Source: an optimization exercise on an open RTL-to-GDS flow (aim: small area and a short achievable clock period). Production flows keep margins and buffers that such runs may drop. At most, simulation tests tie the RTL to the original design; equivalence was not proved. Some runs may be left out. An edit can pass the tests and still lose a function that they never use. Only the layout flow was run in runs 6 to 9 and 14; the RTL was not checked for function there.

==> flow/design.v <==
module Transmitter #(parameter BIT_RATE_VAL = 16'h01B0)(
	input wire clk,
	input wire rst,
	input wire res,
	input wire drl,
	output wire load,
	input wire [7:0] din,
	output wire tx
);
reg [3:0] FSM;
reg [3:0] bit_count;
reg [15:0] clk_count;
reg [9:0] transmit;
reg tx_reg;
assign tx = tx_reg;
assign load = (FSM == 4'h1)? 1'b1:1'b0;
always @(posedge clk) begin
	if (rst | res)
		FSM <= 4'h0;
	else begin
		case (FSM)
			4'h0: begin
				if (drl)
					FSM <= 4'h1;
			end
			4'h1:
				FSM <= 4'h2;
			4'h2:
				FSM <= 4'h3;
			4'h3:
				FSM <= 4'h4;
			4'h4: begin
				if (clk_count == 4'h0)
					FSM <= 4'h5;
			end
			4'h5: begin
				if (bit_count == 'h0)
					FSM <= 4'h0;
				else
					FSM <= 4'h3;
			end
			default: 
				FSM <= 4'h0;
		endcase
	end
end
always @ (posedge clk) begin
	if (rst | res) begin
		bit_count <= 4'h0;
	end
	else begin
		if (FSM == 4'h2)
			bit_count <= 4'ha;
		if (FSM == 4'h3)
			bit_count <= bit_count - 1;
	end
end
always @ (posedge clk) begin
	if (rst | res)
		clk_count <= 16'h0000;
	else begin
		if (FSM == 4'h3)
			clk_count <= BIT_RATE_VAL;
		if (FSM == 4'h4)
			clk_count <= clk_count - 1;
	end
end
always @ (posedge clk) begin
	if (rst | res)
		transmit <= {10{1'b0}};
	else begin
		if (FSM == 4'h2)
			transmit <= {1'b1,din,1'b0};
		if (FSM == 4'h3)
			transmit <= {1'b0,transmit[9:1]};
	end
end
always @ (posedge clk) begin
	if (rst | res)
		tx_reg <= 1'b1;
	else begin 
		if (FSM == 4'h3) 
			tx_reg <= transmit[0];
	end
end
endmodule
module Interface #(parameter NUM_OF_TAPS = 5, NUM_OF_MODULES = 20)(
	input clk,
	input rst,
	input [NUM_OF_MODULES*(NUM_OF_TAPS*8)-1:0] co_buf,	
	input [NUM_OF_MODULES-1:0] found,
	output reg [NUM_OF_MODULES-1:0] res,
	output TX
);
reg [7:0] 	byte_out;
reg 			transmit_byte;
reg [(NUM_OF_TAPS*8)-1:0] 	buff;
reg [5:0] state;
parameter	IDLE 		= 6'b000001,
				SELECT 	= 6'b000010,
				SENDING	= 6'b000100,
				RESET		= 6'b001000;
wire jeden; 
assign jeden = 1'b0;
wire tx_ready;
wire transmit;
reg [5:0] which;
reg [5:0] i;
integer k;
Transmitter transmitter (
	.clk		(clk),
	.rst		(rst),
	.res		(jeden),
	.drl		(transmit),
	.load		(tx_ready),
	.din		(byte_out),
	.tx		(TX)
);
always @ (posedge clk) begin
	if (rst) begin
		byte_out		<= 8'h11;
		buff			<= {NUM_OF_TAPS{8'h00}};
		which			<= 0;
		transmit_byte		<= 1'b0;
		i				<= 1;
		state 		<= IDLE;
		res 			<= {NUM_OF_MODULES{1'b0}};
	end else begin
	case (state)
		IDLE: begin
			if (found != {NUM_OF_MODULES{1'b0}}) begin
				state <= SELECT;
				for (k=0;k<NUM_OF_MODULES;k=k+1) begin
					if (found[k] == 1'b1) begin
						which <= k;
					end
				end
			end
		end
		SELECT: begin
			buff 		<= co_buf[(which+1)*(NUM_OF_TAPS*8)-1-:NUM_OF_TAPS*8];
			transmit_byte <= 1'b1;
			state 	<= SENDING;
			i <= 0;
		end
		SENDING: begin
			if (buff	== {NUM_OF_TAPS{8'h00}} || buff[7:0] == 8'h00) begin
				state <= RESET;
			end else begin
				if (tx_ready) begin
					if (i == 0) begin
						byte_out <= 8'hff;
					end
					if (i>0 && i<NUM_OF_TAPS+1) begin
						byte_out <= buff[i*8-1-:8];
					end
					if (i == NUM_OF_TAPS + 1) begin
						byte_out <= 8'hfe;
					end
					i 	<= i + 1;
				end
				if (i == NUM_OF_TAPS + 2) begin
					transmit_byte		<= 1'b0;
					res[which] 			<= 1'b1;
					i <= i + 1;
				end
				if (i == NUM_OF_TAPS + 3) begin
					state					<= RESET;
				end
			end
		end
		RESET: begin
			res 			<= {NUM_OF_MODULES{1'b0}};
			byte_out		<= 8'h11;
			buff			<= {NUM_OF_TAPS{8'h00}};
			which			<= 0;
			i				<= 1;
			state 		<= IDLE;
		end
	endcase
	end
end
assign transmit = (transmit_byte) ? 1'b1:1'b0;
endmodule
module PRNG #(parameter SEED = 3515) (
	input 				clk,
	input 				rst,
	input					res,
	output reg [7:0] 	dout,
	output reg 			done
);
reg [31:0] 	lfsr;
reg [7:0] 	waiter;
reg [3:0] 	i;
wire feedback;
assign feedback 	= (lfsr[31] ^ lfsr[21] ^ lfsr[1] ^ lfsr[0]);
always @ (posedge clk) begin
	if (rst) begin
		lfsr 			<= SEED;
		dout			<= 8'h00;
		waiter		<= 8'h00;
		i 				<= 4'b0000;
		done 			<= 1'b0;
	end else begin
	if (res) begin
		dout		<= 8'h00;
		done 		<= 1'b0;
		waiter	<= 8'h00;
	end 
	if (waiter < 33) begin
		waiter <= waiter + 1;  
	end 
	if (waiter >= 33) begin
		lfsr <= {feedback,lfsr[31:1]};
		if (i < 7) begin
			done <= 1'b0;
			dout[i] <= lfsr[31];
			i <= i + 1;
		end
		if (i == 7) begin
			dout[i] <= lfsr[31];
			done <= 1'b1;
			i <= 0;
		end
	end
	end
end
endmodule
module Selector #(parameter NUM_OF_TAPS = 15, SIZE = 32)(
	input 		rst,
	input 		res,
	input 		clk,
	input [7:0] din,
	input 		take,
	input			ena,
	output reg [NUM_OF_TAPS*8-1:0] taps,
	output reg done
);
reg 		occured;	 
reg 		finished;  
integer 	count;
always @ (posedge clk) begin
	if (rst) begin
		done 		<= 1'b0;
		count 	<= 1;
		taps		<= {NUM_OF_TAPS*8{1'b0}};
		occured	<= 1'b0;
		finished	<= 1'b0;
	end else begin
	if (res) begin
		done 		<= 1'b0;
		count 	<= 1;
		taps		<= {NUM_OF_TAPS*8{1'b0}};
		occured	<= 1'b0;
		finished	<= 1'b0;
	end
	if (ena) begin
		if (take && !finished) begin
			if (din[4:0] != 5'b00000 && din[4:0] < SIZE) begin
				case(count)
					1:	begin
						taps[count*8-1-:8] <= {3'b000,din[4:0]};
					end
					2: begin
						if ({3'b000,din[4:0]} != taps[(count-1)*8-1-:8]) begin
							taps[count*8-1-:8] <= {3'b000,din[4:0]};
						end
					end
					3: begin
							taps[count*8-1-:8] <= {3'b000,din[4:0]};
					end
					4: begin
							taps[count*8-1-:8] <= {3'b000,din[4:0]};
					end
					5:	begin
						taps[count*8-1-:8] <= {3'b000,din[4:0]};
					end
					6: begin
							taps[count*8-1-:8] <= {3'b000,din[4:0]};
					end
				endcase
				count <= count + 1;
				if (count == NUM_OF_TAPS + 1)
					finished <= 1'b1;
			end
		end
		if (finished && !done) begin
			done <= 1'b1;
		end
	end
	end
end
endmodule
module XORs #(parameter NUM_OF_TAPS = 16,SIZE = 32)(
	input clk,
	input res,
	input start,
	input [NUM_OF_TAPS*8-1:0] co_buf,	 
	input [SIZE-1:0] register,					 
	output result
);
reg [NUM_OF_TAPS:1] TAPS;
assign result = (TAPS[1] & TAPS[2]) ^ TAPS[3] ^ TAPS[4] ^ TAPS[5] ^ TAPS[6]; 
genvar i;
generate
for (i = 1; i <= NUM_OF_TAPS; i = i + 1) 
	begin: TAPSY
	always @ (*) begin
		TAPS[i] = 1'b0;
		begin
			case (co_buf[i*8-1-:8])
				8'h01 :	TAPS[i] = register[1];
				8'h02 :	TAPS[i] = register[2];
				8'h03 :	TAPS[i] = register[3];
				8'h04 :	TAPS[i] = register[4];
				8'h05 :	TAPS[i] = register[5];
				8'h06 :	TAPS[i] = register[6];
				8'h07 :	TAPS[i] = register[7];
				8'h08 :	TAPS[i] = register[8];
				8'h09 :	TAPS[i] = register[9];
				8'h0a :	TAPS[i] = register[10];
			endcase
		end
	end
end
endgenerate
endmodule
module NLFSR #(parameter SIZE = 32)(
	input 						clk,
	input 						rst,
	input 						res,
	input 						ena,
	input							selector_done,
	input 						feedback,
	output reg					failure,
	output reg					found,
	output reg [SIZE-1:0]	state
);
wire feedback1 = feedback ^ state[0];
parameter [35:0] period = (2**SIZE) - 1;
parameter per1 = (2**SIZE) / 4;
parameter per2 = (2**SIZE) / 2;
reg [35:0] i;
reg [SIZE-1:0] control1, control2;
parameter INIT_VAL = {1'b1,{SIZE-1{1'b0}}};
always @ (posedge clk) begin
	if (rst) begin
		i <= 0;
		state <= INIT_VAL;
		failure <= 1'b0;
		found 	<= 1'b0;
		control1 <= {SIZE{1'b0}};
		control2 <= {SIZE{1'b0}};
	end else begin
	if (res) begin
		state 	<= INIT_VAL;
		found 	<= 1'b0;
		failure 	<= 1'b0;
		i 			<= 0;
		control1 <= {SIZE{1'b0}};
		control2 <= {SIZE{1'b0}};
	end
	if (ena && selector_done) begin
		if (!found && !failure) begin
			state <= {feedback1,state[SIZE-1:1]};
			i <= i + 1;
		end
		if (state == INIT_VAL) begin
			if (i == period) begin
				found <= 1'b1;   
			end
			if (i > 5 && i < period) begin
				failure <= 1'b1;
			end
		end
		if (i > period + 3)
			failure <= 1'b1;
	end
	end
end
endmodule
module SearchModule #(parameter NUM_OF_TAPS = 16, SIZE = 32, SEED = 13413515)(
	input 			clk		,
	input 			rst		,
	input 			start		,
	input				ext_res	,
	output 	wire 	found		,
	output	reg	started	,
	output 	[NUM_OF_TAPS*8-1:0]		co_buf
);
reg 	ena;
reg   res;
wire [7:0] temp1; 
wire temp2, temp3;
wire failure;
wire feedback;
wire [SIZE-1:0]	nlfsr_reg;
wire [NUM_OF_TAPS*8-1:0] taps_from_selector; 
assign co_buf = taps_from_selector;
PRNG #(.SEED(SEED) ) generator (
	.clk 		(clk)			,
	.rst 		(rst)			,
	.res 		(res)			,
	.dout 	(temp1)		,
	.done 	(temp2)
);
Selector #(.NUM_OF_TAPS (NUM_OF_TAPS), .SIZE(SIZE)) selector (
	.rst 		(rst)						,
	.res 		(res)						,
	.clk 		(clk)						,
	.din 		(temp1)					,
	.ena		(ena)						,
	.take 	(temp2)					,
	.taps 	(taps_from_selector)	,
	.done 	(temp3)
);
XORs #(
	.NUM_OF_TAPS (NUM_OF_TAPS), .SIZE (SIZE) ) xory (
	.clk			(clk)						,
	.res			(res)						,
	.start		(temp3)					,
	.co_buf		(taps_from_selector)	,	
	.register	(nlfsr_reg)				,	
	.result		(feedback)
);
NLFSR #(.SIZE(SIZE) ) nlfsr (
	.clk				(clk)			,
	.rst				(rst)			,
	.res				(res)			,
	.ena				(ena)			,
	.feedback		(feedback)	,
	.selector_done	(temp3)		,
	.found			(found)		,
	.failure			(failure)	,
	.state			(nlfsr_reg)	
);
always @ (posedge clk) begin
	if (rst) begin
		ena <= 1'b0;
		started <= 1'b0;
		res <= 1'b0;
	end else begin
	if (start) begin
		ena <= 1'b1;
		started <= 1'b1;
	end
	if (started) begin
		if (failure) begin
			res <= 1'b1;
		end
		if (res) begin
			res <= 1'b0;
		end
		if (ext_res) begin
			res <= 1'b1;
		end
	end
	end
end
endmodule
module FPGA #(parameter NUM_OF_TAPS = 6, SIZE = 11, NUM_OF_MODULES = 30, SEED = 1351) (
	input clk,
	input rst,
	input start,
	output wire TX,
	output reg found_smth,
	output wire startedmod,
	output wire [NUM_OF_MODULES-1:0] found_mods
);
reg start_S;
wire [NUM_OF_MODULES*(NUM_OF_TAPS*8)-1:0] coefficient_buff;
wire [NUM_OF_MODULES-1:0] found;
wire [NUM_OF_MODULES-1:0] res;
wire [NUM_OF_MODULES-1:0] started;
assign startedmod = started[2];
assign found_mods = found;
Interface #(
			.NUM_OF_TAPS		(NUM_OF_TAPS)		, 
			.NUM_OF_MODULES	(NUM_OF_MODULES)	)
	interfejs (	
		.clk		(clk)					,
		.rst		(rst)					,
		.co_buf	(coefficient_buff),	
		.found	(found)				,
		.res		(res)					,
		.TX		(TX)
);
genvar i;
generate
for (i=0; i<NUM_OF_MODULES; i=i+1) begin: Trololo
	SearchModule #(
				.NUM_OF_TAPS 	(NUM_OF_TAPS), 
				.SIZE 			(SIZE), 
				.SEED 			(SEED + i) )
		szukacz (
			.clk		(clk)	,
			.rst		(rst)	,
			.start	(start_S)	,
			.ext_res (res[i]),
			.found	(found[i])	,
			.started	(started[i]),
			.co_buf	(coefficient_buff[(i+1)*(NUM_OF_TAPS*8)-1-:NUM_OF_TAPS*8])
	);
end
endgenerate
always @ (posedge clk) begin
	if (rst) begin
		found_smth <= 1'b0;
		start_S <= 1'b0;
	end else begin
	if (!start) begin
		start_S <= 1'b1;
	end
	if (found != {NUM_OF_MODULES{1'b0}}) begin
		found_smth <= 1'b1;
	end
	else found_smth <= 1'b0;
	end
end
endmodule
==> flow/run.sh <==
#!/bin/bash
# synth_recipe.tcl (not shown) runs the flow's synth.tcl, then flattens the netlist and writes it again
# the make line also repeats each setting of config.mk as NAME=value (left out here)
make -C /OpenROAD-flow-scripts/flow DESIGN_CONFIG=/design/flow/config.mk WORK_HOME=/design/flow/orfs CLKGATE_MAP_FILE= SYNTH_SCRIPT=/design/flow/synth_recipe.tcl finish
==> flow/config.mk <==
export PLATFORM = sky130hd
export DESIGN_NAME = FPGA
export DESIGN_NICKNAME = FPGA
export VERILOG_FILES = /design/flow/design.v
export SDC_FILE = /design/flow/constraint.sdc
export NUM_CORES = 8
export LEC_CHECK = 0
export CAP_MARGIN = 20
export CORE_MARGIN = 2
export CORE_UTILIZATION = 40
export SLEW_MARGIN = 20
==> flow/constraint.sdc <==
create_clock -name core_clock -period 8.0 [get_ports {clk}]
set_input_delay 1.6000 -clock core_clock [delete_from_list [all_inputs] [get_ports {clk}]]
set_output_delay 1.6000 -clock core_clock [all_outputs]
set_load 0.01 [all_outputs]
==> run_1/routing.png <==
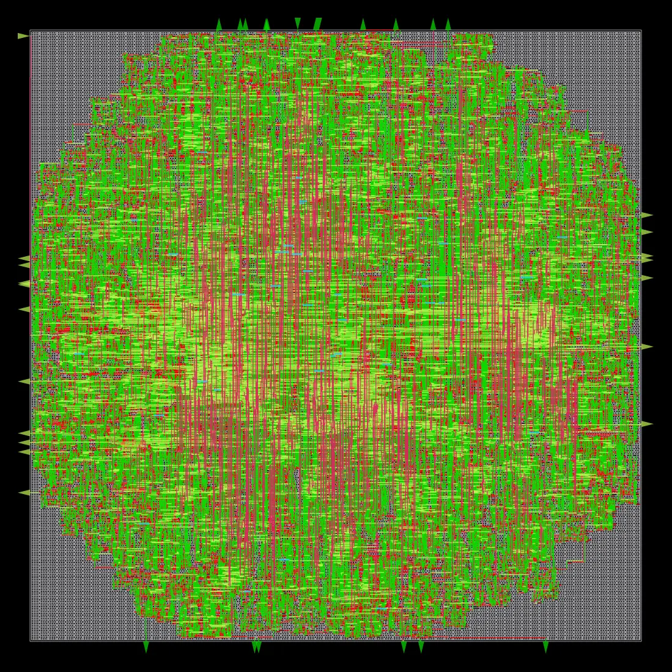
Post-Route WL: 1538 mm
top routing layer in use: met5
wire length on met2: 680.2 mm

==> run_1/layer_met2.png <==
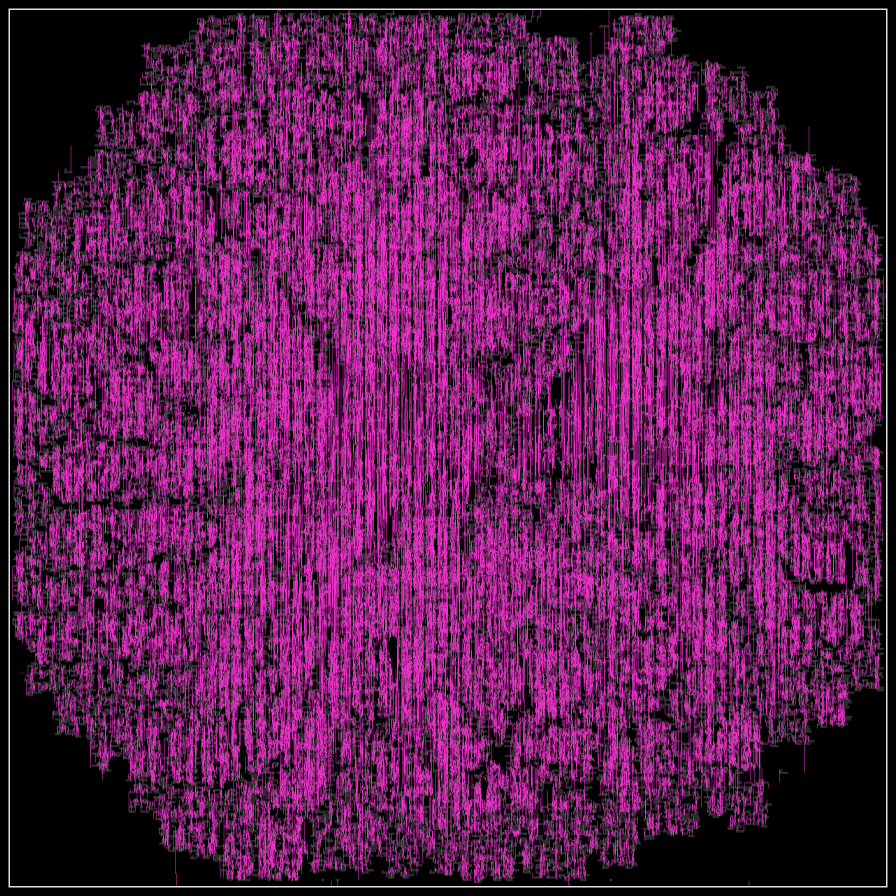
main direction	vertical
longest straight run	218 um
share of all routed wire	44%
nets with wire on the layer	38,932
wire length on this layer	680 mm

==> run_1/wires.png <==
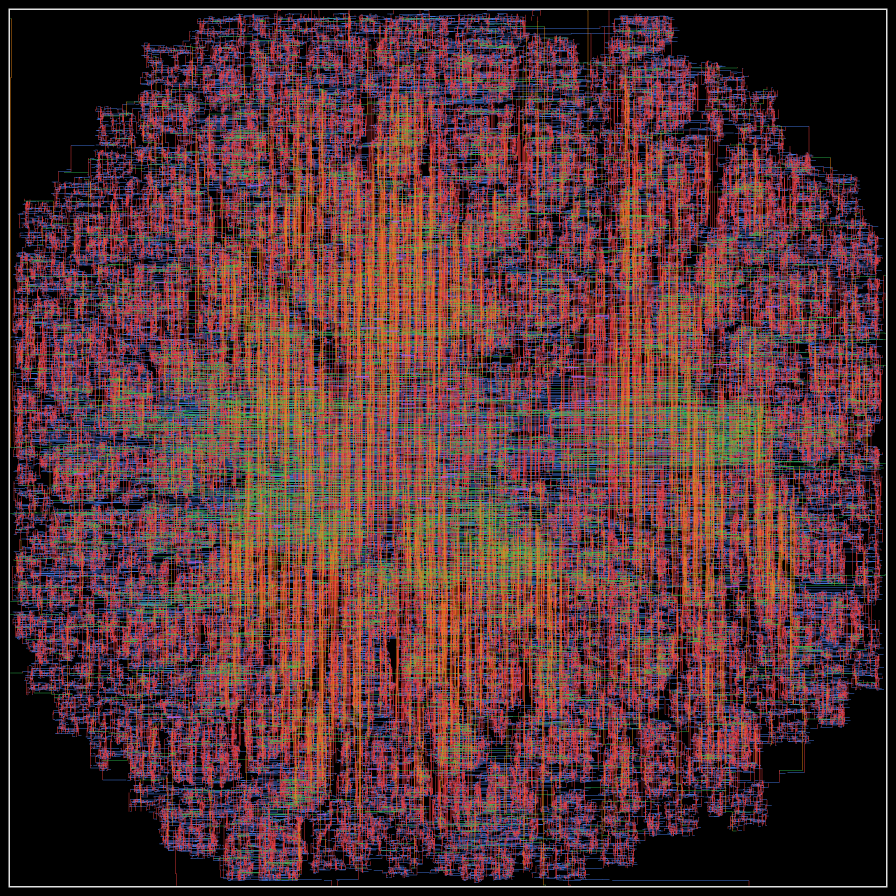
color	layer	wire length
red	metal 2	680 mm
orange	metal 4	106 mm
purple	metal 5	465 um
green	metal 3	128 mm
blue	metal 1	623 mm

==> flow_summary.ini, run 1 <==
[critical_path]
path_class = flip-flop to flip-flop
crit_arrival_ps = 7900
startpoint = Trololo[25].szukacz.selector.count[0]
worst_setup_path_end_kind = flip-flop
start_kind = flip-flop
regToRegSetupSlack_ps = 1060
worst-path-max-fanout = 30
worstReg2RegStart = Trololo[25].szukacz.selector.count[0]
rr_endpoint = Trololo[25].szukacz.selector.taps[9]

[global_route]
grt_max_degree = 169
grtUsageMet3_pct = 6.249
overflow = 0
grt_pass1_vias = 353600
gr-max-usage-layer = met2
grt.met1_usage_pct = 38.37

[floorplanning]
rows = 358
die_w_um = 979.7
num_tap_cells = 12600
ioPinCount = 36

[finish]
largest_register_ff_count = 1440
seq_cell_count = 5599
non_clock_inverter_count = 888
seq_share_pct = 27.11
top_regs = Trololo.szukacz.selector.taps: 1440 flops, Trololo.szukacz.nlfsr.i: 1080 flops
n_all_buffers = 869
fin_nets = 47740
fillers = 94240
multi_input_gates = 39130
register_area_sq_um = 112100
layout_common_cells = nand2_1 (6,379), dfxtp_1 (5,589), nor2_1 (4,937), a21oi_1 (4,060), o21ai_0 (2,651)
drive_above_1_share_pct = 8.880
clock_area_share_pct = 5.698
layout_commonest_cell = nand2_1

[clock_tree]
cts_resized = 0
cts_max_level = 6
cts_sinks = 5599
clkTransAtPathRegs_ps = 60
hold_buffers = 0
cts_setup_buffers = 0

[yosys]
ys_seq_area_share_pct = 29.44
synth_edf_count = 0
avgSynthCellArea_sq_um = 7.687
synth_area_sq_um = 380800
syn-num-nets = 50100
synthTopCellsByCount = nand2_1 (6,389), dfxtp_1 (5,599), nor2_1 (4,976)
synthArstFlopShare_pct = 0
ys.flop_type = dfxtp_1
yosys_warnings = 66
postSynthCellCount = 49540
synth_top_area_share_pct = 29.44

[drt]
met3_length_mm = 127.9
remaining_drc_errors = 0
wl_met1_mm = 622.9
drt_pre_antenna_iters = 8
viasPerCell = 6.398

[timing]
report.final.hold_viol_count = 0
setup_viol = 0
min_period_ps = 6936
rsz0062_at_grt = no
worstMarginPinSlew_ps = 1392
fin_tns_setup_ps = 0

[worst_hold_path]
min_path_type = flip-flop to flip-flop
hold_depth = 2

[placement]
hpwl_mm = 1135
dp_slack_ps = 1310

[run_status]
status = complete, no violations
## run 1: cells by family (layout without fill, tap and decap cells)
| family | count (synthesis) | after routing | share of synthesized area, % |
|---|---|---|---|
| simple gates | 22600 | 22600 | 29.41 |
| compound gates | 12060 | 12060 | 20.00 |
| flops | 5599 | 5599 | 29.44 |
| buf+inv | 4807 | 2996 | 4.800 |
| mux | 2379 | 2379 | 10.85 |
| xor+xnor | 1535 | 1535 | 3.672 |
| fa+ha+maj | 558 | 558 | 1.836 |
| other cells | 0 | 76 | 0 |
## run 1: critical path, stage by stage (launching register included)
cell and delay [ps]:
dfxtp_1 290, buf_4 240, inv_1 270, ha_1 470, nor2b_1 790, nand4_1 280
xnor2_1 230, or3_1 490, or2_2 380, or4_1 540, xor2_1 170, or4b_1 530
a211oi_2 600, nand2_1 600, o31ai_1 700, o22ai_1 150
## run 1: stage by stage
step	instances	instance area [sq um]	util, %
after global routing	60340	413300	43.52
after detailed placement	59080	389500	41.01
final	60400	413500	43.54
after global placement	59070	389400	41.00
after CTS	60310	413000	43.49
after floorplan	49540	380800	-
## Run 2: files that changed since run 1, shown whole
==> flow/design.v <==
module Interface (
	input clk,
	input rst,
	input [30*24-1:0] co_buf,
	input [29:0] found,
	output ext_on,           
	output reg [4:0] which,
	output reg TX
);
localparam [2:0] IDLE = 3'd0, IDLEC = 3'd1, SELECT = 3'd2, SEND = 3'd3, RESET = 3'd4;
reg [2:0] state;
reg [3:0] i;
reg [2:0] fsm;
reg [3:0] bit_count;
reg [8:0] clk_count;
reg [3:0] nib;
reg       upper;
assign ext_on = (state == RESET) | (state == IDLEC);
wire load = (fsm == 3'd1);
integer k;
reg [4:0] hi;
always @(*) begin
	hi = 5'd0;
	for (k = 0; k < 30; k = k + 1)
		if (found[k]) hi = k;
end
wire [23:0] sel = co_buf[which*24 +: 24];
reg [3:0] tap;
always @(*) begin
	case (i)
		4'd2: tap = sel[3:0];
		4'd3: tap = sel[7:4];
		4'd4: tap = sel[11:8];
		4'd5: tap = sel[15:12];
		4'd6: tap = sel[19:16];
		default: tap = sel[23:20];
	endcase
end
always @(posedge clk) begin
	if (rst) begin
		state <= IDLE;
	end else begin
		case (state)
			IDLE, IDLEC: begin
				if (found != 30'd0) begin
					state <= SELECT;
					which <= hi;
				end else
					state <= IDLE;
			end
			SELECT: begin
				state <= SEND;
				i <= 4'd0;
			end
			SEND: begin
				if (load) i <= i + 4'd1;
				if (i == 4'd8) i <= 4'd9;
				if (i == 4'd9) state <= RESET;
			end
			default: state <= IDLEC;
		endcase
	end
end
wire drl = (state == SEND) & (i != 4'd9);
always @(posedge clk) begin
	if (rst) begin
		fsm <= 3'd0;
		TX <= 1'b1;
	end else begin
		case (fsm)
			3'd0: if (drl) fsm <= 3'd1;
			3'd1: fsm <= 3'd2;
			3'd2: begin
				fsm <= 3'd3;
				bit_count <= 4'd10;
				if (i == 4'd1) begin
					nib <= 4'hf; upper <= 1'b1;
				end else if (i == 4'd8) begin
					nib <= 4'he; upper <= 1'b1;
				end else begin
					nib <= tap; upper <= 1'b0;
				end
			end
			3'd3: begin
				fsm <= 3'd4;
				bit_count <= bit_count - 4'd1;
				clk_count <= 9'd432;
				case (bit_count)
					4'd10: TX <= 1'b0;
					4'd9: TX <= nib[0];
					4'd8: TX <= nib[1];
					4'd7: TX <= nib[2];
					4'd6: TX <= nib[3];
					4'd1: TX <= 1'b1;
					default: TX <= upper;
				endcase
			end
			3'd4: begin
				clk_count <= clk_count - 9'd1;
				if (clk_count == 9'd0) fsm <= 3'd5;
			end
			3'd5: fsm <= (bit_count == 4'd0) ? 3'd0 : 3'd3;
			default: fsm <= 3'd0;
		endcase
	end
end
endmodule
module SearchModule #(parameter SEED = 1351) (
	input clk,
	input rst,
	input ena,             
	input ext,             
	output reg found,
	output [23:0] co_buf   
);
localparam [1:0] PW = 2'd0, PC = 2'd1, PR = 2'd2, PF = 2'd3;
localparam [10:0] S0 = 11'b10000000000;
localparam [10:0] INIT = 11'b10000000000;
reg [31:0] lfsr;
reg [2:0]  b;
reg [2:0]  m;
reg        take;
reg [1:0]  ph;
reg [10:0] cnt;
reg [10:0] st;
reg [3:0]  t1, t2, t3, t4, t5, t6;
assign co_buf = {t6, t5, t4, t3, t2, t1};
wire shifting = (ph != PW);
wire fail2    = (ph == PF) & cnt[9];
wire resp     = fail2 | ext;
wire w_end    = (ph == PW) & cnt[0] & cnt[5];
wire fin      = (ph == PC) & st[3];
wire [4:0] din = lfsr[27:23] & {(m <= 3'd4), (m <= 3'd3), (m <= 3'd2), (m <= 3'd1), (m == 3'd0)};
wire inrange  = ~din[4] & (din[3:0] != 4'd0) & (din[3:0] <= 4'd10);
wire valid    = take & ena & (ph == PC) & ~st[3] & inrange;
wire run      = (ph == PR) & ~found;
wire low0     = (cnt[9:0] == 10'd0);
wire stinit   = (st == INIT);
wire found_set = run & low0 & ~cnt[10];
wire fail_set  = run & stinit & ~low0;
function tapv(input [3:0] t, input [10:0] s);
	case (t)
		4'd1: tapv = s[1];
		4'd2: tapv = s[2];
		4'd3: tapv = s[3];
		4'd4: tapv = s[4];
		4'd5: tapv = s[5];
		4'd6: tapv = s[6];
		4'd7: tapv = s[7];
		4'd8: tapv = s[8];
		4'd9: tapv = s[9];
		4'd10: tapv = s[10];
		default: tapv = 1'b0;
	endcase
endfunction
wire fb = st[0] ^ (tapv(t1, st) & tapv(t2, st)) ^ tapv(t3, st) ^ tapv(t4, st) ^ tapv(t5, st) ^ tapv(t6, st);
wire cfb = cnt[0] ^ cnt[2] ^ (cnt[10:1] == 10'd0);
wire prfb = lfsr[31] ^ lfsr[21] ^ lfsr[1] ^ lfsr[0];
always @(posedge clk) begin
	if (rst) begin
		lfsr <= SEED;
		b <= 3'd0;
	end else if (shifting) begin
		lfsr <= {prfb, lfsr[31:1]};
		b <= b + 3'd1;
	end
	take <= shifting & (b == 3'd7) & ~resp;
	if (shifting & (b == 3'd0))
		m <= 3'd0;
	else if (resp)
		m <= b;
	if (rst | fail2 | (found & ext)) begin
		ph <= PW;
		cnt <= S0;
		found <= 1'b0;
	end else begin
		cnt <= {cfb, cnt[10:1]};
		if (w_end) ph <= PC;
		if (fin) begin
			ph <= PR;
			cnt <= S0;
		end
		if (fail_set) begin
			ph <= PF;
			cnt <= S0;
		end
		if (found_set) found <= 1'b1;
	end
	if ((ph == PW) | fin)
		st <= INIT;
	else if (valid)
		st <= {1'b0, st[10:1]};
	else if (run)
		st <= {fb, st[10:1]};
	if (valid) begin
		if (st[10]) begin
			t1 <= din[3:0];
			t2 <= 4'd0;
		end
		if (st[9] && din[3:0] != t1) t2 <= din[3:0];
		if (st[8]) t3 <= din[3:0];
		if (st[7]) t4 <= din[3:0];
		if (st[6]) t5 <= din[3:0];
		if (st[5]) t6 <= din[3:0];
	end
end
endmodule
module FPGA (
	input clk,
	input rst,
	input start,
	output wire TX,
	output reg found_smth,
	output wire startedmod,
	output wire [29:0] found_mods
);
reg start_S;
reg started;
wire [30*24-1:0] co_buf;
wire [29:0] found;
wire ext_on;
wire [4:0] which;
assign startedmod = started;
assign found_mods = found;
Interface interfejs (
	.clk    (clk),
	.rst    (rst),
	.co_buf (co_buf),
	.found  (found),
	.ext_on (ext_on),
	.which  (which),
	.TX     (TX)
);
genvar g;
generate
for (g = 0; g < 30; g = g + 1) begin: Trololo
	SearchModule #(.SEED(1351 + g)) szukacz (
		.clk    (clk),
		.rst    (rst),
		.ena    (started),
		.ext    (ext_on & (which == g)),
		.found  (found[g]),
		.co_buf (co_buf[g*24 +: 24])
	);
end
endgenerate
always @(posedge clk) begin
	if (rst) begin
		found_smth <= 1'b0;
		start_S <= 1'b0;
		started <= 1'b0;
	end else begin
		if (!start) start_S <= 1'b1;
		if (start_S) started <= 1'b1;
		found_smth <= (found != 30'd0);
	end
end
endmodule
==> run_2/layer_met2.png <==
Scale: 1 px per um.
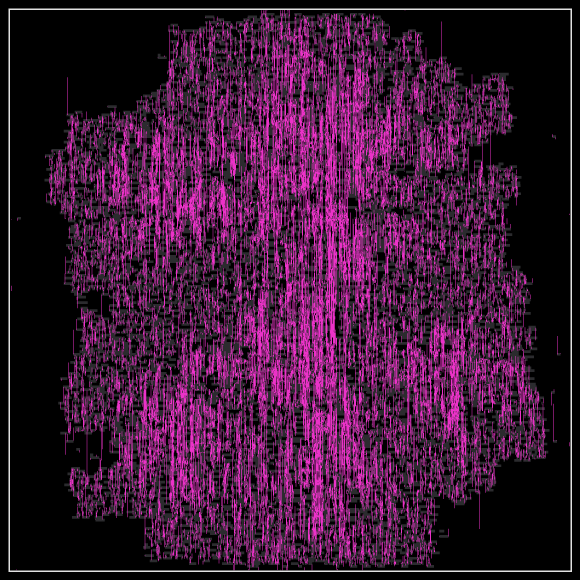
nets with wire on the layer	9,810
share of all routed wire	43%
main direction	vertical

==> run_2/metal_density.png <==
Scale: 0.5 px per um. 28 x 28 tiles, from dark purple (low) to yellow (high), scaled to the fullest tile. Values are wire area over tile area, all layers added.
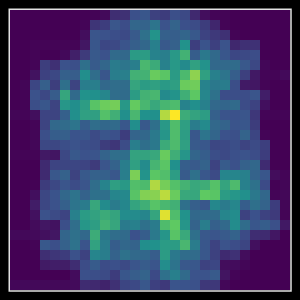
densest ninth of the die	center
emptiest ninth of the die	upper left
mean over tiles	0.17
nearly empty tiles	23%

==> flow_summary.ini, run 2 <==
[global_route]
grt_max_degree = 183
grt_pass1_vias = 84510
overflow = 0
gr-max-usage-layer = met2
grtUsageMet3_pct = 3.733
grt.met1_usage_pct = 28.24

[clock_tree]
cts_resized = 0
cts_sinks = 2677
hold_buffers = 0
tritoncts = yes
cts_setup_buffers = 0
clkTransAtPathRegs_ps = 60
cts_max_level = 5

[drt]
drt_pre_antenna_iters = 6
wire_per_inst_um = 19.05
remaining_drc_errors = 0
viasPerCell = 5.456
met2_length_mm = 136.7
met3_length_mm = 25.10
wirelength_mm = 320.4
drtIter0Drc = 8279
wl_met1_mm = 145.9
route.top_layer_used = met4

[finish]
final-instance-count-excl-fill = 16820
top_regs = Trololo.szukacz.lfsr: 960 flops, Trololo.szukacz.cnt: 330 flops, Trololo.szukacz.st: 330 flops
drive_above_1_share_pct = 8.441
final_cell_area_sq_um = 135700
fin_nets = 12570
layout_common_cells = nand2_1 (2,369), dfxtp_1 (1,929), a21oi_1 (1,253), nor2_1 (1,043), edfxtp_1 (747)
final_util_pct = 43.99
layout_commonest_cell = nand2_1
largest_register_ff_count = 960

[yosys]
avgSynthCellArea_sq_um = 9.497
synth_edf_count = 747
postSynthCellCount = 13040
synth_area_sq_um = 123900
ys_seq_area_share_pct = 49.30
synth_top_area_share_pct = 31.19
syn-num-nets = 13150
yosys_warnings = 32
synthTopCellsByCount = nand2_1 (2,370), dfxtp_1 (1,930), a21oi_1 (1,253)
ys.flop_type = dfxtp_1
synthArstFlopShare_pct = 0

[timing]
rsz0062_at_grt = no
report.final.hold_viol_count = 0
min_period_ps = 4487
fin_tns_setup_ps = 0
worstMarginPinSlew_ps = 1183
setup_viol = 0

[floorplanning]
rows = 204
ioPinCount = 36
die_w_um = 560.5

[critical_path]
critPathTopFamily = buffers and inverters
crit_path_top_delay_cell = buf_4
rr_endpoint = Trololo[1].szukacz.cnt[0]
path_cells = buf_4 -> clkdlybuf4s50_1
start_kind = flip-flop
worst-path-max-fanout = 21
crit_arrival_ps = 2890
path_class = flip-flop to output port
startpoint = started
worstReg2RegStart = interfejs.which[1]
cp_slowest_stage_delay_ps = 740
regToRegSetupSlack_ps = 4060
worst-path-stages = 2
worst_setup_path_end_kind = output port

[worst_hold_path]
worstHoldStart = Trololo[3].szukacz.cnt[1]
hold_depth = 1
min_path_type = flip-flop to flip-flop

[placement]
dp_slack_ps = 3767
placedCellCount = 16290
routabilityCongestion = 0.9282
hpwl_mm = 217.3
placed_area_sq_um = 125900

[run_status]
status = complete, no violations
## run 2: cell types whose count changed in the layout (fill, tap and decap cells not counted), sizes merged, moves of 1051 or more
| cell | delta |
|---|---|
| nor3 | -1440 |
| dfxtp | -3669 |
| a21oi | -2809 |
| o21ai | -2468 |
| nor2 | -3898 |
| nand3 | -2067 |
| mux4 | -1051 |
| nor4 | -1068 |
| nand2 | -4019 |
## run 2: area by class of cell
| type | instances | area (sq um) |
|---|---|---|
| fill | 29250 | 172800 |
| sequential | 2677 | 61070 |
| multi-input combinational | 9039 | 57470 |
| clock buffer | 419 | 8733 |
| tap | 4120 | 5155 |
| inverter | 340 | 1284 |
| clock inverter | 112 | 1026 |
| timing repair buffer | 113 | 996.0 |
| antenna | 4 | 10.01 |
## run 2: kinds of logic (layout without fill, tap and decap cells)
kind of cell | Yosys count | count (layout) | share of synthesized area (%)
muxes | 1089 | 1089 | 12.24
AOI/OAI and AO/OA | 2311 | 2311 | 11.29
buffers and inverters | 1327 | 984 | 4.389
xor gates and xnor gates | 428 | 428 | 3.026
DFF | 2677 | 2677 | 49.30
other | 0 | 4 | 0
adders and majority gates | 101 | 101 | 1.020
and+or+nand+nor | 5110 | 5110 | 18.73
## Run 3: files that changed since run 2, shown whole
==> flow/design.v <==
module Interface (
	input clk,
	input rst,
	input [30*4-1:0] taps,   
	input [29:0] found,
	output ext_on,           
	output rotp,             
	output reg [4:0] which,
	output reg TX
);
localparam [2:0] IDLE = 3'd0, IDLEC = 3'd1, SELECT = 3'd2, SEND = 3'd3, RESET = 3'd4;
reg [2:0] state;
reg [3:0] i;
reg [2:0] fsm;
reg [3:0] bit_count;
reg [8:0] clk_count;
reg       upper;         
reg       last;          
assign ext_on = (state == RESET) | (state == IDLEC);
wire load = (fsm == 3'd1);
assign rotp = load & (i >= 4'd2) & (i <= 4'd6);
integer k;
reg [4:0] hi;
always @(*) begin
	hi = 5'd0;
	for (k = 0; k < 30; k = k + 1)
		if (found[k]) hi = k;
end
wire [3:0] tap = taps[which*4 +: 4];
always @(posedge clk) begin
	if (rst) begin
		state <= IDLE;
	end else begin
		case (state)
			IDLE, IDLEC: begin
				if (found != 30'd0) begin
					state <= SELECT;
					which <= hi;
				end else
					state <= IDLE;
			end
			SELECT: begin
				state <= SEND;
				i <= 4'd0;
			end
			SEND: begin
				if (load) i <= i + 4'd1;
				if (i == 4'd8) i <= 4'd9;
				if (i == 4'd9) state <= RESET;
			end
			default: state <= IDLEC;
		endcase
	end
end
wire drl = (state == SEND) & (i != 4'd9);
always @(posedge clk) begin
	if (rst) begin
		fsm <= 3'd0;
		TX <= 1'b1;
	end else begin
		case (fsm)
			3'd0: if (drl) fsm <= 3'd1;
			3'd1: begin
				fsm <= 3'd2;
				upper <= (i == 4'd0) | (i == 4'd7);
				last <= (i == 4'd7);
			end
			3'd2: begin
				fsm <= 3'd3;
				bit_count <= 4'd10;
			end
			3'd3: begin
				fsm <= 3'd4;
				bit_count <= bit_count - 4'd1;
				clk_count <= 9'd432;
				case (bit_count)
					4'd10: TX <= 1'b0;
					4'd9: TX <= upper ? ~last : tap[0];
					4'd8: TX <= upper | tap[1];
					4'd7: TX <= upper | tap[2];
					4'd6: TX <= upper | tap[3];
					4'd1: TX <= 1'b1;
					default: TX <= upper;
				endcase
			end
			3'd4: begin
				clk_count <= clk_count - 9'd1;
				if (clk_count == 9'd0) fsm <= 3'd5;
			end
			3'd5: fsm <= (bit_count == 4'd0) ? 3'd0 : 3'd3;
			default: fsm <= 3'd0;
		endcase
	end
end
endmodule
module SearchModule #(parameter SEED = 1351) (
	input clk,
	input rst,
	input enan,            
	input ext,             
	input rot,             
	input boot,            
	input bootend,         
	input [10:0] sl,       
	output reg found,
	output [3:0] tap       
);
localparam [1:0] PW = 2'd0, PC = 2'd1, PR = 2'd2, PF = 2'd3;
localparam [10:0] S0 = 11'b10000000000;
localparam [10:0] INIT = 11'b10000000000;
reg [32:0] r;
reg [2:0]  b;       
reg [2:0]  m;       
reg [1:0]  ph;
reg [10:0] cnt;
reg [10:0] st;
reg [3:0]  c0, c1, c2, c3, c4, c5;
assign tap = c5;
wire shifting = (ph != PW);
wire fail2    = (ph == PF) & cnt[9];
wire resp     = fail2 | ext;
wire w_end    = (ph == PW) & (boot ? bootend : (cnt[0] & cnt[5]));
wire fin      = (ph == PC) & st[2];
wire [4:0] din = r[29:25] & {(m <= 3'd4), (m <= 3'd3), (m <= 3'd2), (m <= 3'd1), (m == 3'd0)};
wire inrange  = ~din[4] & (din[3:0] != 4'd0) & (din[3:0] <= 4'd10);
wire valid    = (b == 3'd7) & enan & (ph == PC) & ~st[3] & ~st[2] & inrange;
wire run      = (ph == PR) & ~found;
wire low0     = (cnt[9:0] == 10'd0);
wire stinit   = (st == INIT);
wire found_set = run & low0 & ~cnt[10];
wire fail_set  = run & stinit & ~low0;
function tapv(input [3:0] t, input [10:0] s);
	reg [15:0] v;
	begin
		v = {5'b0, s[10:1], 1'b0};
		tapv = v[t];
	end
endfunction
wire fb = st[0] ^ (tapv(c5, st) & tapv(c4, st)) ^ tapv(c3, st) ^ tapv(c2, st) ^ tapv(c1, st) ^ tapv(c0, st);
wire cfb = cnt[0] ^ cnt[2] ^ (cnt[10:1] == 10'd0);
wire prfb = r[32] ^ r[22] ^ r[2] ^ r[1];
wire seedbit = |(sl & SEED[10:0]);
always @(posedge clk) begin
	r <= {boot ? seedbit : shifting ? prfb : r[0], r[32:1]};
	if (rst)
		b <= 3'd0;
	else if (shifting)
		b <= b + 3'd1;
	if (shifting & (b == 3'd0))
		m <= 3'd0;
	else if (resp)
		m <= b;
	if (rst | fail2 | (found & ext)) begin
		ph <= PW;
		found <= 1'b0;
	end else begin
		if (w_end) ph <= PC;
		if (fin) ph <= PR;
		if (fail_set) ph <= PF;
		if (found_set) found <= 1'b1;
	end
	if (fail2 | (found & ext) | fin | fail_set)
		cnt <= S0;
	else
		cnt <= {cfb, cnt[10:1]};
	if ((ph == PW) | fin)
		st <= INIT;
	else if (valid | ((ph == PC) & st[3]))
		st <= {1'b0, st[10:1]};
	else if (run)
		st <= {fb, st[10:1]};
	if (valid & ~st[4]) begin
		c0 <= (st[9] && din[3:0] == c0) ? 4'd0 : din[3:0];
		{c5, c4, c3, c2, c1} <= {c4, c3, c2, c1, c0};
	end else if (rot) begin
		{c5, c4, c3, c2, c1, c0} <= {c4, c3, c2, c1, c0, c5};
	end
end
endmodule
module FPGA (
	input clk,
	input rst,
	input start,
	output wire TX,
	output reg found_smth,
	output wire startedmod,
	output wire [29:0] found_mods
);
reg start_S;
reg started;
reg started_o;     
reg [5:0] gcnt;      
wire boot = (gcnt != 6'd33);
wire bootend = (gcnt == 6'd32);
wire [10:0] sl;
genvar j;
generate
for (j = 0; j < 11; j = j + 1) begin: SL
	assign sl[j] = (gcnt == j + 1);
end
endgenerate
wire [30*4-1:0] taps;
wire [29:0] found;
wire ext_on, rotp;
wire [4:0] which;
wire enan = started | start_S;
assign startedmod = started_o;
assign found_mods = found;
Interface interfejs (
	.clk    (clk),
	.rst    (rst),
	.taps   (taps),
	.found  (found),
	.ext_on (ext_on),
	.rotp   (rotp),
	.which  (which),
	.TX     (TX)
);
genvar g;
generate
for (g = 0; g < 30; g = g + 1) begin: Trololo
	SearchModule #(.SEED(1351 + g)) szukacz (
		.clk     (clk),
		.rst     (rst),
		.enan    (enan),
		.ext     (ext_on & (which == g)),
		.rot     (rotp & (which == g)),
		.boot    (boot),
		.bootend (bootend),
		.sl      (sl),
		.found   (found[g]),
		.tap     (taps[g*4 +: 4])
	);
end
endgenerate
always @(posedge clk) begin
	if (rst) begin
		found_smth <= 1'b0;
		start_S <= 1'b0;
		started <= 1'b0;
		started_o <= 1'b0;
		gcnt <= 6'd0;
	end else begin
		if (boot) gcnt <= gcnt + 6'd1;
		if (!start) start_S <= 1'b1;
		if (start_S) started <= 1'b1;
		if (start_S) started_o <= 1'b1;
		found_smth <= (found != 30'd0);
	end
end
endmodule
==> flow/config.mk <==
export PLATFORM = sky130hd
export DESIGN_NAME = FPGA
export DESIGN_NICKNAME = FPGA
export VERILOG_FILES = /design/flow/design.v
export SDC_FILE = /design/flow/constraint.sdc
export NUM_CORES = 8
export LEC_CHECK = 0
export CAP_MARGIN = 20
export CORE_MARGIN = 2
export CORE_UTILIZATION = 40
export SETUP_SLACK_MARGIN = 5
export SLEW_MARGIN = 20
==> run_3/flops_by_reg.png <==
Scale: 1 px per um.
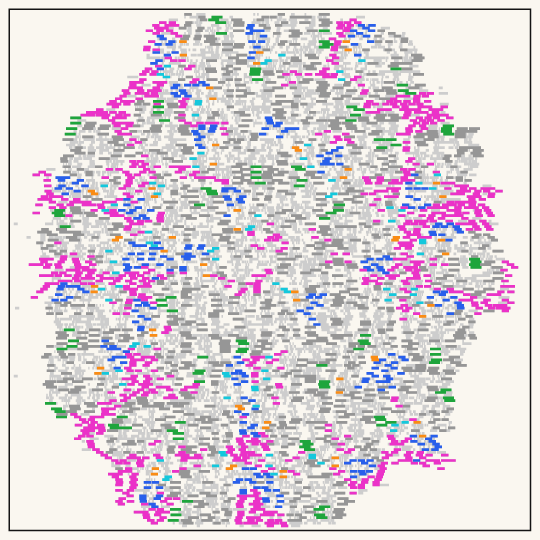
color	name in the netlist	sequential cells
magenta	Trololo.szukacz.r	990
blue	Trololo.szukacz.cnt	330
green	Trololo.szukacz.c2	120
cyan	Trololo.szukacz.b	90
orange	Trololo.szukacz.ph	60
not colored	1,090

==> run_3/wires.png <==
Scale: 1 px per um.
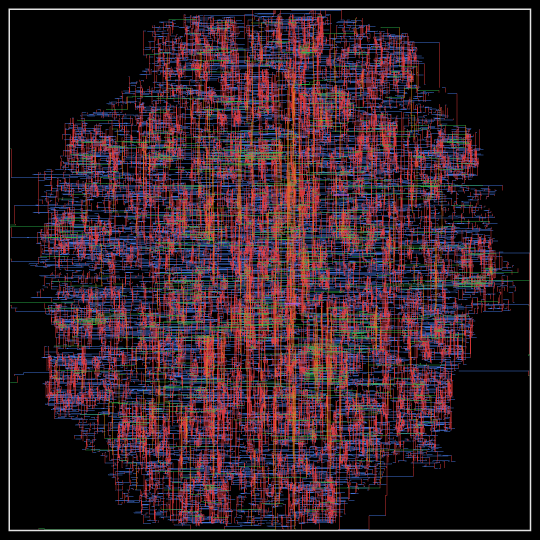
color	layer	wire length
green	metal 3	16,600 um
purple	metal 5	27.6 um
orange	metal 4	9,480 um
blue	metal 1	119 mm
red	metal 2	117 mm

==> flow_summary.ini, run 3 <==
[yosys]
post_synth_fa_ha_maj_area_fraction_pct = 1.211
yosysTopAreaCell = dfxtp_1
yosys.area_share.simple_pct = 13.46
synthArstFlopShare_pct = 0
avgSynthCellArea_sq_um = 11.19
ys_seq_area_share_pct = 57.40
synth_top_area_share_pct = 36.41
synthTopCellsByCount = dfxtp_1 (1,936), nor2_1 (890), nand2_1 (784)
syn-num-nets = 9620
postSynthCellCount = 9514
synth.most_common_cell = dfxtp_1
synthXorXnorAreaFrac_pct = 3.837
synth_area_sq_um = 106400
synth_compound_area_share_pct = 9.462
synth.ff_latch_count = 2680
ys.flop_type = dfxtp_1
synth_edf_count = 744
synth_top_family_by_area = simple AND/OR/NAND/NOR gates
yosys_warnings = 32
synth_mux_area_share_pct = 11.72
synth_area_leaders = dfxtp_1 (36%), edfxtp_1 (21%), mux2i_1 (6.6%)

[clock_tree]
cts_sinks = 2680
cts_setup_buffers = 27
hold_buffers = 0
cts_resized = 290
tritoncts = yes
clkTransAtPathRegs_ps = 60
cts_max_level = 5

[critical_path]
cp_slowest_stage_delay_ps = 310
crit_path_top_delay_cell = dfxtp_2
path_cells = buf_6 -> buf_8
worst_setup_path_end_kind = output port
critPathTopFamily = flip-flops
crit_arrival_ps = 1430
rr_endpoint = Trololo[10].szukacz.c1[3]
start_kind = flip-flop
regToRegSetupSlack_ps = 4990
worst-path-max-fanout = 2
path_class = flip-flop to output port
worstReg2RegStart = interfejs.which[1]
crit_buf_inv = 2

[finish]
fillers = 23840
final_util_pct = 45.59
final-instance-count-excl-fill = 13210
drive_above_1_share_pct = 11.27
top_regs = Trololo.szukacz.r: 990 flops, Trololo.szukacz.cnt: 330 flops, Trololo.szukacz.st: 330 flops
largest_register_ff_count = 990
fin_nets = 9549
register_area_sq_um = 61190
multi_input_area_sq_um = 43100
layout_commonest_cell = dfxtp_1
final_cell_area_sq_um = 120800
layout_common_cells = dfxtp_1 (1,906), nor2_1 (886), nand2_1 (779), edfxtp_1 (744), mux2i_1 (703)

[global_route]
grt_pass1_vias = 69050
grtUsageMet3_pct = 3.203
gr-max-usage-layer = met2
overflow = 0
grt_max_degree = 53
grt.met1_usage_pct = 26.01

[worst_hold_path]
worstHoldStart = Trololo[13].szukacz.r[6]
hold_depth = 0
min_path_type = flip-flop to flip-flop

[drt]
drtIter0Drc = 6316
num_vias = 71560
remaining_drc_errors = 0
drt_pre_antenna_iters = 8
wirelength_mm = 261.8
wire_per_inst_um = 19.82
viasPerCell = 5.418

[placement]
dp_slack_ps = 4194
placedCellCount = 12620
hpwl_mm = 172.2
routabilityCongestion = 0.8837
placed_area_sq_um = 109700

[timing]
min_period_ps = 3035
report.final.hold_viol_count = 0
setup_viol = 0
worstMarginPinSlew_ps = 1086
rsz0062_at_grt = yes
fin_tns_setup_ps = 0

[floorplanning]
ioPinCount = 36
die_w_um = 519.9
rows = 189

[run_status]
status = complete, no violations
run 3: worst max-delay path by stage:
stage | from | end | slack [ps] | cells after the start
after global routing | interfejs.i[0] | Trololo[12].szukacz.c4[1] | 4820 | 7
after floorplan | interfejs.i[0] | Trololo[11].szukacz.c0[0] | 4440 | 6
after CTS | Trololo[8].szukacz.found | found_mods[8] | 4790 | 1
after detailed placement | interfejs.i[0] | Trololo[6].szukacz.c2[2] | 4190 | 7
final | Trololo[12].szukacz.found | found_mods[12] | 4970 | 2
after global placement | interfejs.i[0] | Trololo[17].szukacz.c2[0] | 3700 | 7
run 3: cell type report:
class                   count  area share (%)
repair buffers            138           1.062
diodes                      2        0.004145
flip-flops and latches   2680           50.68
well taps                3533           3.661
multi-input cells        6108           35.69
clock buffers             404           7.137
clock inverters           117           1.065
inverters                 226          0.7025
run 3: worst register-to-register path, delay by kind of cell (launching register included):
kind	cells	cell delay, ps
DFF	1	390
buffers and inverters	1	460
AOI/OAI and AO/OA	1	800
and+or+nand+nor	2	960
run 3: per-layer routing:
layer  vias up  routed length [um]
li1      33820                   -
met1     35020              118600
met2      2216              117100
met3       500               16550
met4         4                9483
met5         -                  27
--- run 4 (diff from run 3) ---
--- a/flow/config.mk
+++ b/flow/config.mk
@@ -10,2 +10,4 @@
 export CORE_UTILIZATION = 40
+export CTS_CLUSTER_DIAMETER = 100
+export CTS_CLUSTER_SIZE = 24
 export SETUP_SLACK_MARGIN = 5
==> run_4/flops_by_reg.png <==
Scale: 1 px per um.
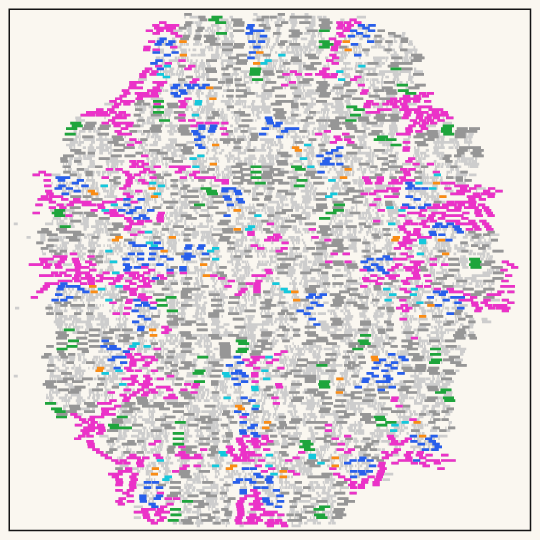
color	name in the netlist	sequential cells
blue	Trololo.szukacz.cnt	330
orange	Trololo.szukacz.ph	60
cyan	Trololo.szukacz.b	90
green	Trololo.szukacz.c2	120
magenta	Trololo.szukacz.r	990

==> run_4/metal_density.png <==
26 x 26 tiles, from dark purple (low) to yellow (high), scaled to the fullest tile. Values are wire area over tile area, all layers added.
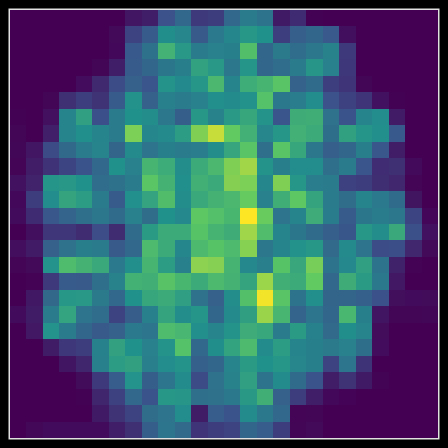
mean over tiles	0.15
tiles over half the peak	24%
densest ninth of the die	center

==> flow_summary.ini, run 4 <==
[run_status]
status = complete, no violations

[finish]
final-instance-count-excl-fill = 12930
nClkBuffers = 215
largest_register_ff_count = 990
final_util_pct = 43.42
final_cell_area_sq_um = 115000
top_regs = Trololo.szukacz.r: 990 flops, Trololo.szukacz.cnt: 330 flops, Trololo.szukacz.st: 330 flops
clock_area_share_pct = 3.491
multi_input_area_sq_um = 43120
non_clock_inverter_count = 226
fin_nets = 9400
num_antenna_cells = 2
seq_share_pct = 53.22
n_all_buffers = 142
fillers = 24330
largest_class = sequential cells
multi_input_gates = 6111
layout_commonest_cell = dfxtp_1
drive_above_1_share_pct = 8.454
seq_cell_count = 2680
bufAreaShareNonClock_pct = 1.203

[drt]
num_vias = 70220
wire_per_inst_um = 19.86
viasPerCell = 5.432
remaining_drc_errors = 0
drt_pre_antenna_iters = 8

[timing]
min_period_ps = 3025
fin_tns_setup_ps = 0
report.final.hold_viol_count = 0
rsz0062_at_grt = yes
fin_crit_sh_pct = 37.81
worstMarginPinSlew_ps = 1096

[yosys]
synth.ff_latch_count = 2680
synthTopCellsByCount = dfxtp_1 (1,936), nor2_1 (890), nand2_1 (784)
synth.most_common_cell = dfxtp_1
avgSynthCellArea_sq_um = 11.19
synth_area_sq_um = 106400
synth_top_area_share_pct = 36.41
synth_edf_count = 744
yosysTopAreaCell = dfxtp_1
ys.flop_type = dfxtp_1
yosys_warnings = 32
ys_seq_area_share_pct = 57.40
synth_area_leaders = dfxtp_1 (36%), edfxtp_1 (21%), mux2i_1 (6.6%)
postSynthCellCount = 9514

[placement]
placed_area_sq_um = 109700
placedCellCount = 12620
hpwl_mm = 172.2
routabilityCongestion = 0.8837

[critical_path]
worstReg2RegStart = interfejs.which[1]
start_kind = flip-flop
crit_path_top_delay_cell = dfxtp_1
worst_setup_path_end_kind = output port
crit_buf_inv = 2
crit_arrival_ps = 1430
startpoint = Trololo[29].szukacz.found
worst-path-max-fanout = 2
critPathTopFamily = flip-flops

[global_route]
grt_max_degree = 53
overflow = 0
grt_pass1_vias = 67110
antenna_found_initial = 12

[floorplanning]
num_tap_cells = 3533
rows = 189
ioPinCount = 36

[clock_tree]
cts_sinks = 2680
cts_max_level = 4
tritoncts = yes
cts_resized = 303
cts_setup_buffers = 33

[worst_hold_path]
worstHoldStart = Trololo[3].szukacz.r[9]
min_path_type = flip-flop to flip-flop
run 4: per-layer routing:
layer	track usage [%]	up-vias	share of wire, %
met1	26.03	34560	46
met2	28.45	1889	45
met5	0	-	0.018
met4	6.808	6	3.5
met3	2.482	375	5.4
li1	-	33390	-
run 4: cell families (layout without fill, tap and decap cells):
group,after synthesis,count (layout),share of synthesized area (%)
adder cells (fa/ha/maj),103,103,1.211
buffers and inverters,745,601,2.907
XOR/XNOR,456,456,3.837
multiplexers,981,981,11.72
AO/OA/AOI/OAI,1603,1625,9.462
AND/OR/NAND/NOR,2946,2946,13.46
flip-flops,2680,2680,57.40
other,0,2,0
run 4: path summary, 6_finish.rpt:
check	end	cells past startpoint	slack, ps
worst max-delay path	found_mods[29]	2	4970
worst min-delay path	Trololo[3].szukacz.r[8]	0	310
worst max register to register	Trololo[26].szukacz.c4[3]	4	4990
worst min register to register	Trololo[3].szukacz.r[8]	0	310
run 4: stage by stage:
stage / setup WS, ps
floorplan: 4441
global placement: 3704
detailed placement: 4194
CTS: 4694
global route: 4923
finish: 4975
--- run 5 (diff from run 4) ---
--- a/flow/config.mk
+++ b/flow/config.mk
@@ -9,5 +9,6 @@
 export CORE_MARGIN = 2
-export CORE_UTILIZATION = 40
-export CTS_CLUSTER_DIAMETER = 100
-export CTS_CLUSTER_SIZE = 24
+export CORE_UTILIZATION = 60
+export CTS_CLUSTER_DIAMETER = 110
+export CTS_CLUSTER_SIZE = 26
+export PLACE_DENSITY = 0.72
 export SETUP_SLACK_MARGIN = 5
==> run_5/flops_by_reg.png <==
Scale: 1 px per um.
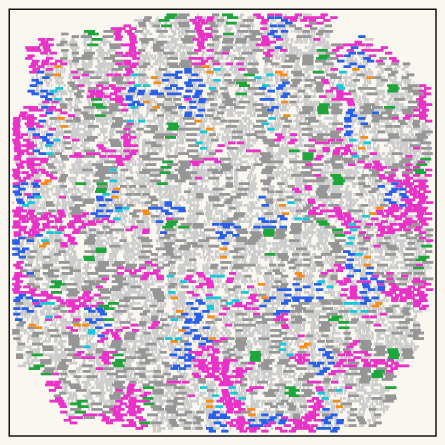
color	name in the netlist	sequential cells	where
orange	Trololo.szukacz.ph	60	all over the die
cyan	Trololo.szukacz.b	90	all over the die
blue	Trololo.szukacz.cnt	330	all over the die
magenta	Trololo.szukacz.r	990	all over the die
green	Trololo.szukacz.c2	120	all over the die
not colored	1,090

==> run_5/wires.png <==
Scale: 1 px per um.
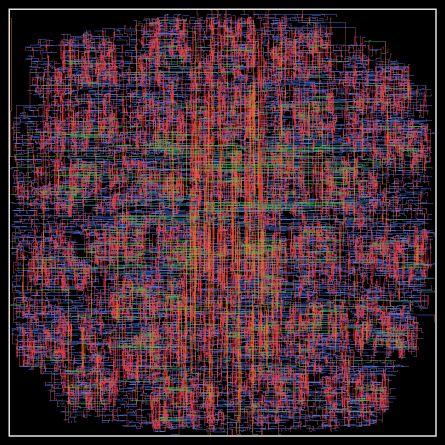
color	layer	wire length
red	metal 2	110 mm
blue	metal 1	108 mm
orange	metal 4	9,170 um
green	metal 3	17,800 um

==> flow_summary.ini, run 5 <==
[finish]
fillers = 13470
final-instance-count-excl-fill = 11710
drive_above_1_share_pct = 8.101
regMostFlops = Trololo.szukacz.r
largest_register_ff_count = 990
top_regs = Trololo.szukacz.r: 990 flops, Trololo.szukacz.cnt: 330 flops, Trololo.szukacz.st: 330 flops
layout_commonest_cell = dfxtp_1
final_cell_area_sq_um = 112900
layout_common_cells = dfxtp_1 (1,903), nor2_1 (887), nand2_1 (779), edfxtp_1 (744), mux2i_1 (703)
final_util_pct = 64.02
fin_nets = 9387

[critical_path]
worst-path-max-fanout = 2
worstPathRequired_ps = 6400
path_class = flip-flop to output port
crit_arrival_ps = 1420
crit_path_top_delay_cell = dfxtp_2
start_kind = flip-flop
worst_setup_path_end_kind = output port
cp_slowest_stage_delay_ps = 340
path_cells = buf_12 -> buf_6

[global_route]
gr-max-usage-layer = met2
grtUsageMet3_pct = 3.694
use_met2_pct = 41.01
grt_pass1_vias = 67140
overflow = 0
antenna_found_initial = 8
grt.met1_usage_pct = 38.06
grt_max_degree = 83

[drt]
viasPerCell = 6.048
met3_length_mm = 17.80
drt_pre_antenna_iters = 6
num_vias = 70820
route.top_layer_used = met4
met2_length_mm = 110.4
wl_met1_mm = 108.2
drtIter0Drc = 7118
wirelength_mm = 245.6
wire_per_inst_um = 20.97
remaining_drc_errors = 0

[placement]
routabilityCongestion = 0.9428
hpwl_mm = 164.5
placedCellCount = 11420
dp_slack_ps = 4241
portBuffers = 35
placed_area_sq_um = 108100

[timing]
maxSlewViolCount = 0
fin_tns_setup_ps = 0
rsz0062_at_grt = yes
setup_viol = 0
fin_skew_ps = 48.50
fin_crit_sh_pct = 37.75
hold_slack_ps = 306.4
worstMarginPinSlew_ps = 1138
report.final.hold_viol_count = 0
min_period_ps = 3020
layout_setup_ws_ps = 4980

[yosys]
ys_seq_area_share_pct = 57.40
synthTopCellsByCount = dfxtp_1 (1,936), nor2_1 (890), nand2_1 (784)
synth.ff_latch_count = 2680
synthXorXnorAreaFrac_pct = 3.837
synthArstFlopShare_pct = 0
ys.flop_type = dfxtp_1
synth_area_sq_um = 106400
synth_area_leaders = dfxtp_1 (36%), edfxtp_1 (21%), mux2i_1 (6.6%)
synth_top_family_by_area = simple AND/OR/NAND/NOR gates
synth_mux_area_share_pct = 11.72
synth_compound_area_share_pct = 9.462
post_synth_fa_ha_maj_area_fraction_pct = 1.211
postSynthCellCount = 9514
yosysTopAreaCell = dfxtp_1
avgSynthCellArea_sq_um = 11.19
synth.most_common_cell = dfxtp_1
yosys.area_share.simple_pct = 13.46
synth_top_area_share_pct = 36.41
syn-num-nets = 9620
yosys_warnings = 32
synth_edf_count = 744

[clock_tree]
clkTransAtPathRegs_ps = 100
cts_setup_buffers = 39
tritoncts = yes
cts_resized = 276
cts_max_level = 3
cts.root.buffer_cell = clkbuf_16
numCtsBuffers = 113
clockBufferDepth = 3
hold_buffers = 0
clk_latency_ps = 840
cts_sinks = 2680

[floorplanning]
rows = 154
ioPinCount = 36
die_w_um = 425.2
coreArea_sq_um = 176300

[worst_hold_path]
min_path_type = flip-flop to flip-flop

[run]
maxCapViolations = 0

[run_status]
status = complete, no violations
[run 5: cell count changes in the layout (fill, tap and decap cells not counted), moves of 5 or more]
cell	previous run	this run
buf_6	36	22
clkbuf_1	73	80
buf_2	1	11
dfxtp_2	9	14
buf_12	11	24
clkbuf_16	138	114
o21ai_2	8	3
[run 5: cell type report]
cell class              count  area, sq um  area share, %
flip-flops and latches   2680        61190          54.21
multi-input cells        6109        43110          38.19
clock buffers             194         3153          2.793
well taps                2340         2928          2.594
repair buffers            151         1544          1.368
inverters                 226        848.3         0.7516
clock inverters             9        102.6        0.09090
diodes                      1        2.502       0.002217
[run 5: final timing paths]
kind / startpoint / endpoint / slack (ps) / cells past startpoint
worst max-delay path: Trololo[28].szukacz.found / found_mods[28] / 4980 / 2
worst min-delay path: Trololo[12].szukacz.r[16] / Trololo[12].szukacz.r[15] / 310 / 0
worst max register to register: interfejs.which[3] / Trololo[19].szukacz.cnt[4] / 5030 / 6
worst min register to register: Trololo[12].szukacz.r[16] / Trololo[12].szukacz.r[15] / 310 / 0
[run 5: critical path, delay by kind of cell, from the launching register on]
family                 cells  cell delay [ps]
DFF                        1              340
buffers and inverters      2              240
--- run 6 (diff from run 5) ---
--- a/flow/design.v
+++ b/flow/design.v
@@ -123,3 +123,3 @@
 wire fin      = (ph == PC) & st[2];
-wire [4:0] din = r[29:25] & {(m <= 3'd4), (m <= 3'd3), (m <= 3'd2), (m <= 3'd1), (m == 3'd0)};
+wire [4:0] din = r[29:25] & {~(m[2] & (m[1] | m[0])), ~m[2], ~(m[2] | (m[1] & m[0])), ~(m[2] | m[1]), ~(m[2] | m[1] | m[0])};
 wire inrange  = ~din[4] & (din[3:0] != 4'd0) & (din[3:0] <= 4'd10);
--- a/flow/config.mk
+++ b/flow/config.mk
@@ -7,8 +7,8 @@
 export LEC_CHECK = 0
+export ABC_AREA = 1
 export CAP_MARGIN = 20
 export CORE_MARGIN = 2
-export CORE_UTILIZATION = 60
-export CTS_CLUSTER_DIAMETER = 110
-export CTS_CLUSTER_SIZE = 26
-export PLACE_DENSITY = 0.72
+export CORE_UTILIZATION = 40
+export CTS_CLUSTER_DIAMETER = 100
+export CTS_CLUSTER_SIZE = 24
 export SETUP_SLACK_MARGIN = 5
==> run_6/layer_met2.png <==
Scale: 1 px per um.
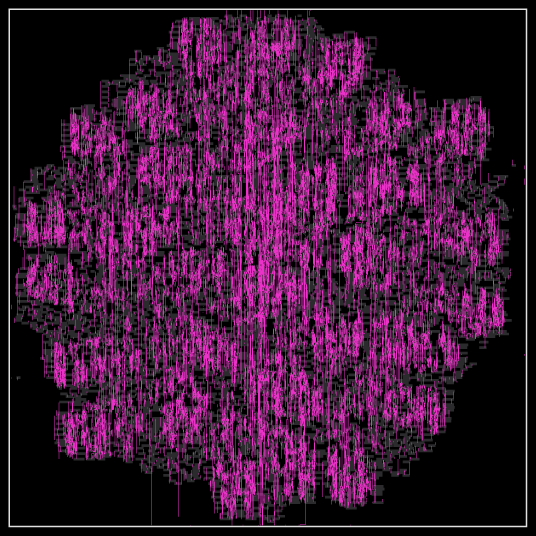
share of all routed wire	45%
longest straight run	166 um
wire length on this layer	123 mm
nets with wire on the layer	9,614
main direction	vertical

==> run_6/flops_by_reg.png <==
Scale: 1 px per um.
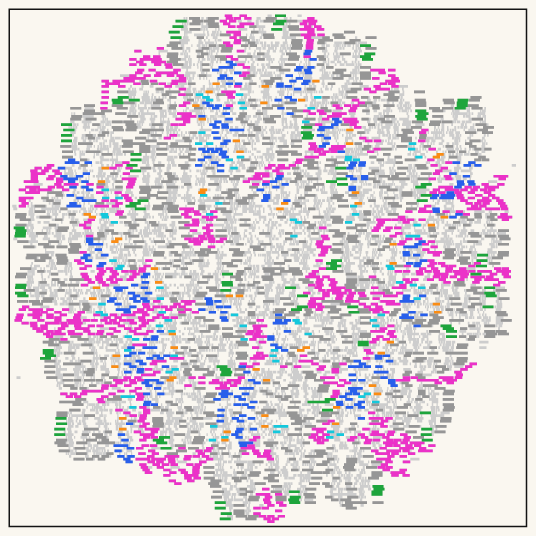
color	name in the netlist	sequential cells
cyan	Trololo.szukacz.b	90
blue	Trololo.szukacz.cnt	330
green	Trololo.szukacz.c2	120
magenta	Trololo.szukacz.r	990
orange	Trololo.szukacz.ph	60

==> flow_summary.ini, run 6 <==
[yosys]
yosys_warnings = 32
yosysTopAreaCell = dfxtp_1
synth_area_sq_um = 104800
synth.ff_latch_count = 2680
syn-num-nets = 11490
synth_area_leaders = dfxtp_1 (37%), edfxtp_1 (21%), o21ai_0 (8.2%)
avgSynthCellArea_sq_um = 9.203
ys_seq_area_share_pct = 58.32
synth_top_area_share_pct = 37.00
ys.flop_type = dfxtp_1
postSynthCellCount = 11380

[critical_path]
endpoint = found_mods[2]
crit_arrival_ps = 1520
startpoint = Trololo[2].szukacz.found
critPathTopFamily = flip-flops
path_cells = buf_6 -> buf_6 -> buf_6
path_class = flip-flop to output port
cp_slowest_stage_delay_ps = 360
start_kind = flip-flop
cp_common_cell = buf_6
worstReg2RegStart = Trololo[2].szukacz.found
worst-path-max-fanout = 2
ff2ff_path_depth = 29
worst-path-stages = 3
worst_setup_path_end_kind = output port
worstPathRequired_ps = 6400
rr_endpoint = interfejs.which[0]

[finish]
n_all_buffers = 95
clock_area_share_pct = 3.495
drive_above_1_share_pct = 4.296
final_util_pct = 43.64
non_clock_inverter_count = 1725
seq_cell_count = 2680
fin_nets = 11480
top_regs = Trololo.szukacz.r: 990 flops, Trololo.szukacz.cnt: 330 flops, Trololo.szukacz.st: 330 flops
final-instance-count-excl-fill = 14980
multi_input_area_sq_um = 36490
multi_input_area_share_pct = 32.17
seq_share_pct = 53.97
regMostFlops = Trololo.szukacz.r
final_cell_area_sq_um = 113400
nClkBuffers = 213
register_area_sq_um = 61210

[timing]
worstMarginPinSlew_ps = 1134
fin_tns_setup_ps = 0
rsz0062_at_grt = yes
setup_viol = 0
layout_setup_ws_ps = 4879
fin_skew_ps = 31.59
report.final.hold_viol_count = 0

[placement]
placedCellCount = 14700
placed_area_sq_um = 108600
portBuffers = 35
dp_slack_ps = 4009

[drt]
drtIter0Drc = 8790
remaining_drc_errors = 0
wire_per_inst_um = 18.12
wirelength_mm = 271.4
drt_pre_antenna_iters = 7

[clock_tree]
cts_max_level = 4
cts_sinks = 2680
hold_buffers = 0
cts_setup_buffers = 33
clkTransAtPathRegs_ps = 100
tritoncts = yes
cts_resized = 319
clk_latency_ps = 850
numCtsBuffers = 133

[worst_hold_path]
min_to = Trololo[19].szukacz.r[3]
worstHoldStart = Trololo[19].szukacz.r[4]
hold_depth = 0
min_path_type = flip-flop to flip-flop

[global_route]
overflow = 0
antenna_found_initial = 14

[floorplanning]
num_tap_cells = 3496
ioPinCount = 36
coreArea_sq_um = 259900

[run_status]
status = complete, no violations
## run 6: cell count changes after synthesis, sizes merged, moves of 116 or more
cell / change
inv: +1488
o21ai: +1290
a21oi: +824
mux2i: -703
and2: -312
nand3: +282
a31oi: +243
clkbuf: -223
mux4: -205
o221ai: -173
xnor2: -156
nand4: +131
nor2: -128
nand2b: -116
## run 6: per-layer routing
metal / vias up / global-route usage, % / share of wire [%]
met1: 38330 / 26.81 / 45
li1: 39240 / - / -
met3: 542 / 2.735 / 6.6
met5: - / 0 / 0.0048
met2: 3005 / 31.66 / 45
met4: 2 / 7.278 / 3.4
## run 6: cells by family (layout without fill, tap and decap cells)
family | count (synthesis) | after routing | share of synthesized area (%)
adder cells (fa/ha/maj) | 103 | 103 | 1.230
XOR/XNOR | 355 | 355 | 2.968
buffers and inverters | 1962 | 2055 | 7.225
AND/OR/NAND/NOR | 2519 | 2520 | 10.81
other | 0 | 4 | 0
AO/OA/AOI/OAI | 3764 | 3764 | 19.45
flip-flops | 2680 | 2680 | 58.32
## run 6: worst register-to-register path: cells and delay by family, from the launching register on
family	cells	cell delay, ps
flops	1	360
buf+inv	1	100
simple gates	28	2440
--- run 7 (diff from run 6) ---
==> flow/flow/run.sh (new file) <==
#!/bin/bash
set -e
bash standard.sh SETUP_SLACK_MARGIN=5.5 finish > standard.log 2>&1
==> flow/standard.sh (new file) <==
#!/bin/bash
# synth_recipe.tcl (not shown) runs the flow's synth.tcl, then flattens the netlist and writes it again
# the make line also repeats each setting of config.mk as NAME=value (left out here)
make -C /OpenROAD-flow-scripts/flow DESIGN_CONFIG=/design/flow/config.mk WORK_HOME=/design/flow/orfs CLKGATE_MAP_FILE= SYNTH_SCRIPT=/design/flow/synth_recipe.tcl "${@:-finish}"
--- a/flow/config.mk
+++ b/flow/config.mk
@@ -7,3 +7,2 @@
 export LEC_CHECK = 0
-export ABC_AREA = 1
 export CAP_MARGIN = 20
removed: flow/run.sh
==> run_7/congestion.png <==
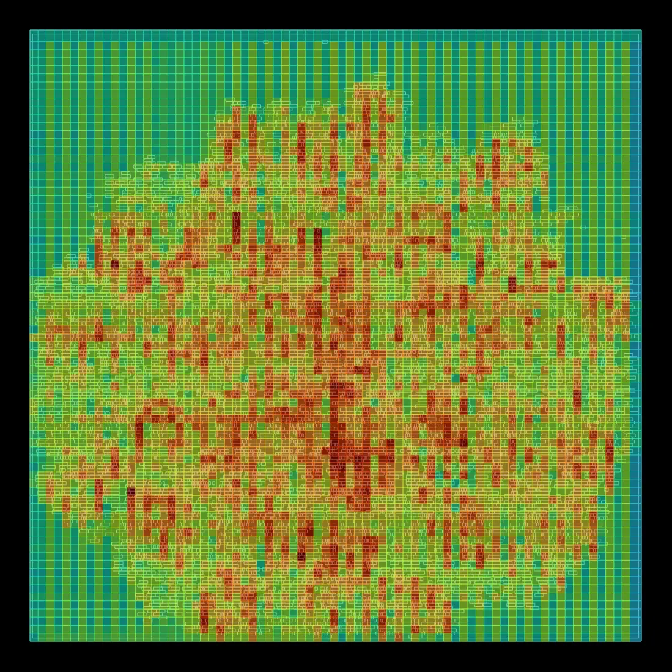
utilization after layout: 44.96%
met2 usage: 29.51%

==> run_7/metal_density.png <==
26 x 26 tiles, from dark purple (low) to yellow (high), scaled to the fullest tile. Values are wire area over tile area, all layers added.
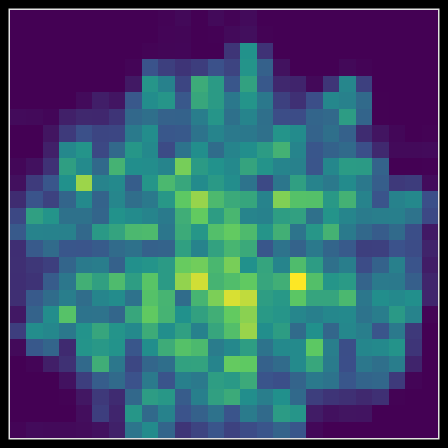
tiles over half the peak	23%
mean over tiles	0.16
emptiest ninth of the die	upper left
nearly empty tiles	23%
densest ninth of the die	center

==> flow_summary.ini, run 7 <==
[run_status]
status = complete, no violations

[yosys]
ys_seq_area_share_pct = 57.31
synth.most_common_cell = dfxtp_1
synthTopCellsByCount = dfxtp_1 (1,936), nor2_1 (908), nand2_1 (806)
synth_edf_count = 744
synth_area_sq_um = 106600
syn-num-nets = 9651
synthArstFlopShare_pct = 0
ys.flop_type = dfxtp_1
yosys_warnings = 32
postSynthCellCount = 9545
synth.ff_latch_count = 2680
avgSynthCellArea_sq_um = 11.17
synth_top_area_share_pct = 36.35
synth_area_leaders = dfxtp_1 (36%), edfxtp_1 (21%), mux2i_1 (7.3%)
yosysTopAreaCell = dfxtp_1
yosys.cell_types.count = 71

[finish]
final_cell_area_sq_um = 119200
fillers = 24030
layout_common_cells = dfxtp_1 (1,896), nor2_1 (892), nand2_1 (779), mux2i_1 (773), edfxtp_1 (744)
fin_nets = 9589
layout_commonest_cell = dfxtp_1
top_regs = Trololo.szukacz.r: 990 flops, Trololo.szukacz.cnt: 330 flops, Trololo.szukacz.st: 330 flops
regMostFlops = Trololo.szukacz.r
largest_register_ff_count = 990

[placement]
hpwl_mm = 172.4
routabilityCongestion = 0.8673
placed_area_sq_um = 110000
portBuffers = 35
dp_slack_ps = 3903

[timing]
layout_setup_ws_ps = 5024
rsz0062_at_grt = yes
fin_crit_sh_pct = 37.20
report.final.hold_viol_count = 0
maxSlewViolCount = 0
fin_skew_ps = 60.31
worstMarginPinSlew_ps = 996.5
min_period_ps = 2976
hold_slack_ps = 305.1
setup_viol = 0

[drt]
viasPerCell = 5.483
met2_length_mm = 119.4
remaining_drc_errors = 0
wl_met1_mm = 119.2
wire_per_inst_um = 20.12
wirelength_mm = 263.9
num_vias = 71930
drtIter0Drc = 6190
drt_pre_antenna_iters = 7
met3_length_mm = 17.20

[global_route]
grtUsageMet3_pct = 2.932
grt_pass1_vias = 68820
antenna_found_initial = 11
gr-max-usage-layer = met2
grt.met1_usage_pct = 25.92
grt_max_degree = 85
overflow = 0

[clock_tree]
hold_buffers = 0
clockBufferDepth = 3
clk_latency_ps = 830
numCtsBuffers = 135
cts_sinks = 2680
clkTransAtPathRegs_ps = 100
cts.root.buffer_cell = clkbuf_16
tritoncts = yes
cts_max_level = 4
cts_resized = 462
cts_setup_buffers = 112

[critical_path]
ff2ff_path_depth = 15
crit_buf_inv = 1
start_kind = flip-flop
crit_path_top_delay_cell = dfxtp_4
regToRegSetupSlack_ps = 5120
cp_slowest_stage_delay_ps = 390
worst_setup_path_end_kind = output port
worstPathRequired_ps = 6400
rr_endpoint = Trololo[23].szukacz.st[0]
startpoint = Trololo[18].szukacz.found
worst-path-max-fanout = 2
path_cells = buf_8
worst-path-stages = 1
endpoint = found_mods[18]
worstReg2RegStart = started_o
crit_arrival_ps = 1380
critPathTopFamily = flip-flops
path_class = flip-flop to output port

[run]
maxCapViolations = 0

[worst_hold_path]
min_path_type = flip-flop to flip-flop
worstHoldStart = Trololo[7].szukacz.r[4]
hold_depth = 0
min_to = Trololo[7].szukacz.r[3]

[floorplanning]
coreArea_sq_um = 265100
rows = 189
die_w_um = 520.3
ioPinCount = 36
## run 7: cell types whose count changed after synthesis, sizes merged, moves of 131 or more
cell / delta
mux4: +221
a21oi: -877
nand4: -131
inv: -1496
clkbuf: +316
nor2: +146
o221ai: +149
mux2i: +777
nand3: -291
a31oi: -225
o21ai: -1216
xnor2: +177
and2: +303
## run 7: layout make-up
class	instances	area (sq um)	area share [%]
multi-input combinational	6153	44970	37.73
clock buffer	211	3790	3.180
inverter	218	818.3	0.6866
clock inverter	25	292.8	0.2457
antenna	3	7.507	0.006299
timing repair buffer	295	3666	3.076
sequential	2680	61210	51.36
tap	3533	4420	3.709
## run 7: logic make-up after synthesis
logic type	count (synthesis)	synth area share, %
flip-flops	2680	57.31
multiplexers	1046	12.51
adder cells (fa/ha/maj)	103	1.209
AO/OA/AOI/OAI	1573	9.076
XOR/XNOR	448	3.680
buffers and inverters	757	2.833
AND/OR/NAND/NOR	2938	13.39
## run 7: per-stage QoR
stage	cells
global placement	12610
CTS	13000
detailed placement	12620
global route	13120
floorplan	9545
finish	13120
--- run 8 (diff from run 7) ---
==> flow/run.sh (new file) <==
#!/bin/bash
# synth_recipe.tcl (not shown) runs the flow's synth.tcl, then flattens the netlist and writes it again
# the make line also repeats each setting of config.mk as NAME=value (left out here)
make -C /OpenROAD-flow-scripts/flow DESIGN_CONFIG=/design/flow/config.mk WORK_HOME=/design/flow/orfs CLKGATE_MAP_FILE= SYNTH_SCRIPT=/design/flow/synth_recipe.tcl finish
--- a/flow/config.mk
+++ b/flow/config.mk
@@ -7,7 +7,9 @@
 export LEC_CHECK = 0
+export ABC_AREA = 1
 export CAP_MARGIN = 20
 export CORE_MARGIN = 2
-export CORE_UTILIZATION = 40
+export CORE_UTILIZATION = 50
 export CTS_CLUSTER_DIAMETER = 100
 export CTS_CLUSTER_SIZE = 24
+export PLACE_DENSITY = 0.65
 export SETUP_SLACK_MARGIN = 5
removed: flow/flow/run.sh
removed: flow/standard.sh
==> run_8/layer_met2.png <==
Scale: 1 px per um.
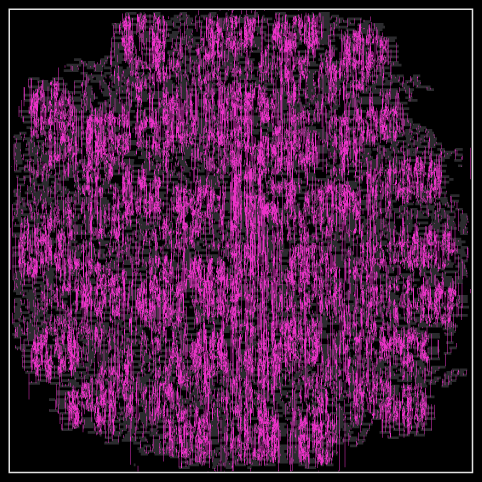
nets with wire on the layer	9,614
share of all routed wire	44%
main direction	vertical
longest straight run	189 um
wire length on this layer	118 mm

==> run_8/congestion.png <==
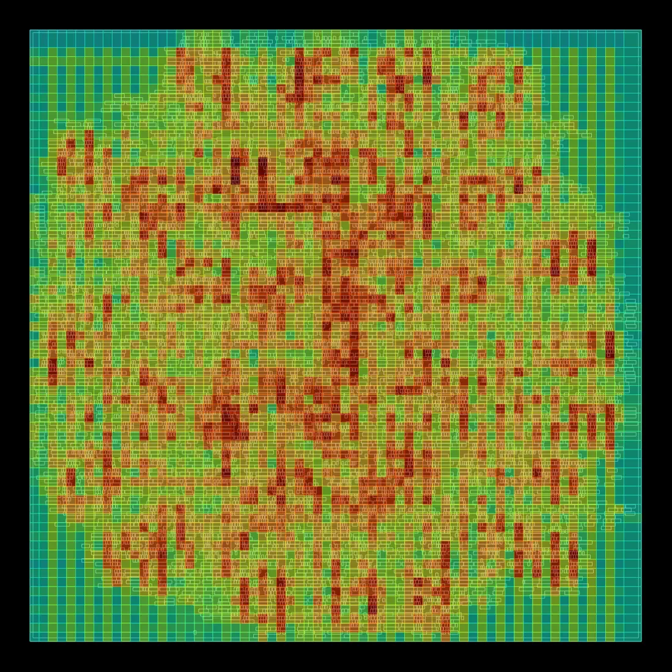
Tot GR Track Use: 24.04%
GRT busiest layer: met2

==> flow_summary.ini, run 8 <==
[run_status]
status = complete, no violations

[clock_tree]
numCtsBuffers = 133
cts.root.buffer_cell = clkbuf_16
cts_sinks = 2680
clkTransAtPathRegs_ps = 100
clk_latency_ps = 840
cts_max_level = 4

[yosys]
synth_area_leaders = dfxtp_1 (37%), edfxtp_1 (21%), o21ai_0 (8.2%)
yosys.cell_types.count = 59
syn-num-nets = 11490
postSynthCellCount = 11380
ys_seq_area_share_pct = 58.32
ys.flop_type = dfxtp_1
synthTopCellsByCount = dfxtp_1 (1,936), o21ai_0 (1,707), inv_1 (1,655)
synth_top_family_by_area = compound AO/OA/AOI/OAI gates
yosys.area_share.simple_pct = 10.81
yosys_warnings = 32
post_synth_fa_ha_maj_area_fraction_pct = 1.230
synth_edf_count = 744
synthArstFlopShare_pct = 0
synth.ff_latch_count = 2680
avgSynthCellArea_sq_um = 9.203
synth_compound_area_share_pct = 19.45
yosysTopAreaCell = dfxtp_1
synth_top_area_share_pct = 37.00
synthXorXnorAreaFrac_pct = 2.968

[timing]
min_period_ps = 3048
fin_skew_ps = 44.53
worstMarginPinSlew_ps = 1007
fin_tns_setup_ps = 0
fin_crit_sh_pct = 38.10
maxSlewViolCount = 0
report.final.hold_viol_count = 0
rsz0062_at_grt = yes
setup_viol = 0
hold_slack_ps = 300.5

[critical_path]
crit_buf_inv = 1
rr_endpoint = interfejs.TX
regToRegSetupSlack_ps = 4950
worst-path-stages = 11
crit_arrival_ps = 3750
endpoint = interfejs.TX
cp_common_cell = nand2_1
critPathTopFamily = compound AO/OA/AOI/OAI gates
start_kind = flip-flop
path_cells = nand2_2 -> inv_1 -> o21ai_1 -> o211ai_1 -> a211oi_2 -> a211oi_1 -> nand3b_1 -> nand2_1 -> nand2_1 -> nand2_1 -> nand2_1
worst-path-max-fanout = 11
worstPathRequired_ps = 8700
cp_slowest_stage_delay_ps = 540
path_class = flip-flop to flip-flop

[placement]
routabilityCongestion = 0.9189
portBuffers = 35
hpwl_mm = 182.4

[floorplanning]
ioPinCount = 36
rows = 168
coreArea_sq_um = 208900
die_w_um = 461.7

[finish]
layout_commonest_cell = dfxtp_1
regMostFlops = Trololo.szukacz.r
top_regs = Trololo.szukacz.r: 990 flops, Trololo.szukacz.cnt: 330 flops, Trololo.szukacz.st: 330 flops
largest_register_ff_count = 990
final_util_pct = 53.84
final_cell_area_sq_um = 112500
layout_common_cells = dfxtp_1 (1,904), o21ai_0 (1,698), inv_1 (1,653), a21oi_1 (1,280), nor2_1 (753)
drive_above_1_share_pct = 4.278
fin_nets = 11490

[drt]
num_vias = 81620
viasPerCell = 5.713
remaining_drc_errors = 0
wirelength_mm = 266.3
wire_per_inst_um = 18.64
drtIter0Drc = 8711

[worst_hold_path]
hold_depth = 0
min_to = Trololo[1].szukacz.r[6]

[run]
maxCapViolations = 0

[global_route]
overflow = 0
antenna_found_initial = 9
## run 8: final cells by class
cell class	count	area [sq um]	share of cell area, %
Antenna cell	3	7.507	0.006673
Clock buffer	210	3754	3.337
Clock inverter	22	234.0	0.2080
Inverter	1725	6496	5.775
Multi-Input combinational cell	6746	36490	32.44
Sequential cell	2680	61210	54.41
Tap cell	2805	3510	3.120
Timing Repair Buffer	95	794.5	0.7063
## run 8: per-stage QoR
step           std cells  worst slack [ps]
5_1_grt            14290              4921
4_1_cts            14270              4967
3_3_place_gp       14010              4122
2_1_floorplan      11380              5130
3_5_place_dp       14010              3976
6_report           14290              4952
## run 8: routing by layer
| layer | vias up | wire (um) | GRT usage [%] |
|---|---|---|---|
| met5 | - | 0 | 0 |
| met4 | 0 | 10450 | 9.930 |
| met3 | 544 | 20190 | 3.578 |
| met2 | 3335 | 118100 | 37.53 |
| met1 | 38520 | 117500 | 33.46 |
| li1 | 39220 | - | - |
## run 8: what timing repair did
action,4_1_cts,5_1_grt
pin swaps,0,9
resized for setup,296,32
setup endpoints to repair,1019,471
cloned,0,5
buffers inserted,35,4
--- run 9 (diff from run 8) ---
--- a/flow/design.v
+++ b/flow/design.v
@@ -28,3 +28,12 @@
 end
-wire [3:0] tap = taps[which*4 +: 4];
+wire [3:0] tcode = taps[which*4 +: 4];
+reg [3:0] tap;           
+always @(*) begin
+	case (tcode[3:2])
+		2'b00: tap = (tcode[1:0] == 2'b00) ? 4'd8 : {2'b00, tcode[1:0]};
+		2'b01: tap = {2'b01, tcode[1:0]};
+		2'b10: tap = 4'd9;
+		default: tap = tcode[1] ? 4'd10 : 4'd0;
+	endcase
+end
 always @(posedge clk) begin
@@ -131,7 +140,11 @@
 wire fail_set  = run & stinit & ~low0;
+function [3:0] tcode(input [3:0] p);
+	tcode = {p[3] & (p[1] | p[0]), p[2] | (p[3] & p[1]), p[1:0]};
+endfunction
 function tapv(input [3:0] t, input [10:0] s);
-	reg [15:0] v;
+	reg a, b;
 	begin
-		v = {5'b0, s[10:1], 1'b0};
-		tapv = v[t];
+		case (t[1:0]) 2'd0: a = s[8]; 2'd1: a = s[1]; 2'd2: a = s[2]; default: a = s[3]; endcase
+		case (t[1:0]) 2'd0: b = s[4]; 2'd1: b = s[5]; 2'd2: b = s[6]; default: b = s[7]; endcase
+		case (t[3:2]) 2'd0: tapv = a; 2'd1: tapv = b; 2'd2: tapv = s[9]; default: tapv = s[10] & t[1]; endcase
 	end
@@ -139,2 +152,3 @@
 wire fb = st[0] ^ (tapv(c5, st) & tapv(c4, st)) ^ tapv(c3, st) ^ tapv(c2, st) ^ tapv(c1, st) ^ tapv(c0, st);
+wire [3:0] dcode = tcode(din[3:0]);
 wire cfb = cnt[0] ^ cnt[2] ^ (cnt[10:1] == 10'd0);
@@ -172,3 +186,3 @@
 	if (valid & ~st[4]) begin
-		c0 <= (st[9] && din[3:0] == c0) ? 4'd0 : din[3:0];
+		c0 <= (st[9] && dcode == c0) ? 4'b1100 : dcode;
 		{c5, c4, c3, c2, c1} <= {c4, c3, c2, c1, c0};
--- a/flow/config.mk
+++ b/flow/config.mk
@@ -7,9 +7,7 @@
 export LEC_CHECK = 0
-export ABC_AREA = 1
 export CAP_MARGIN = 20
 export CORE_MARGIN = 2
-export CORE_UTILIZATION = 50
+export CORE_UTILIZATION = 40
 export CTS_CLUSTER_DIAMETER = 100
 export CTS_CLUSTER_SIZE = 24
-export PLACE_DENSITY = 0.65
 export SETUP_SLACK_MARGIN = 5
==> run_9/metal_density.png <==
26 x 26 tiles, from dark purple (low) to yellow (high), scaled to the fullest tile. Values are wire area over tile area, all layers added.
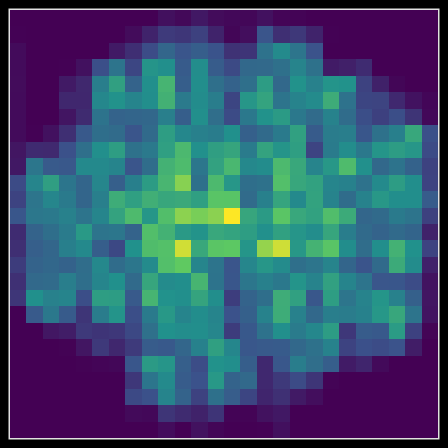
fullest tile	0.50
mean over tiles	0.15
nearly empty tiles	23%

==> run_9/congestion.png <==
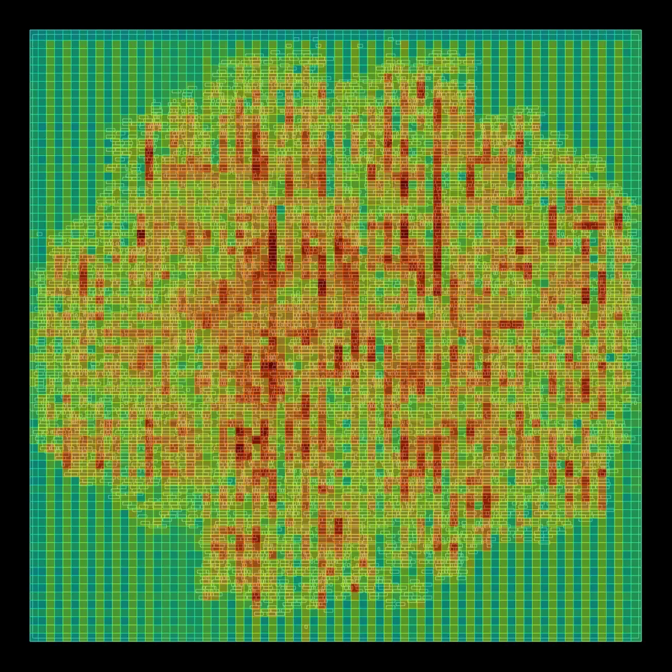
met2 usage: 29.05%
met3 track demand over resource: 2.720%

==> flow_summary.ini, run 9 <==
[yosys]
syn-num-nets = 8301
synthArstFlopShare_pct = 0
synth_area_sq_um = 103400
synth_top_area_share_pct = 37.49
postSynthCellCount = 8194
synthTopCellsByCount = dfxtp_1 (1,936), nor2_1 (826), edfxtp_1 (744)
ys.flop_type = dfxtp_1
post_synth_fa_ha_maj_area_fraction_pct = 1.259
yosysTopAreaCell = dfxtp_1
synth_edf_count = 744
synth_area_leaders = dfxtp_1 (37%), edfxtp_1 (22%), mux4_2 (12%)
synth_compound_area_share_pct = 6.833
synth.ff_latch_count = 2680

[clock_tree]
cts_resized = 295
tritoncts = yes
clk_latency_ps = 820
cts.root.buffer_cell = clkbuf_16
cts_setup_buffers = 41

[placement]
placed_area_sq_um = 107100
portBuffers = 35
routabilityCongestion = 0.8502
hpwl_mm = 159.3
placedCellCount = 11310

[finish]
layout_common_cells = dfxtp_1 (1,905), nor2_1 (825), edfxtp_1 (744), mux4_2 (547), and2_1 (494)
register_area_sq_um = 61190
top_regs = Trololo.szukacz.r: 990 flops, Trololo.szukacz.cnt: 330 flops, Trololo.szukacz.st: 330 flops
drive_above_1_share_pct = 12.72

[worst_hold_path]
hold_depth = 0
min_path_type = flip-flop to flip-flop
min_to = Trololo[4].szukacz.r[4]

[global_route]
antenna_found_initial = 13
track_usage_pct = 17.71
overflow = 0
grt_max_degree = 116

[critical_path]
crit_arrival_ps = 3720
rr_endpoint = interfejs.TX
critPathTopFamily = compound AO/OA/AOI/OAI gates
crit_buf_inv = 1

[run_status]
status = complete, no violations

[timing]
layout_setup_ws_ps = 4976
setup_viol = 0
rsz0062_at_grt = yes
hold_slack_ps = 298.1
worstMarginPinSlew_ps = 1196

[drt]
drtIter0Drc = 5132

[floorplanning]
die_w_um = 512.4
run 9: how the worst max path moves through the flow:
stage	startpoint	endpoint	slack, ps
2_1_floorplan	interfejs.fsm[0]	Trololo[13].szukacz.c0[0]	4860
3_5_place_dp	interfejs.which[0]	interfejs.TX	3820
6_report	interfejs.which[0]	interfejs.TX	4980
5_1_grt	interfejs.which[0]	interfejs.TX	4780
3_3_place_gp	interfejs.which[0]	interfejs.TX	3920
4_1_cts	interfejs.which[0]	interfejs.TX	4740
run 9: final cells by class:
class,count,share of cell area (%)
inverters,189,0.6310
diodes,3,0.006677
well taps,3384,3.766
multi-input cells,5004,36.59
flip-flops and latches,2680,54.42
clock buffers,211,3.338
clock inverters,19,0.1892
repair buffers,139,1.056
run 9: routing by layer:
layer	share of wire [%]	global-route usage, %
met1	44	24.24
met3	5.7	2.720
met4	2.9	5.101
met2	47	29.05
met5	0.012	0
--- run 10 (diff from run 9) ---
--- a/flow/design.v
+++ b/flow/design.v
@@ -28,3 +28,4 @@
 end
-wire [3:0] tcode = taps[which*4 +: 4];
+reg [3:0] tcode;
+always @(posedge clk) tcode <= taps[which*4 +: 4];
 reg [3:0] tap;           
==> run_10/congestion.png <==
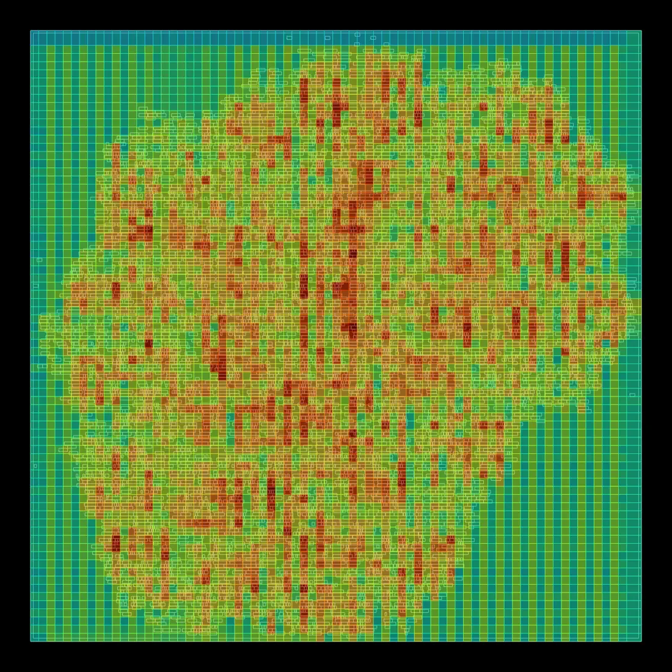
met3 track demand over resource: 2.231%
grt met1 use: 24.84%
utilization after layout: 43.73%
met2 usage: 28.82%
routed len/inst: 19.78 um

==> run_10/layer_met2.png <==
Scale: 1 px per um.
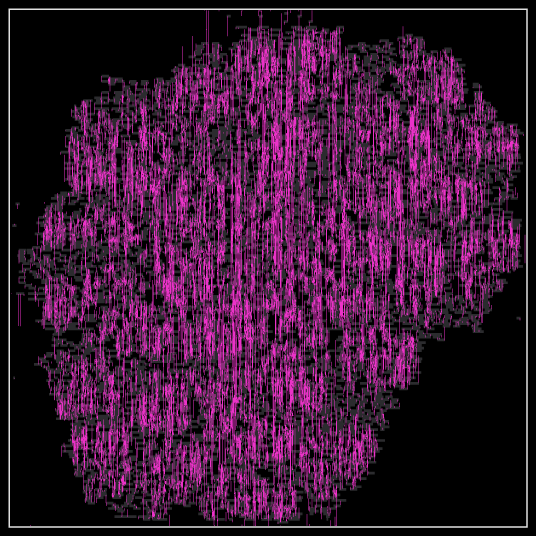
main direction	vertical
longest straight run	116 um
share of all routed wire	47%
nets with wire on the layer	7,338

==> flow_summary.ini, run 10 <==
[yosys]
ys.flop_type = dfxtp_1
synth_top_area_share_pct = 37.01
yosys_warnings = 32
synth_area_leaders = dfxtp_1 (37%), edfxtp_1 (21%), mux4_2 (7.1%)
synthTopCellsByCount = dfxtp_1 (1,940), nor2_1 (876), edfxtp_1 (744)
synth_area_sq_um = 104900
synth.ff_latch_count = 2684
ys_seq_area_share_pct = 58.30
postSynthCellCount = 8519
avgSynthCellArea_sq_um = 12.32
syn-num-nets = 8626
synthArstFlopShare_pct = 0
yosys.cell_types.count = 76
yosysTopAreaCell = dfxtp_1
synth.most_common_cell = dfxtp_1
synth_edf_count = 744

[drt]
met3_length_mm = 10.42
viasPerCell = 5.371
remaining_drc_errors = 0
met2_length_mm = 112.7
wirelength_mm = 239.9
num_vias = 65140
wl_met1_mm = 110.9
route.top_layer_used = met5
drtIter0Drc = 5671
drt_pre_antenna_iters = 7

[finish]
seq_cell_count = 2684
non_clock_inverter_count = 234
multi_input_gates = 5285
largest_register_ff_count = 990
seq_share_pct = 53.58
top_regs = Trololo.szukacz.r: 990 flops, Trololo.szukacz.cnt: 330 flops, Trololo.szukacz.st: 330 flops
bufAreaShareNonClock_pct = 1.483
drive_above_1_share_pct = 9.943
n_all_buffers = 165
layout_commonest_cell = dfxtp_1
largest_class = sequential cells
fin_nets = 8611
final_cell_area_sq_um = 114400
multi_input_area_share_pct = 36.69
syn_to_final_growth_pct = 9.002
num_antenna_cells = 5
multi_input_area_sq_um = 41960
nClkBuffers = 215
clock_area_share_pct = 3.626
fillers = 23880
regMostFlops = Trololo.szukacz.r
final-instance-count-excl-fill = 12130
layout_common_cells = dfxtp_1 (1,908), nor2_1 (871), edfxtp_1 (744), a21oi_1 (452), and2_1 (409)

[critical_path]
ff2ff_path_depth = 6
start_kind = flip-flop
worstReg2RegStart = interfejs.fsm[0]
worst_setup_path_end_kind = output port
worst-path-max-fanout = 2
rr_endpoint = Trololo[8].szukacz.c4[0]
crit_arrival_ps = 1420
regToRegSetupSlack_ps = 5030
path_class = flip-flop to output port
startpoint = Trololo[27].szukacz.found
endpoint = found_mods[27]
worstPathRequired_ps = 6400

[floorplanning]
ioPinCount = 36
coreArea_sq_um = 261600
num_tap_cells = 3515
rows = 188
die_w_um = 516.2

[timing]
hold_slack_ps = 303.3
fin_skew_ps = 40.71
setup_viol = 0
fin_crit_sh_pct = 37.73
layout_setup_ws_ps = 4982
fin_tns_setup_ps = 0
min_period_ps = 3018
rsz0062_at_grt = yes
worstMarginPinSlew_ps = 1077
maxSlewViolCount = 0
report.final.hold_viol_count = 0

[global_route]
overflow = 0
gr-max-usage-layer = met2
grt_pass1_vias = 63190
track_usage_pct = 17.71
antenna_found_initial = 9
grt_max_degree = 60

[placement]
dp_slack_ps = 3793
routabilityCongestion = 0.8419
placedCellCount = 11770
portBuffers = 35
hpwl_mm = 160.2

[worst_hold_path]
min_to = Trololo[6].szukacz.r[4]
min_path_type = flip-flop to flip-flop
hold_depth = 0
worstHoldStart = Trololo[6].szukacz.r[5]

[clock_tree]
cts_resized = 323
tritoncts = yes
cts_sinks = 2684
clockBufferDepth = 3
cts.root.buffer_cell = clkbuf_16
cts_max_level = 4
clkTransAtPathRegs_ps = 100
clk_latency_ps = 850
cts_setup_buffers = 69
numCtsBuffers = 134
hold_buffers = 0

[run]
maxCapViolations = 0

[run_status]
status = complete, no violations
run 10: cell types whose count changed in the layout (fill, tap and decap cells not counted), moves of 62 or more:
cell / previous run / this run
nand3_1: 81 / 204
nor2b_1: 127 / 193
mux4_2: 547 / 333
xnor2_1: 366 / 286
mux4_1: 4 / 111
xor2_1: 98 / 160
and2_1: 494 / 409
o21ai_0: 135 / 224
mux2i_1: 256 / 407
nand2_1: 423 / 289
run 10: cell families after synthesis:
logic type / count (synthesis) / share of synthesized area, %
DFF: 2684 / 58.30
and+or+nand+nor: 2542 / 12.17
AOI/OAI and AO/OA: 1304 / 8.011
muxes: 851 / 13.81
buffers and inverters: 573 / 2.514
xor gates and xnor gates: 461 / 3.955
adders and majority gates: 104 / 1.240
run 10: worst max-delay path: stages (launching register included):
cell	delay [ps]
dfxtp_2	330
buf_6	130
buf_6	120
--- run 11 (diff from run 10) ---
--- a/flow/config.mk
+++ b/flow/config.mk
@@ -10,4 +10,4 @@
 export CORE_UTILIZATION = 40
-export CTS_CLUSTER_DIAMETER = 100
-export CTS_CLUSTER_SIZE = 24
+export CTS_CLUSTER_DIAMETER = 90
+export CTS_CLUSTER_SIZE = 30
 export SETUP_SLACK_MARGIN = 5
==> run_11/flops_by_reg.png <==
Scale: 1 px per um.
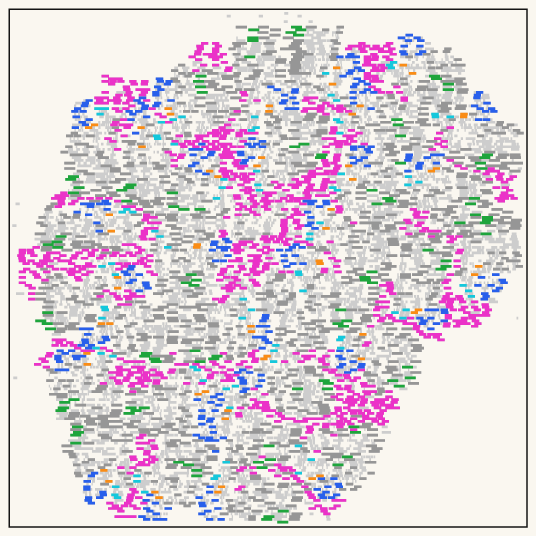
color	name in the netlist	sequential cells
magenta	Trololo.szukacz.r	990
cyan	Trololo.szukacz.b	90
orange	Trololo.szukacz.ph	60
green	Trololo.szukacz.c2	120
blue	Trololo.szukacz.cnt	330

==> run_11/layer_met2.png <==
Scale: 1 px per um.
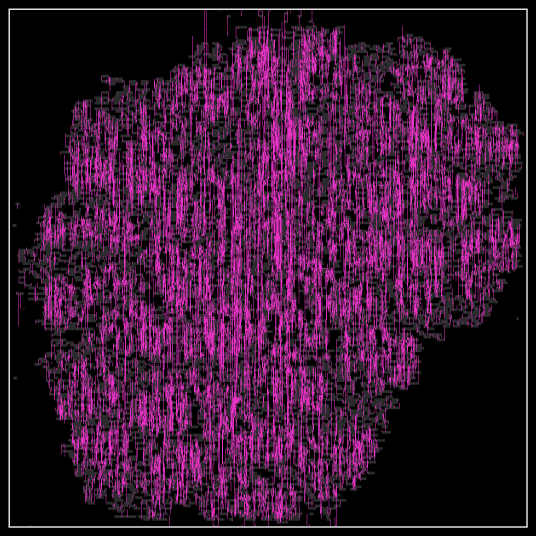
longest straight run	125 um
share of all routed wire	47%
wire length on this layer	112 mm
main direction	vertical
nets with wire on the layer	7,341

==> flow_summary.ini, run 11 <==
[run_status]
status = complete, no violations

[timing]
fin_tns_setup_ps = 0
maxSlewViolCount = 0
hold_slack_ps = 300.5
rsz0062_at_grt = yes
report.final.hold_viol_count = 0
min_period_ps = 3042
worstMarginPinSlew_ps = 1082
fin_skew_ps = 75.04

[yosys]
synth_edf_count = 744
yosys.cell_types.count = 76
yosys_warnings = 32
ys.flop_type = dfxtp_1
synthTopCellsByCount = dfxtp_1 (1,940), nor2_1 (876), edfxtp_1 (744)
yosysTopAreaCell = dfxtp_1
ys_seq_area_share_pct = 58.30
synth_area_sq_um = 104900
synth.most_common_cell = dfxtp_1
synth.ff_latch_count = 2684
synth_area_leaders = dfxtp_1 (37%), edfxtp_1 (21%), mux4_2 (7.1%)
synthArstFlopShare_pct = 0
syn-num-nets = 8626
synth_top_area_share_pct = 37.01
avgSynthCellArea_sq_um = 12.32

[placement]
hpwl_mm = 160.2
routabilityCongestion = 0.8419
placedCellCount = 11770
portBuffers = 35
placed_area_sq_um = 108500

[finish]
clock_area_share_pct = 3.450
register_area_sq_um = 61290
fin_nets = 8590
largest_register_ff_count = 990
num_antenna_cells = 3
layout_commonest_cell = dfxtp_1
multi_input_gates = 5285
top_regs = Trololo.szukacz.r: 990 flops, Trololo.szukacz.cnt: 330 flops, Trololo.szukacz.st: 330 flops
n_all_buffers = 163
final_util_pct = 43.67
final-instance-count-excl-fill = 12100
fillers = 23900
seq_cell_count = 2684
non_clock_inverter_count = 234
drive_above_1_share_pct = 10.08
bufAreaShareNonClock_pct = 1.536
seq_share_pct = 53.65

[worst_hold_path]
min_to = Trololo[2].szukacz.r[19]
min_path_type = flip-flop to flip-flop
worstHoldStart = Trololo[2].szukacz.r[20]

[clock_tree]
clkTransAtPathRegs_ps = 110
hold_buffers = 0
numCtsBuffers = 115
cts.root.buffer_cell = clkbuf_16
cts_sinks = 2684
cts_setup_buffers = 73

[floorplanning]
coreArea_sq_um = 261600
num_tap_cells = 3515
rows = 188

[global_route]
antenna_found_initial = 9
grtUsageMet3_pct = 2.154
grt_pass1_vias = 63050
gr-max-usage-layer = met2
use_met2_pct = 28.93
track_usage_pct = 17.64

[critical_path]
path_class = flip-flop to output port
worst-path-max-fanout = 2
rr_endpoint = Trololo[19].szukacz.c2[0]
worstReg2RegStart = interfejs.fsm[0]
cp_slowest_stage_delay_ps = 340
endpoint = found_mods[27]
worst-path-stages = 2
regToRegSetupSlack_ps = 5080
crit_buf_inv = 2
startpoint = Trololo[27].szukacz.found
crit_arrival_ps = 1440

[drt]
drtIter0Drc = 5521
drt_pre_antenna_iters = 6
wirelength_mm = 239.1
wire_per_inst_um = 19.76
viasPerCell = 5.367

[run]
maxCapViolations = 0
[run 11: changes by cell type in the layout (fill, tap and decap cells not counted), sizes merged]
cell | previous run | this run
inv | 251 | 271
clkbuf | 215 | 159
bufinv | 1 | 3
buf | 164 | 162
diode | 5 | 3
clkinvlp | 0 | 1
clkinv | 8 | 16
[run 11: metal layers]
| metal | wire length, um | share of wire, % |
|---|---|---|
| met4 | 5982 | 2.5 |
| met2 | 112500 | 47 |
| met3 | 10070 | 4.2 |
| met5 | 22 | 0.0092 |
| met1 | 110500 | 46 |
[run 11: cells by family (layout without fill, tap and decap cells)]
| logic type | count (synthesis) | after routing | synth area share [%] |
|---|---|---|---|
| flops | 2684 | 2684 | 58.30 |
| simple gates | 2542 | 2542 | 12.17 |
| compound gates | 1304 | 1327 | 8.011 |
| mux | 851 | 851 | 13.81 |
| buf+inv | 573 | 613 | 2.514 |
| xor+xnor | 461 | 461 | 3.955 |
| fa+ha+maj | 104 | 104 | 1.240 |
| other cells | 0 | 3 | 0 |
[run 11: worst register-to-register path: cells and delay by family, from the launching register on]
family	cells	cell delay [ps]
flip-flops	1	490
AND/OR/NAND/NOR	3	1160
buffers and inverters	2	350
AO/OA/AOI/OAI	2	580
--- run 12 (diff from run 11) ---
--- a/flow/config.mk
+++ b/flow/config.mk
@@ -10,4 +10,6 @@
 export CORE_UTILIZATION = 40
-export CTS_CLUSTER_DIAMETER = 90
-export CTS_CLUSTER_SIZE = 30
+export CTS_BUF_LIST = sky130_fd_sc_hd__clkbuf_16
+export CTS_CLUSTER_DIAMETER = 120
+export CTS_CLUSTER_SIZE = 28
+export PLACE_DENSITY = 0.7
 export SETUP_SLACK_MARGIN = 5
==> run_12/flops_by_reg.png <==
Scale: 1 px per um.
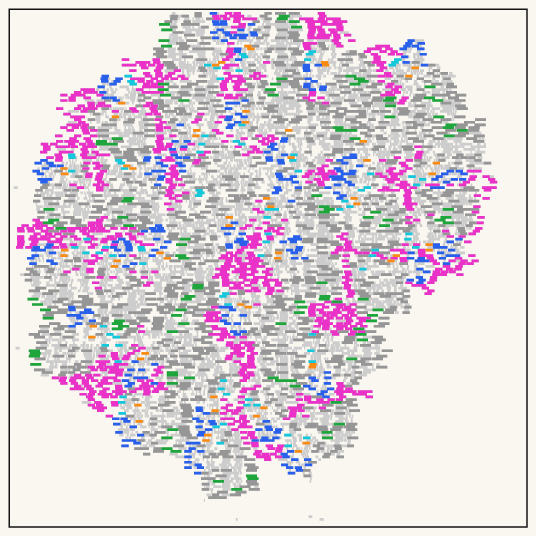
color	name in the netlist	sequential cells
blue	Trololo.szukacz.cnt	330
green	Trololo.szukacz.c2	120
magenta	Trololo.szukacz.r	990
cyan	Trololo.szukacz.b	90
orange	Trololo.szukacz.ph	60
not colored	1,094

==> run_12/wires.png <==
Scale: 1 px per um.
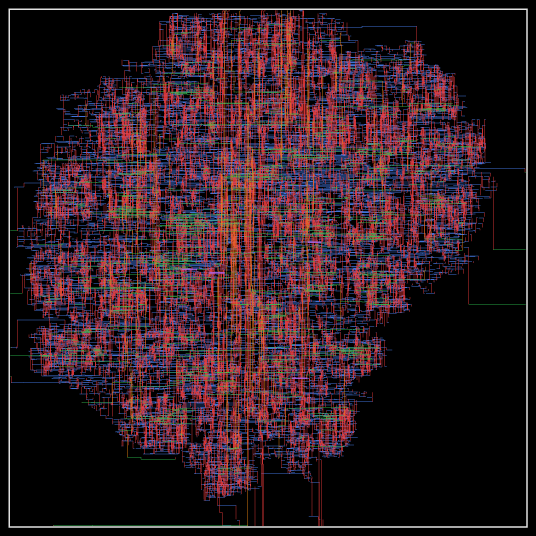
color	layer	wire length
red	metal 2	109 mm
blue	metal 1	101 mm
orange	metal 4	8,090 um
purple	metal 5	53.4 um
green	metal 3	13,800 um

==> flow_summary.ini, run 12 <==
[global_route]
grt_pass1_vias = 63760
antenna_found_initial = 11
grt_max_degree = 102
grtUsageMet3_pct = 2.132
track_usage_pct = 17.01
gr-max-usage-layer = met2
use_met2_pct = 27.89

[critical_path]
worst_setup_path_end_kind = flip-flop
crit_path_top_delay_cell = o21ai_4
ff2ff_path_depth = 4
crit_arrival_ps = 3540
path_cells = or3b_2 -> a2111oi_4 -> nand2_2 -> o21ai_4
start_kind = flip-flop
path_class = flip-flop to flip-flop
worst-path-max-fanout = 12

[yosys]
synth_top_family_by_area = multiplexers
post_synth_fa_ha_maj_area_fraction_pct = 1.240
synth_compound_area_share_pct = 8.011
synth_area_sq_um = 104900
ys.flop_type = dfxtp_1
synth_edf_count = 744
postSynthCellCount = 8519
synth.ff_latch_count = 2684
syn-num-nets = 8626
yosys_warnings = 32
avgSynthCellArea_sq_um = 12.32

[timing]
hold_slack_ps = 287.9
fin_crit_sh_pct = 38.57
report.final.hold_viol_count = 0
worstMarginPinSlew_ps = 1107
fin_tns_setup_ps = 0
setup_viol = 0
maxSlewViolCount = 0

[clock_tree]
tritoncts = yes
cts_max_level = 3
clk_latency_ps = 840
numCtsBuffers = 107
clkTransAtPathRegs_ps = 110
cts.root.buffer_cell = clkbuf_16
cts_resized = 329
cts_sinks = 2684

[finish]
top_regs = Trololo.szukacz.r: 990 flops, Trololo.szukacz.cnt: 330 flops, Trololo.szukacz.st: 330 flops
largest_register_ff_count = 990
final-instance-count-excl-fill = 12050
regMostFlops = Trololo.szukacz.r
fillers = 23710
syn_to_final_growth_pct = 7.819
fin_nets = 8556
register_area_sq_um = 61280

[drt]
route.top_layer_used = met5
drtIter0Drc = 5602
wl_met1_mm = 101.1
wirelength_mm = 232.4
remaining_drc_errors = 0

[placement]
hpwl_mm = 155.1
portBuffers = 35
dp_slack_ps = 3970
routabilityCongestion = 0.8487
placedCellCount = 11760

[worst_hold_path]
min_path_type = flip-flop to flip-flop

[run_status]
status = complete, no violations

[run]
maxCapViolations = 0

[floorplanning]
coreArea_sq_um = 261600
rows = 188
-- run 12: cell counts after synthesis --
Identical to the previous run, type by type.
-- run 12: critical path: cells and delay by family, from the launching register on --
kind,cells,cell delay (ps)
AOI/OAI and AO/OA,2,1090
and+or+nand+nor,2,1100
DFF,1,480
-- run 12: layout make-up --
| cell class | instances | area share, % |
|---|---|---|
| Clock buffer | 109 | 2.411 |
| Timing Repair Buffer | 132 | 1.158 |
| Antenna cell | 1 | 0.002212 |
| Sequential cell | 2684 | 54.17 |
| Multi-Input combinational cell | 5290 | 37.17 |
| Tap cell | 3515 | 3.887 |
| Inverter | 234 | 0.7764 |
| Clock inverter | 88 | 0.4225 |
-- run 12: final timing paths --
| path | startpoint | endpoint | slack, ps |
|---|---|---|---|
| min | Trololo[18].szukacz.r[14] | Trololo[18].szukacz.r[13] | 290 |
| max | interfejs.fsm[0] | Trololo[4].szukacz.c2[1] | 4910 |
| min reg2reg | Trololo[18].szukacz.r[14] | Trololo[18].szukacz.r[13] | 290 |
| max reg2reg | interfejs.fsm[0] | Trololo[4].szukacz.c2[1] | 4910 |
--- run 13 (diff from run 12) ---
--- a/flow/config.mk
+++ b/flow/config.mk
@@ -13,3 +13,2 @@
 export CTS_CLUSTER_SIZE = 28
-export PLACE_DENSITY = 0.7
 export SETUP_SLACK_MARGIN = 5
==> run_13/routing.png <==
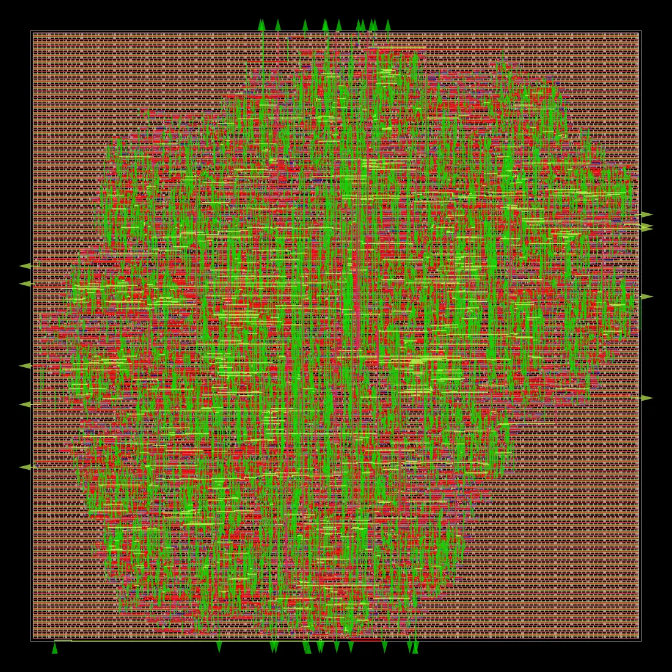
wire length on met2: 111.6 mm
vias: 64,810

==> run_13/flops_by_reg.png <==
Scale: 1 px per um.
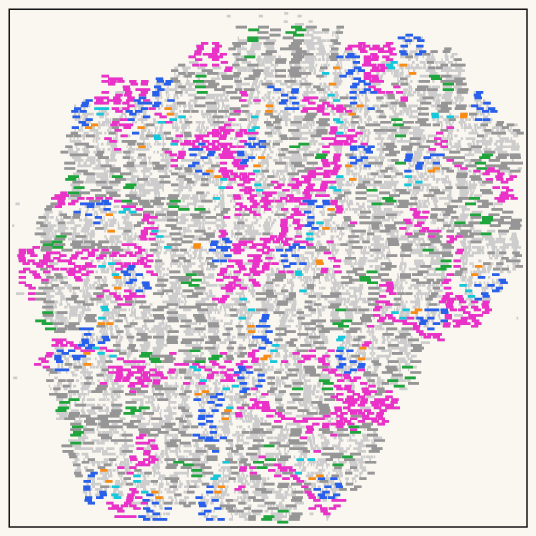
color	name in the netlist	sequential cells
orange	Trololo.szukacz.ph	60
blue	Trololo.szukacz.cnt	330
magenta	Trololo.szukacz.r	990
cyan	Trololo.szukacz.b	90
green	Trololo.szukacz.c2	120
not colored	1,094

==> flow_summary.ini, run 13 <==
[critical_path]
worstReg2RegStart = gcnt[1]
startpoint = Trololo[27].szukacz.found
cp_slowest_stage_delay_ps = 330
crit_path_top_delay_cell = dfxtp_2
ff2ff_path_depth = 8
regToRegSetupSlack_ps = 5130
worstPathRequired_ps = 6400
endpoint = found_mods[27]
worst_setup_path_end_kind = output port
path_cells = buf_6 -> buf_6
rr_endpoint = Trololo[6].szukacz.ph[0]
start_kind = flip-flop
path_class = flip-flop to output port
cp_common_cell = buf_6
worst-path-max-fanout = 2
crit_arrival_ps = 1430

[drt]
met3_length_mm = 10.09
remaining_drc_errors = 0
drt_pre_antenna_iters = 5
viasPerCell = 5.368
route.top_layer_used = met4
drtIter0Drc = 5314
wirelength_mm = 238.0
wl_met1_mm = 110.3
wire_per_inst_um = 19.72

[yosys]
ys.flop_type = dfxtp_1
avgSynthCellArea_sq_um = 12.32
synthArstFlopShare_pct = 0
yosys.cell_types.count = 76
synthTopCellsByCount = dfxtp_1 (1,940), nor2_1 (876), edfxtp_1 (744)
synth.ff_latch_count = 2684
yosysTopAreaCell = dfxtp_1
synth_edf_count = 744
synth_area_leaders = dfxtp_1 (37%), edfxtp_1 (21%), mux4_2 (7.1%)
synth_area_sq_um = 104900
ys_seq_area_share_pct = 58.30
yosys_warnings = 32
synth.most_common_cell = dfxtp_1
syn-num-nets = 8626
postSynthCellCount = 8519
synth_top_area_share_pct = 37.01

[floorplanning]
rows = 188
coreArea_sq_um = 261600
die_y_um = 516.2
die_w_um = 516.2
ioPinCount = 36

[worst_hold_path]
min_to = Trololo[3].szukacz.r[16]
min_path_type = flip-flop to flip-flop
hold_depth = 0
worstHoldStart = Trololo[3].szukacz.r[17]

[timing]
layout_setup_ws_ps = 4974
hold_slack_ps = 270.3
rsz0062_at_grt = yes
worstMarginPinSlew_ps = 1090
fin_tns_setup_ps = 0
setup_viol = 0
min_period_ps = 3026
fin_crit_sh_pct = 37.82
report.final.hold_viol_count = 0
maxSlewViolCount = 0
fin_skew_ps = 91.49

[clock_tree]
cts_sinks = 2684
tritoncts = yes
clk_latency_ps = 850
clockBufferDepth = 3
hold_buffers = 0
numCtsBuffers = 106
cts_setup_buffers = 69
clkTransAtPathRegs_ps = 110
cts_resized = 323
cts.root.buffer_cell = clkbuf_16
cts_max_level = 3

[finish]
top_regs = Trololo.szukacz.r: 990 flops, Trololo.szukacz.cnt: 330 flops, Trololo.szukacz.st: 330 flops
final-instance-count-excl-fill = 12070
layout_commonest_cell = dfxtp_1
final_cell_area_sq_um = 113300
layout_common_cells = dfxtp_1 (1,908), nor2_1 (870), edfxtp_1 (744), a21oi_1 (452), and2_1 (409)
syn_to_final_growth_pct = 7.973
largest_register_ff_count = 990
drive_above_1_share_pct = 9.341
fin_nets = 8574
regMostFlops = Trololo.szukacz.r
final_util_pct = 43.31
fillers = 24020

[placement]
placedCellCount = 11770
routabilityCongestion = 0.8419
hpwl_mm = 160.2
dp_slack_ps = 3793
placed_area_sq_um = 108500
portBuffers = 35

[global_route]
grt_max_degree = 60
antenna_found_initial = 10
grt_pass1_vias = 62990
overflow = 0
track_usage_pct = 17.54

[run_status]
status = complete, no violations

[run]
maxCapViolations = 0
[run 13: kinds of logic after synthesis]
logic type | share of synthesized area (%)
flip-flops | 58.30
AND/OR/NAND/NOR | 12.17
AO/OA/AOI/OAI | 8.011
multiplexers | 13.81
buffers and inverters | 2.514
XOR/XNOR | 3.955
adder cells (fa/ha/maj) | 1.240
[run 13: area by class of cell]
cell class / count / area [sq um] / area share [%]
Clock buffer: 106 / 2653 / 2.341
Tap cell: 3515 / 4398 / 3.882
Timing Repair Buffer: 156 / 1624 / 1.433
Multi-Input combinational cell: 5285 / 41970 / 37.04
Antenna cell: 4 / 10.01 / 0.008835
Clock inverter: 89 / 484.2 / 0.4274
Sequential cell: 2684 / 61280 / 54.09
Inverter: 234 / 878.3 / 0.7753
[run 13: routing by layer]
layer / vias to the layer above / track usage, %
met2: 1358 / 28.68
met3: 232 / 2.059
li1: 30720 / -
met4: 0 / 4.456
met1: 32490 / 24.72
met5: - / 0
[run 13: worst max-delay path, delay by kind of cell, from the launching register on]
kind / cells / cell delay, ps
DFF: 1 / 330
buffers and inverters: 2 / 250
--- run 14 (diff from run 13) ---
--- a/flow/design.v
+++ b/flow/design.v
@@ -115,2 +115,3 @@
 	output reg found,
+	output reg found_o,    
 	output [3:0] tap       
@@ -176,2 +177,6 @@
 	end
+	if (rst | (found_o & ext))
+		found_o <= 1'b0;
+	else if (found_set)
+		found_o <= 1'b1;
 	if (fail2 | (found & ext) | fin | fail_set)
@@ -218,2 +223,3 @@
 wire [29:0] found;
+wire [29:0] found_o;
 wire ext_on, rotp;
@@ -222,3 +228,3 @@
 assign startedmod = started_o;
-assign found_mods = found;
+assign found_mods = found_o;
 Interface interfejs (
@@ -246,2 +252,3 @@
 		.found   (found[g]),
+		.found_o (found_o[g]),
 		.tap     (taps[g*4 +: 4])
==> run_14/wires.png <==
Scale: 1 px per um.
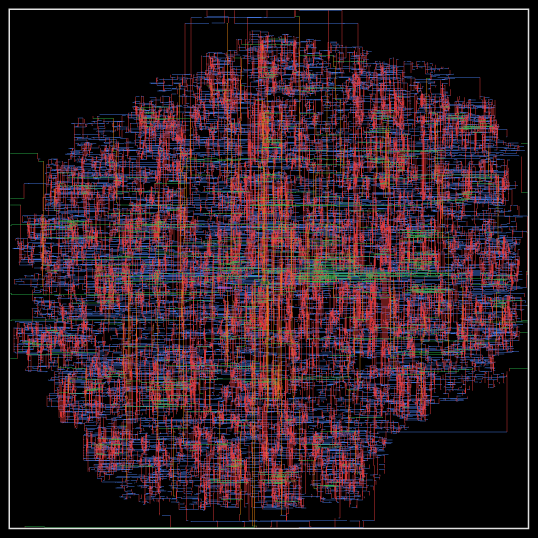
color	layer	wire length
red	metal 2	112 mm
orange	metal 4	7,490 um
purple	metal 5	12.9 um
green	metal 3	13,400 um
blue	metal 1	110 mm

==> run_14/metal_density.png <==
26 x 26 tiles, from dark purple (low) to yellow (high), scaled to the fullest tile. Values are wire area over tile area, all layers added.
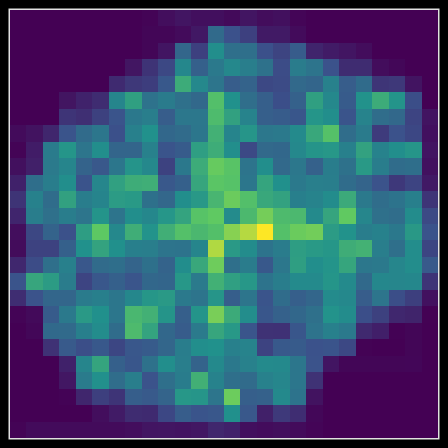
nearly empty tiles	21%
fullest tile	0.50
tiles over half the peak	17%

==> flow_summary.ini, run 14 <==
[run_status]
status = complete, no violations

[placement]
placed_area_sq_um = 109100
hpwl_mm = 163.0
dp_slack_ps = 4214

[timing]
fin_crit_sh_pct = 38.43
fin_skew_ps = 51.92
maxSlewViolCount = 0
min_period_ps = 3075
layout_setup_ws_ps = 4925
fin_tns_setup_ps = 0

[worst_hold_path]
worstHoldStart = Trololo[9].szukacz.r[17]
min_path_type = flip-flop to flip-flop
hold_depth = 0

[clock_tree]
clockBufferDepth = 3
hold_buffers = 0
tritoncts = yes
clk_latency_ps = 830
clkTransAtPathRegs_ps = 120
numCtsBuffers = 106

[finish]
regMostFlops = Trololo.szukacz.r
final_cell_area_sq_um = 113900
syn_to_final_growth_pct = 7.959
layout_commonest_cell = dfxtp_1
layout_common_cells = dfxtp_1 (1,938), nor2_1 (818), edfxtp_1 (744), mux4_2 (492), and2_1 (466)
top_regs = Trololo.szukacz.r: 990 flops, Trololo.szukacz.cnt: 330 flops, Trololo.szukacz.st: 330 flops

[yosys]
synthXorXnorAreaFrac_pct = 3.813
synth_area_sq_um = 105500
synth.most_common_cell = dfxtp_1
yosys_warnings = 32
synth_area_leaders = dfxtp_1 (37%), edfxtp_1 (21%), mux4_2 (10%)
avgSynthCellArea_sq_um = 12.38
synthArstFlopShare_pct = 0
ys_seq_area_share_pct = 58.54
yosys.area_share.simple_pct = 11.98
ys.flop_type = dfxtp_1

[floorplanning]
coreArea_sq_um = 262300
die_w_um = 517.7
rows = 188

[drt]
drt_pre_antenna_iters = 5
remaining_drc_errors = 0
wire_per_inst_um = 20.13
viasPerCell = 5.414
wirelength_mm = 242.2

[global_route]
use_met2_pct = 27.96
grt_pass1_vias = 63940
grt_max_degree = 68

[critical_path]
critPathTopFamily = simple AND/OR/NAND/NOR gates
cp_common_cell = nor2_1
crit_arrival_ps = 3790
path_class = flip-flop to flip-flop
worstPathRequired_ps = 8720
endpoint = Trololo[18].szukacz.cnt[7]
regToRegSetupSlack_ps = 4930
rr_endpoint = Trololo[18].szukacz.cnt[7]

[run]
maxCapViolations = 0
## run 14: cell count changes after synthesis, sizes merged, moves of 35 or more
cell and delta:
nand2 +83, o21ai -72, mux4 +61, nor2b -55
nor2 -52, inv +46, nand3 -45, and2 +43
clkbuf +37, and3 +35
## run 14: cell type report
type                    instances  area, sq um
clock buffers                 106         2653
diodes                          5        12.51
multi-input cells            5200        42090
repair buffers                136         1466
clock inverters                77        380.4
well taps                    3515         4398
fillers                     23810       148300
inverters                     280         1051
flip-flops and latches       2714        61880
## run 14: routing by layer
layer | up-vias | part of all wire, %
li1 | 30500 | -
met2 | 1694 | 46
met1 | 32660 | 45
met3 | 298 | 5.5
met5 | - | 0.0050
met4 | 2 | 3.1
## run 14: logic make-up after synthesis
logic type	Yosys count
xor+xnor	451
mux	908
simple gates	2534
buf+inv	638
flops	2714
fa+ha+maj	104
compound gates	1176
## run 14: repair_timing
item | CTS | global route
endpoints found under the setup margin | 1330 | 632
buffers inserted | 54 | 22
pin swaps | 29 | 23
resized for setup | 322 | 25
gates cloned | 19 | 8

-- what the ideal ports hide --
The results above use ideal ports. As a check the final layouts listed here were re-extracted and re-timed, cells and wires unchanged. Step 1, drivers: a clkbuf_16 drives clk and a buf_2 each remaining input, both assumed. Step 2, shift: input delay + t, output delay - t, t = (earliest + latest rising clock arrival at the registers) / 2. This alone moves slack from input paths to output paths. Three values: no drivers, after step 1, after step 2; two values: the first two.
run | shift t [ns] | setup WS [ns] | worst setup path at the end | clock arrival spread, ns | worst slew at a driven data input, ns
run 1 | 1.252 | 1.064 / 1.064 / 1.064 | register to register | 0.135 / 0.135 | 0.08
run 2 | 0.944 | 3.513 / 3.419 / 3.828 | input to register | 0.065 / 0.065 | 0.05
run 3 | 0.921 | 4.965 / 4.870 / 4.581 | input to register | 0.070 / 0.070 | 0.13
run 4 | 0.929 | 4.975 / 4.878 / 4.577 | input to register | 0.060 / 0.060 | 0.12
run 5 | 0.895 | 4.980 / 4.900 / 4.286 | input to register | 0.053 / 0.054 | 0.05
run 6 | 0.935 | 4.879 / 4.776 / 4.212 | input to register | 0.041 / 0.041 | 0.10
run 7 | 0.896 | 5.024 / 4.935 / 4.800 | input to register | 0.069 / 0.068 | 0.13
run 8 | 0.902 | 4.952 / 4.927 / 4.338 | input to register | 0.054 / 0.054 | 0.06
run 9 | 0.888 | 4.976 / 4.914 / 4.679 | input to register | 0.056 / 0.056 | 0.05
run 10 | 0.911 | 4.982 / 4.894 / 4.315 | input to register | 0.050 / 0.050 | 0.04
run 11 | 0.906 | 4.958 / 4.871 / 4.261 | input to register | 0.085 / 0.085 | 0.04
run 12 | 0.895 | 4.915 / 4.915 / 4.478 | input to register | 0.071 / 0.071 | 0.05
run 13 | 0.885 | 4.974 / 4.886 / 4.307 | input to register | 0.102 / 0.102 | 0.04
run 14 | 0.896 | 4.925 / 4.913 / 4.571 | input to register | 0.055 / 0.054 | 0.05
After both steps setup and hold are still met in every run listed. For run 11, which loses most, drivers alone change the setup slack by -0.087 ns; drivers and shift together by -0.697 ns.
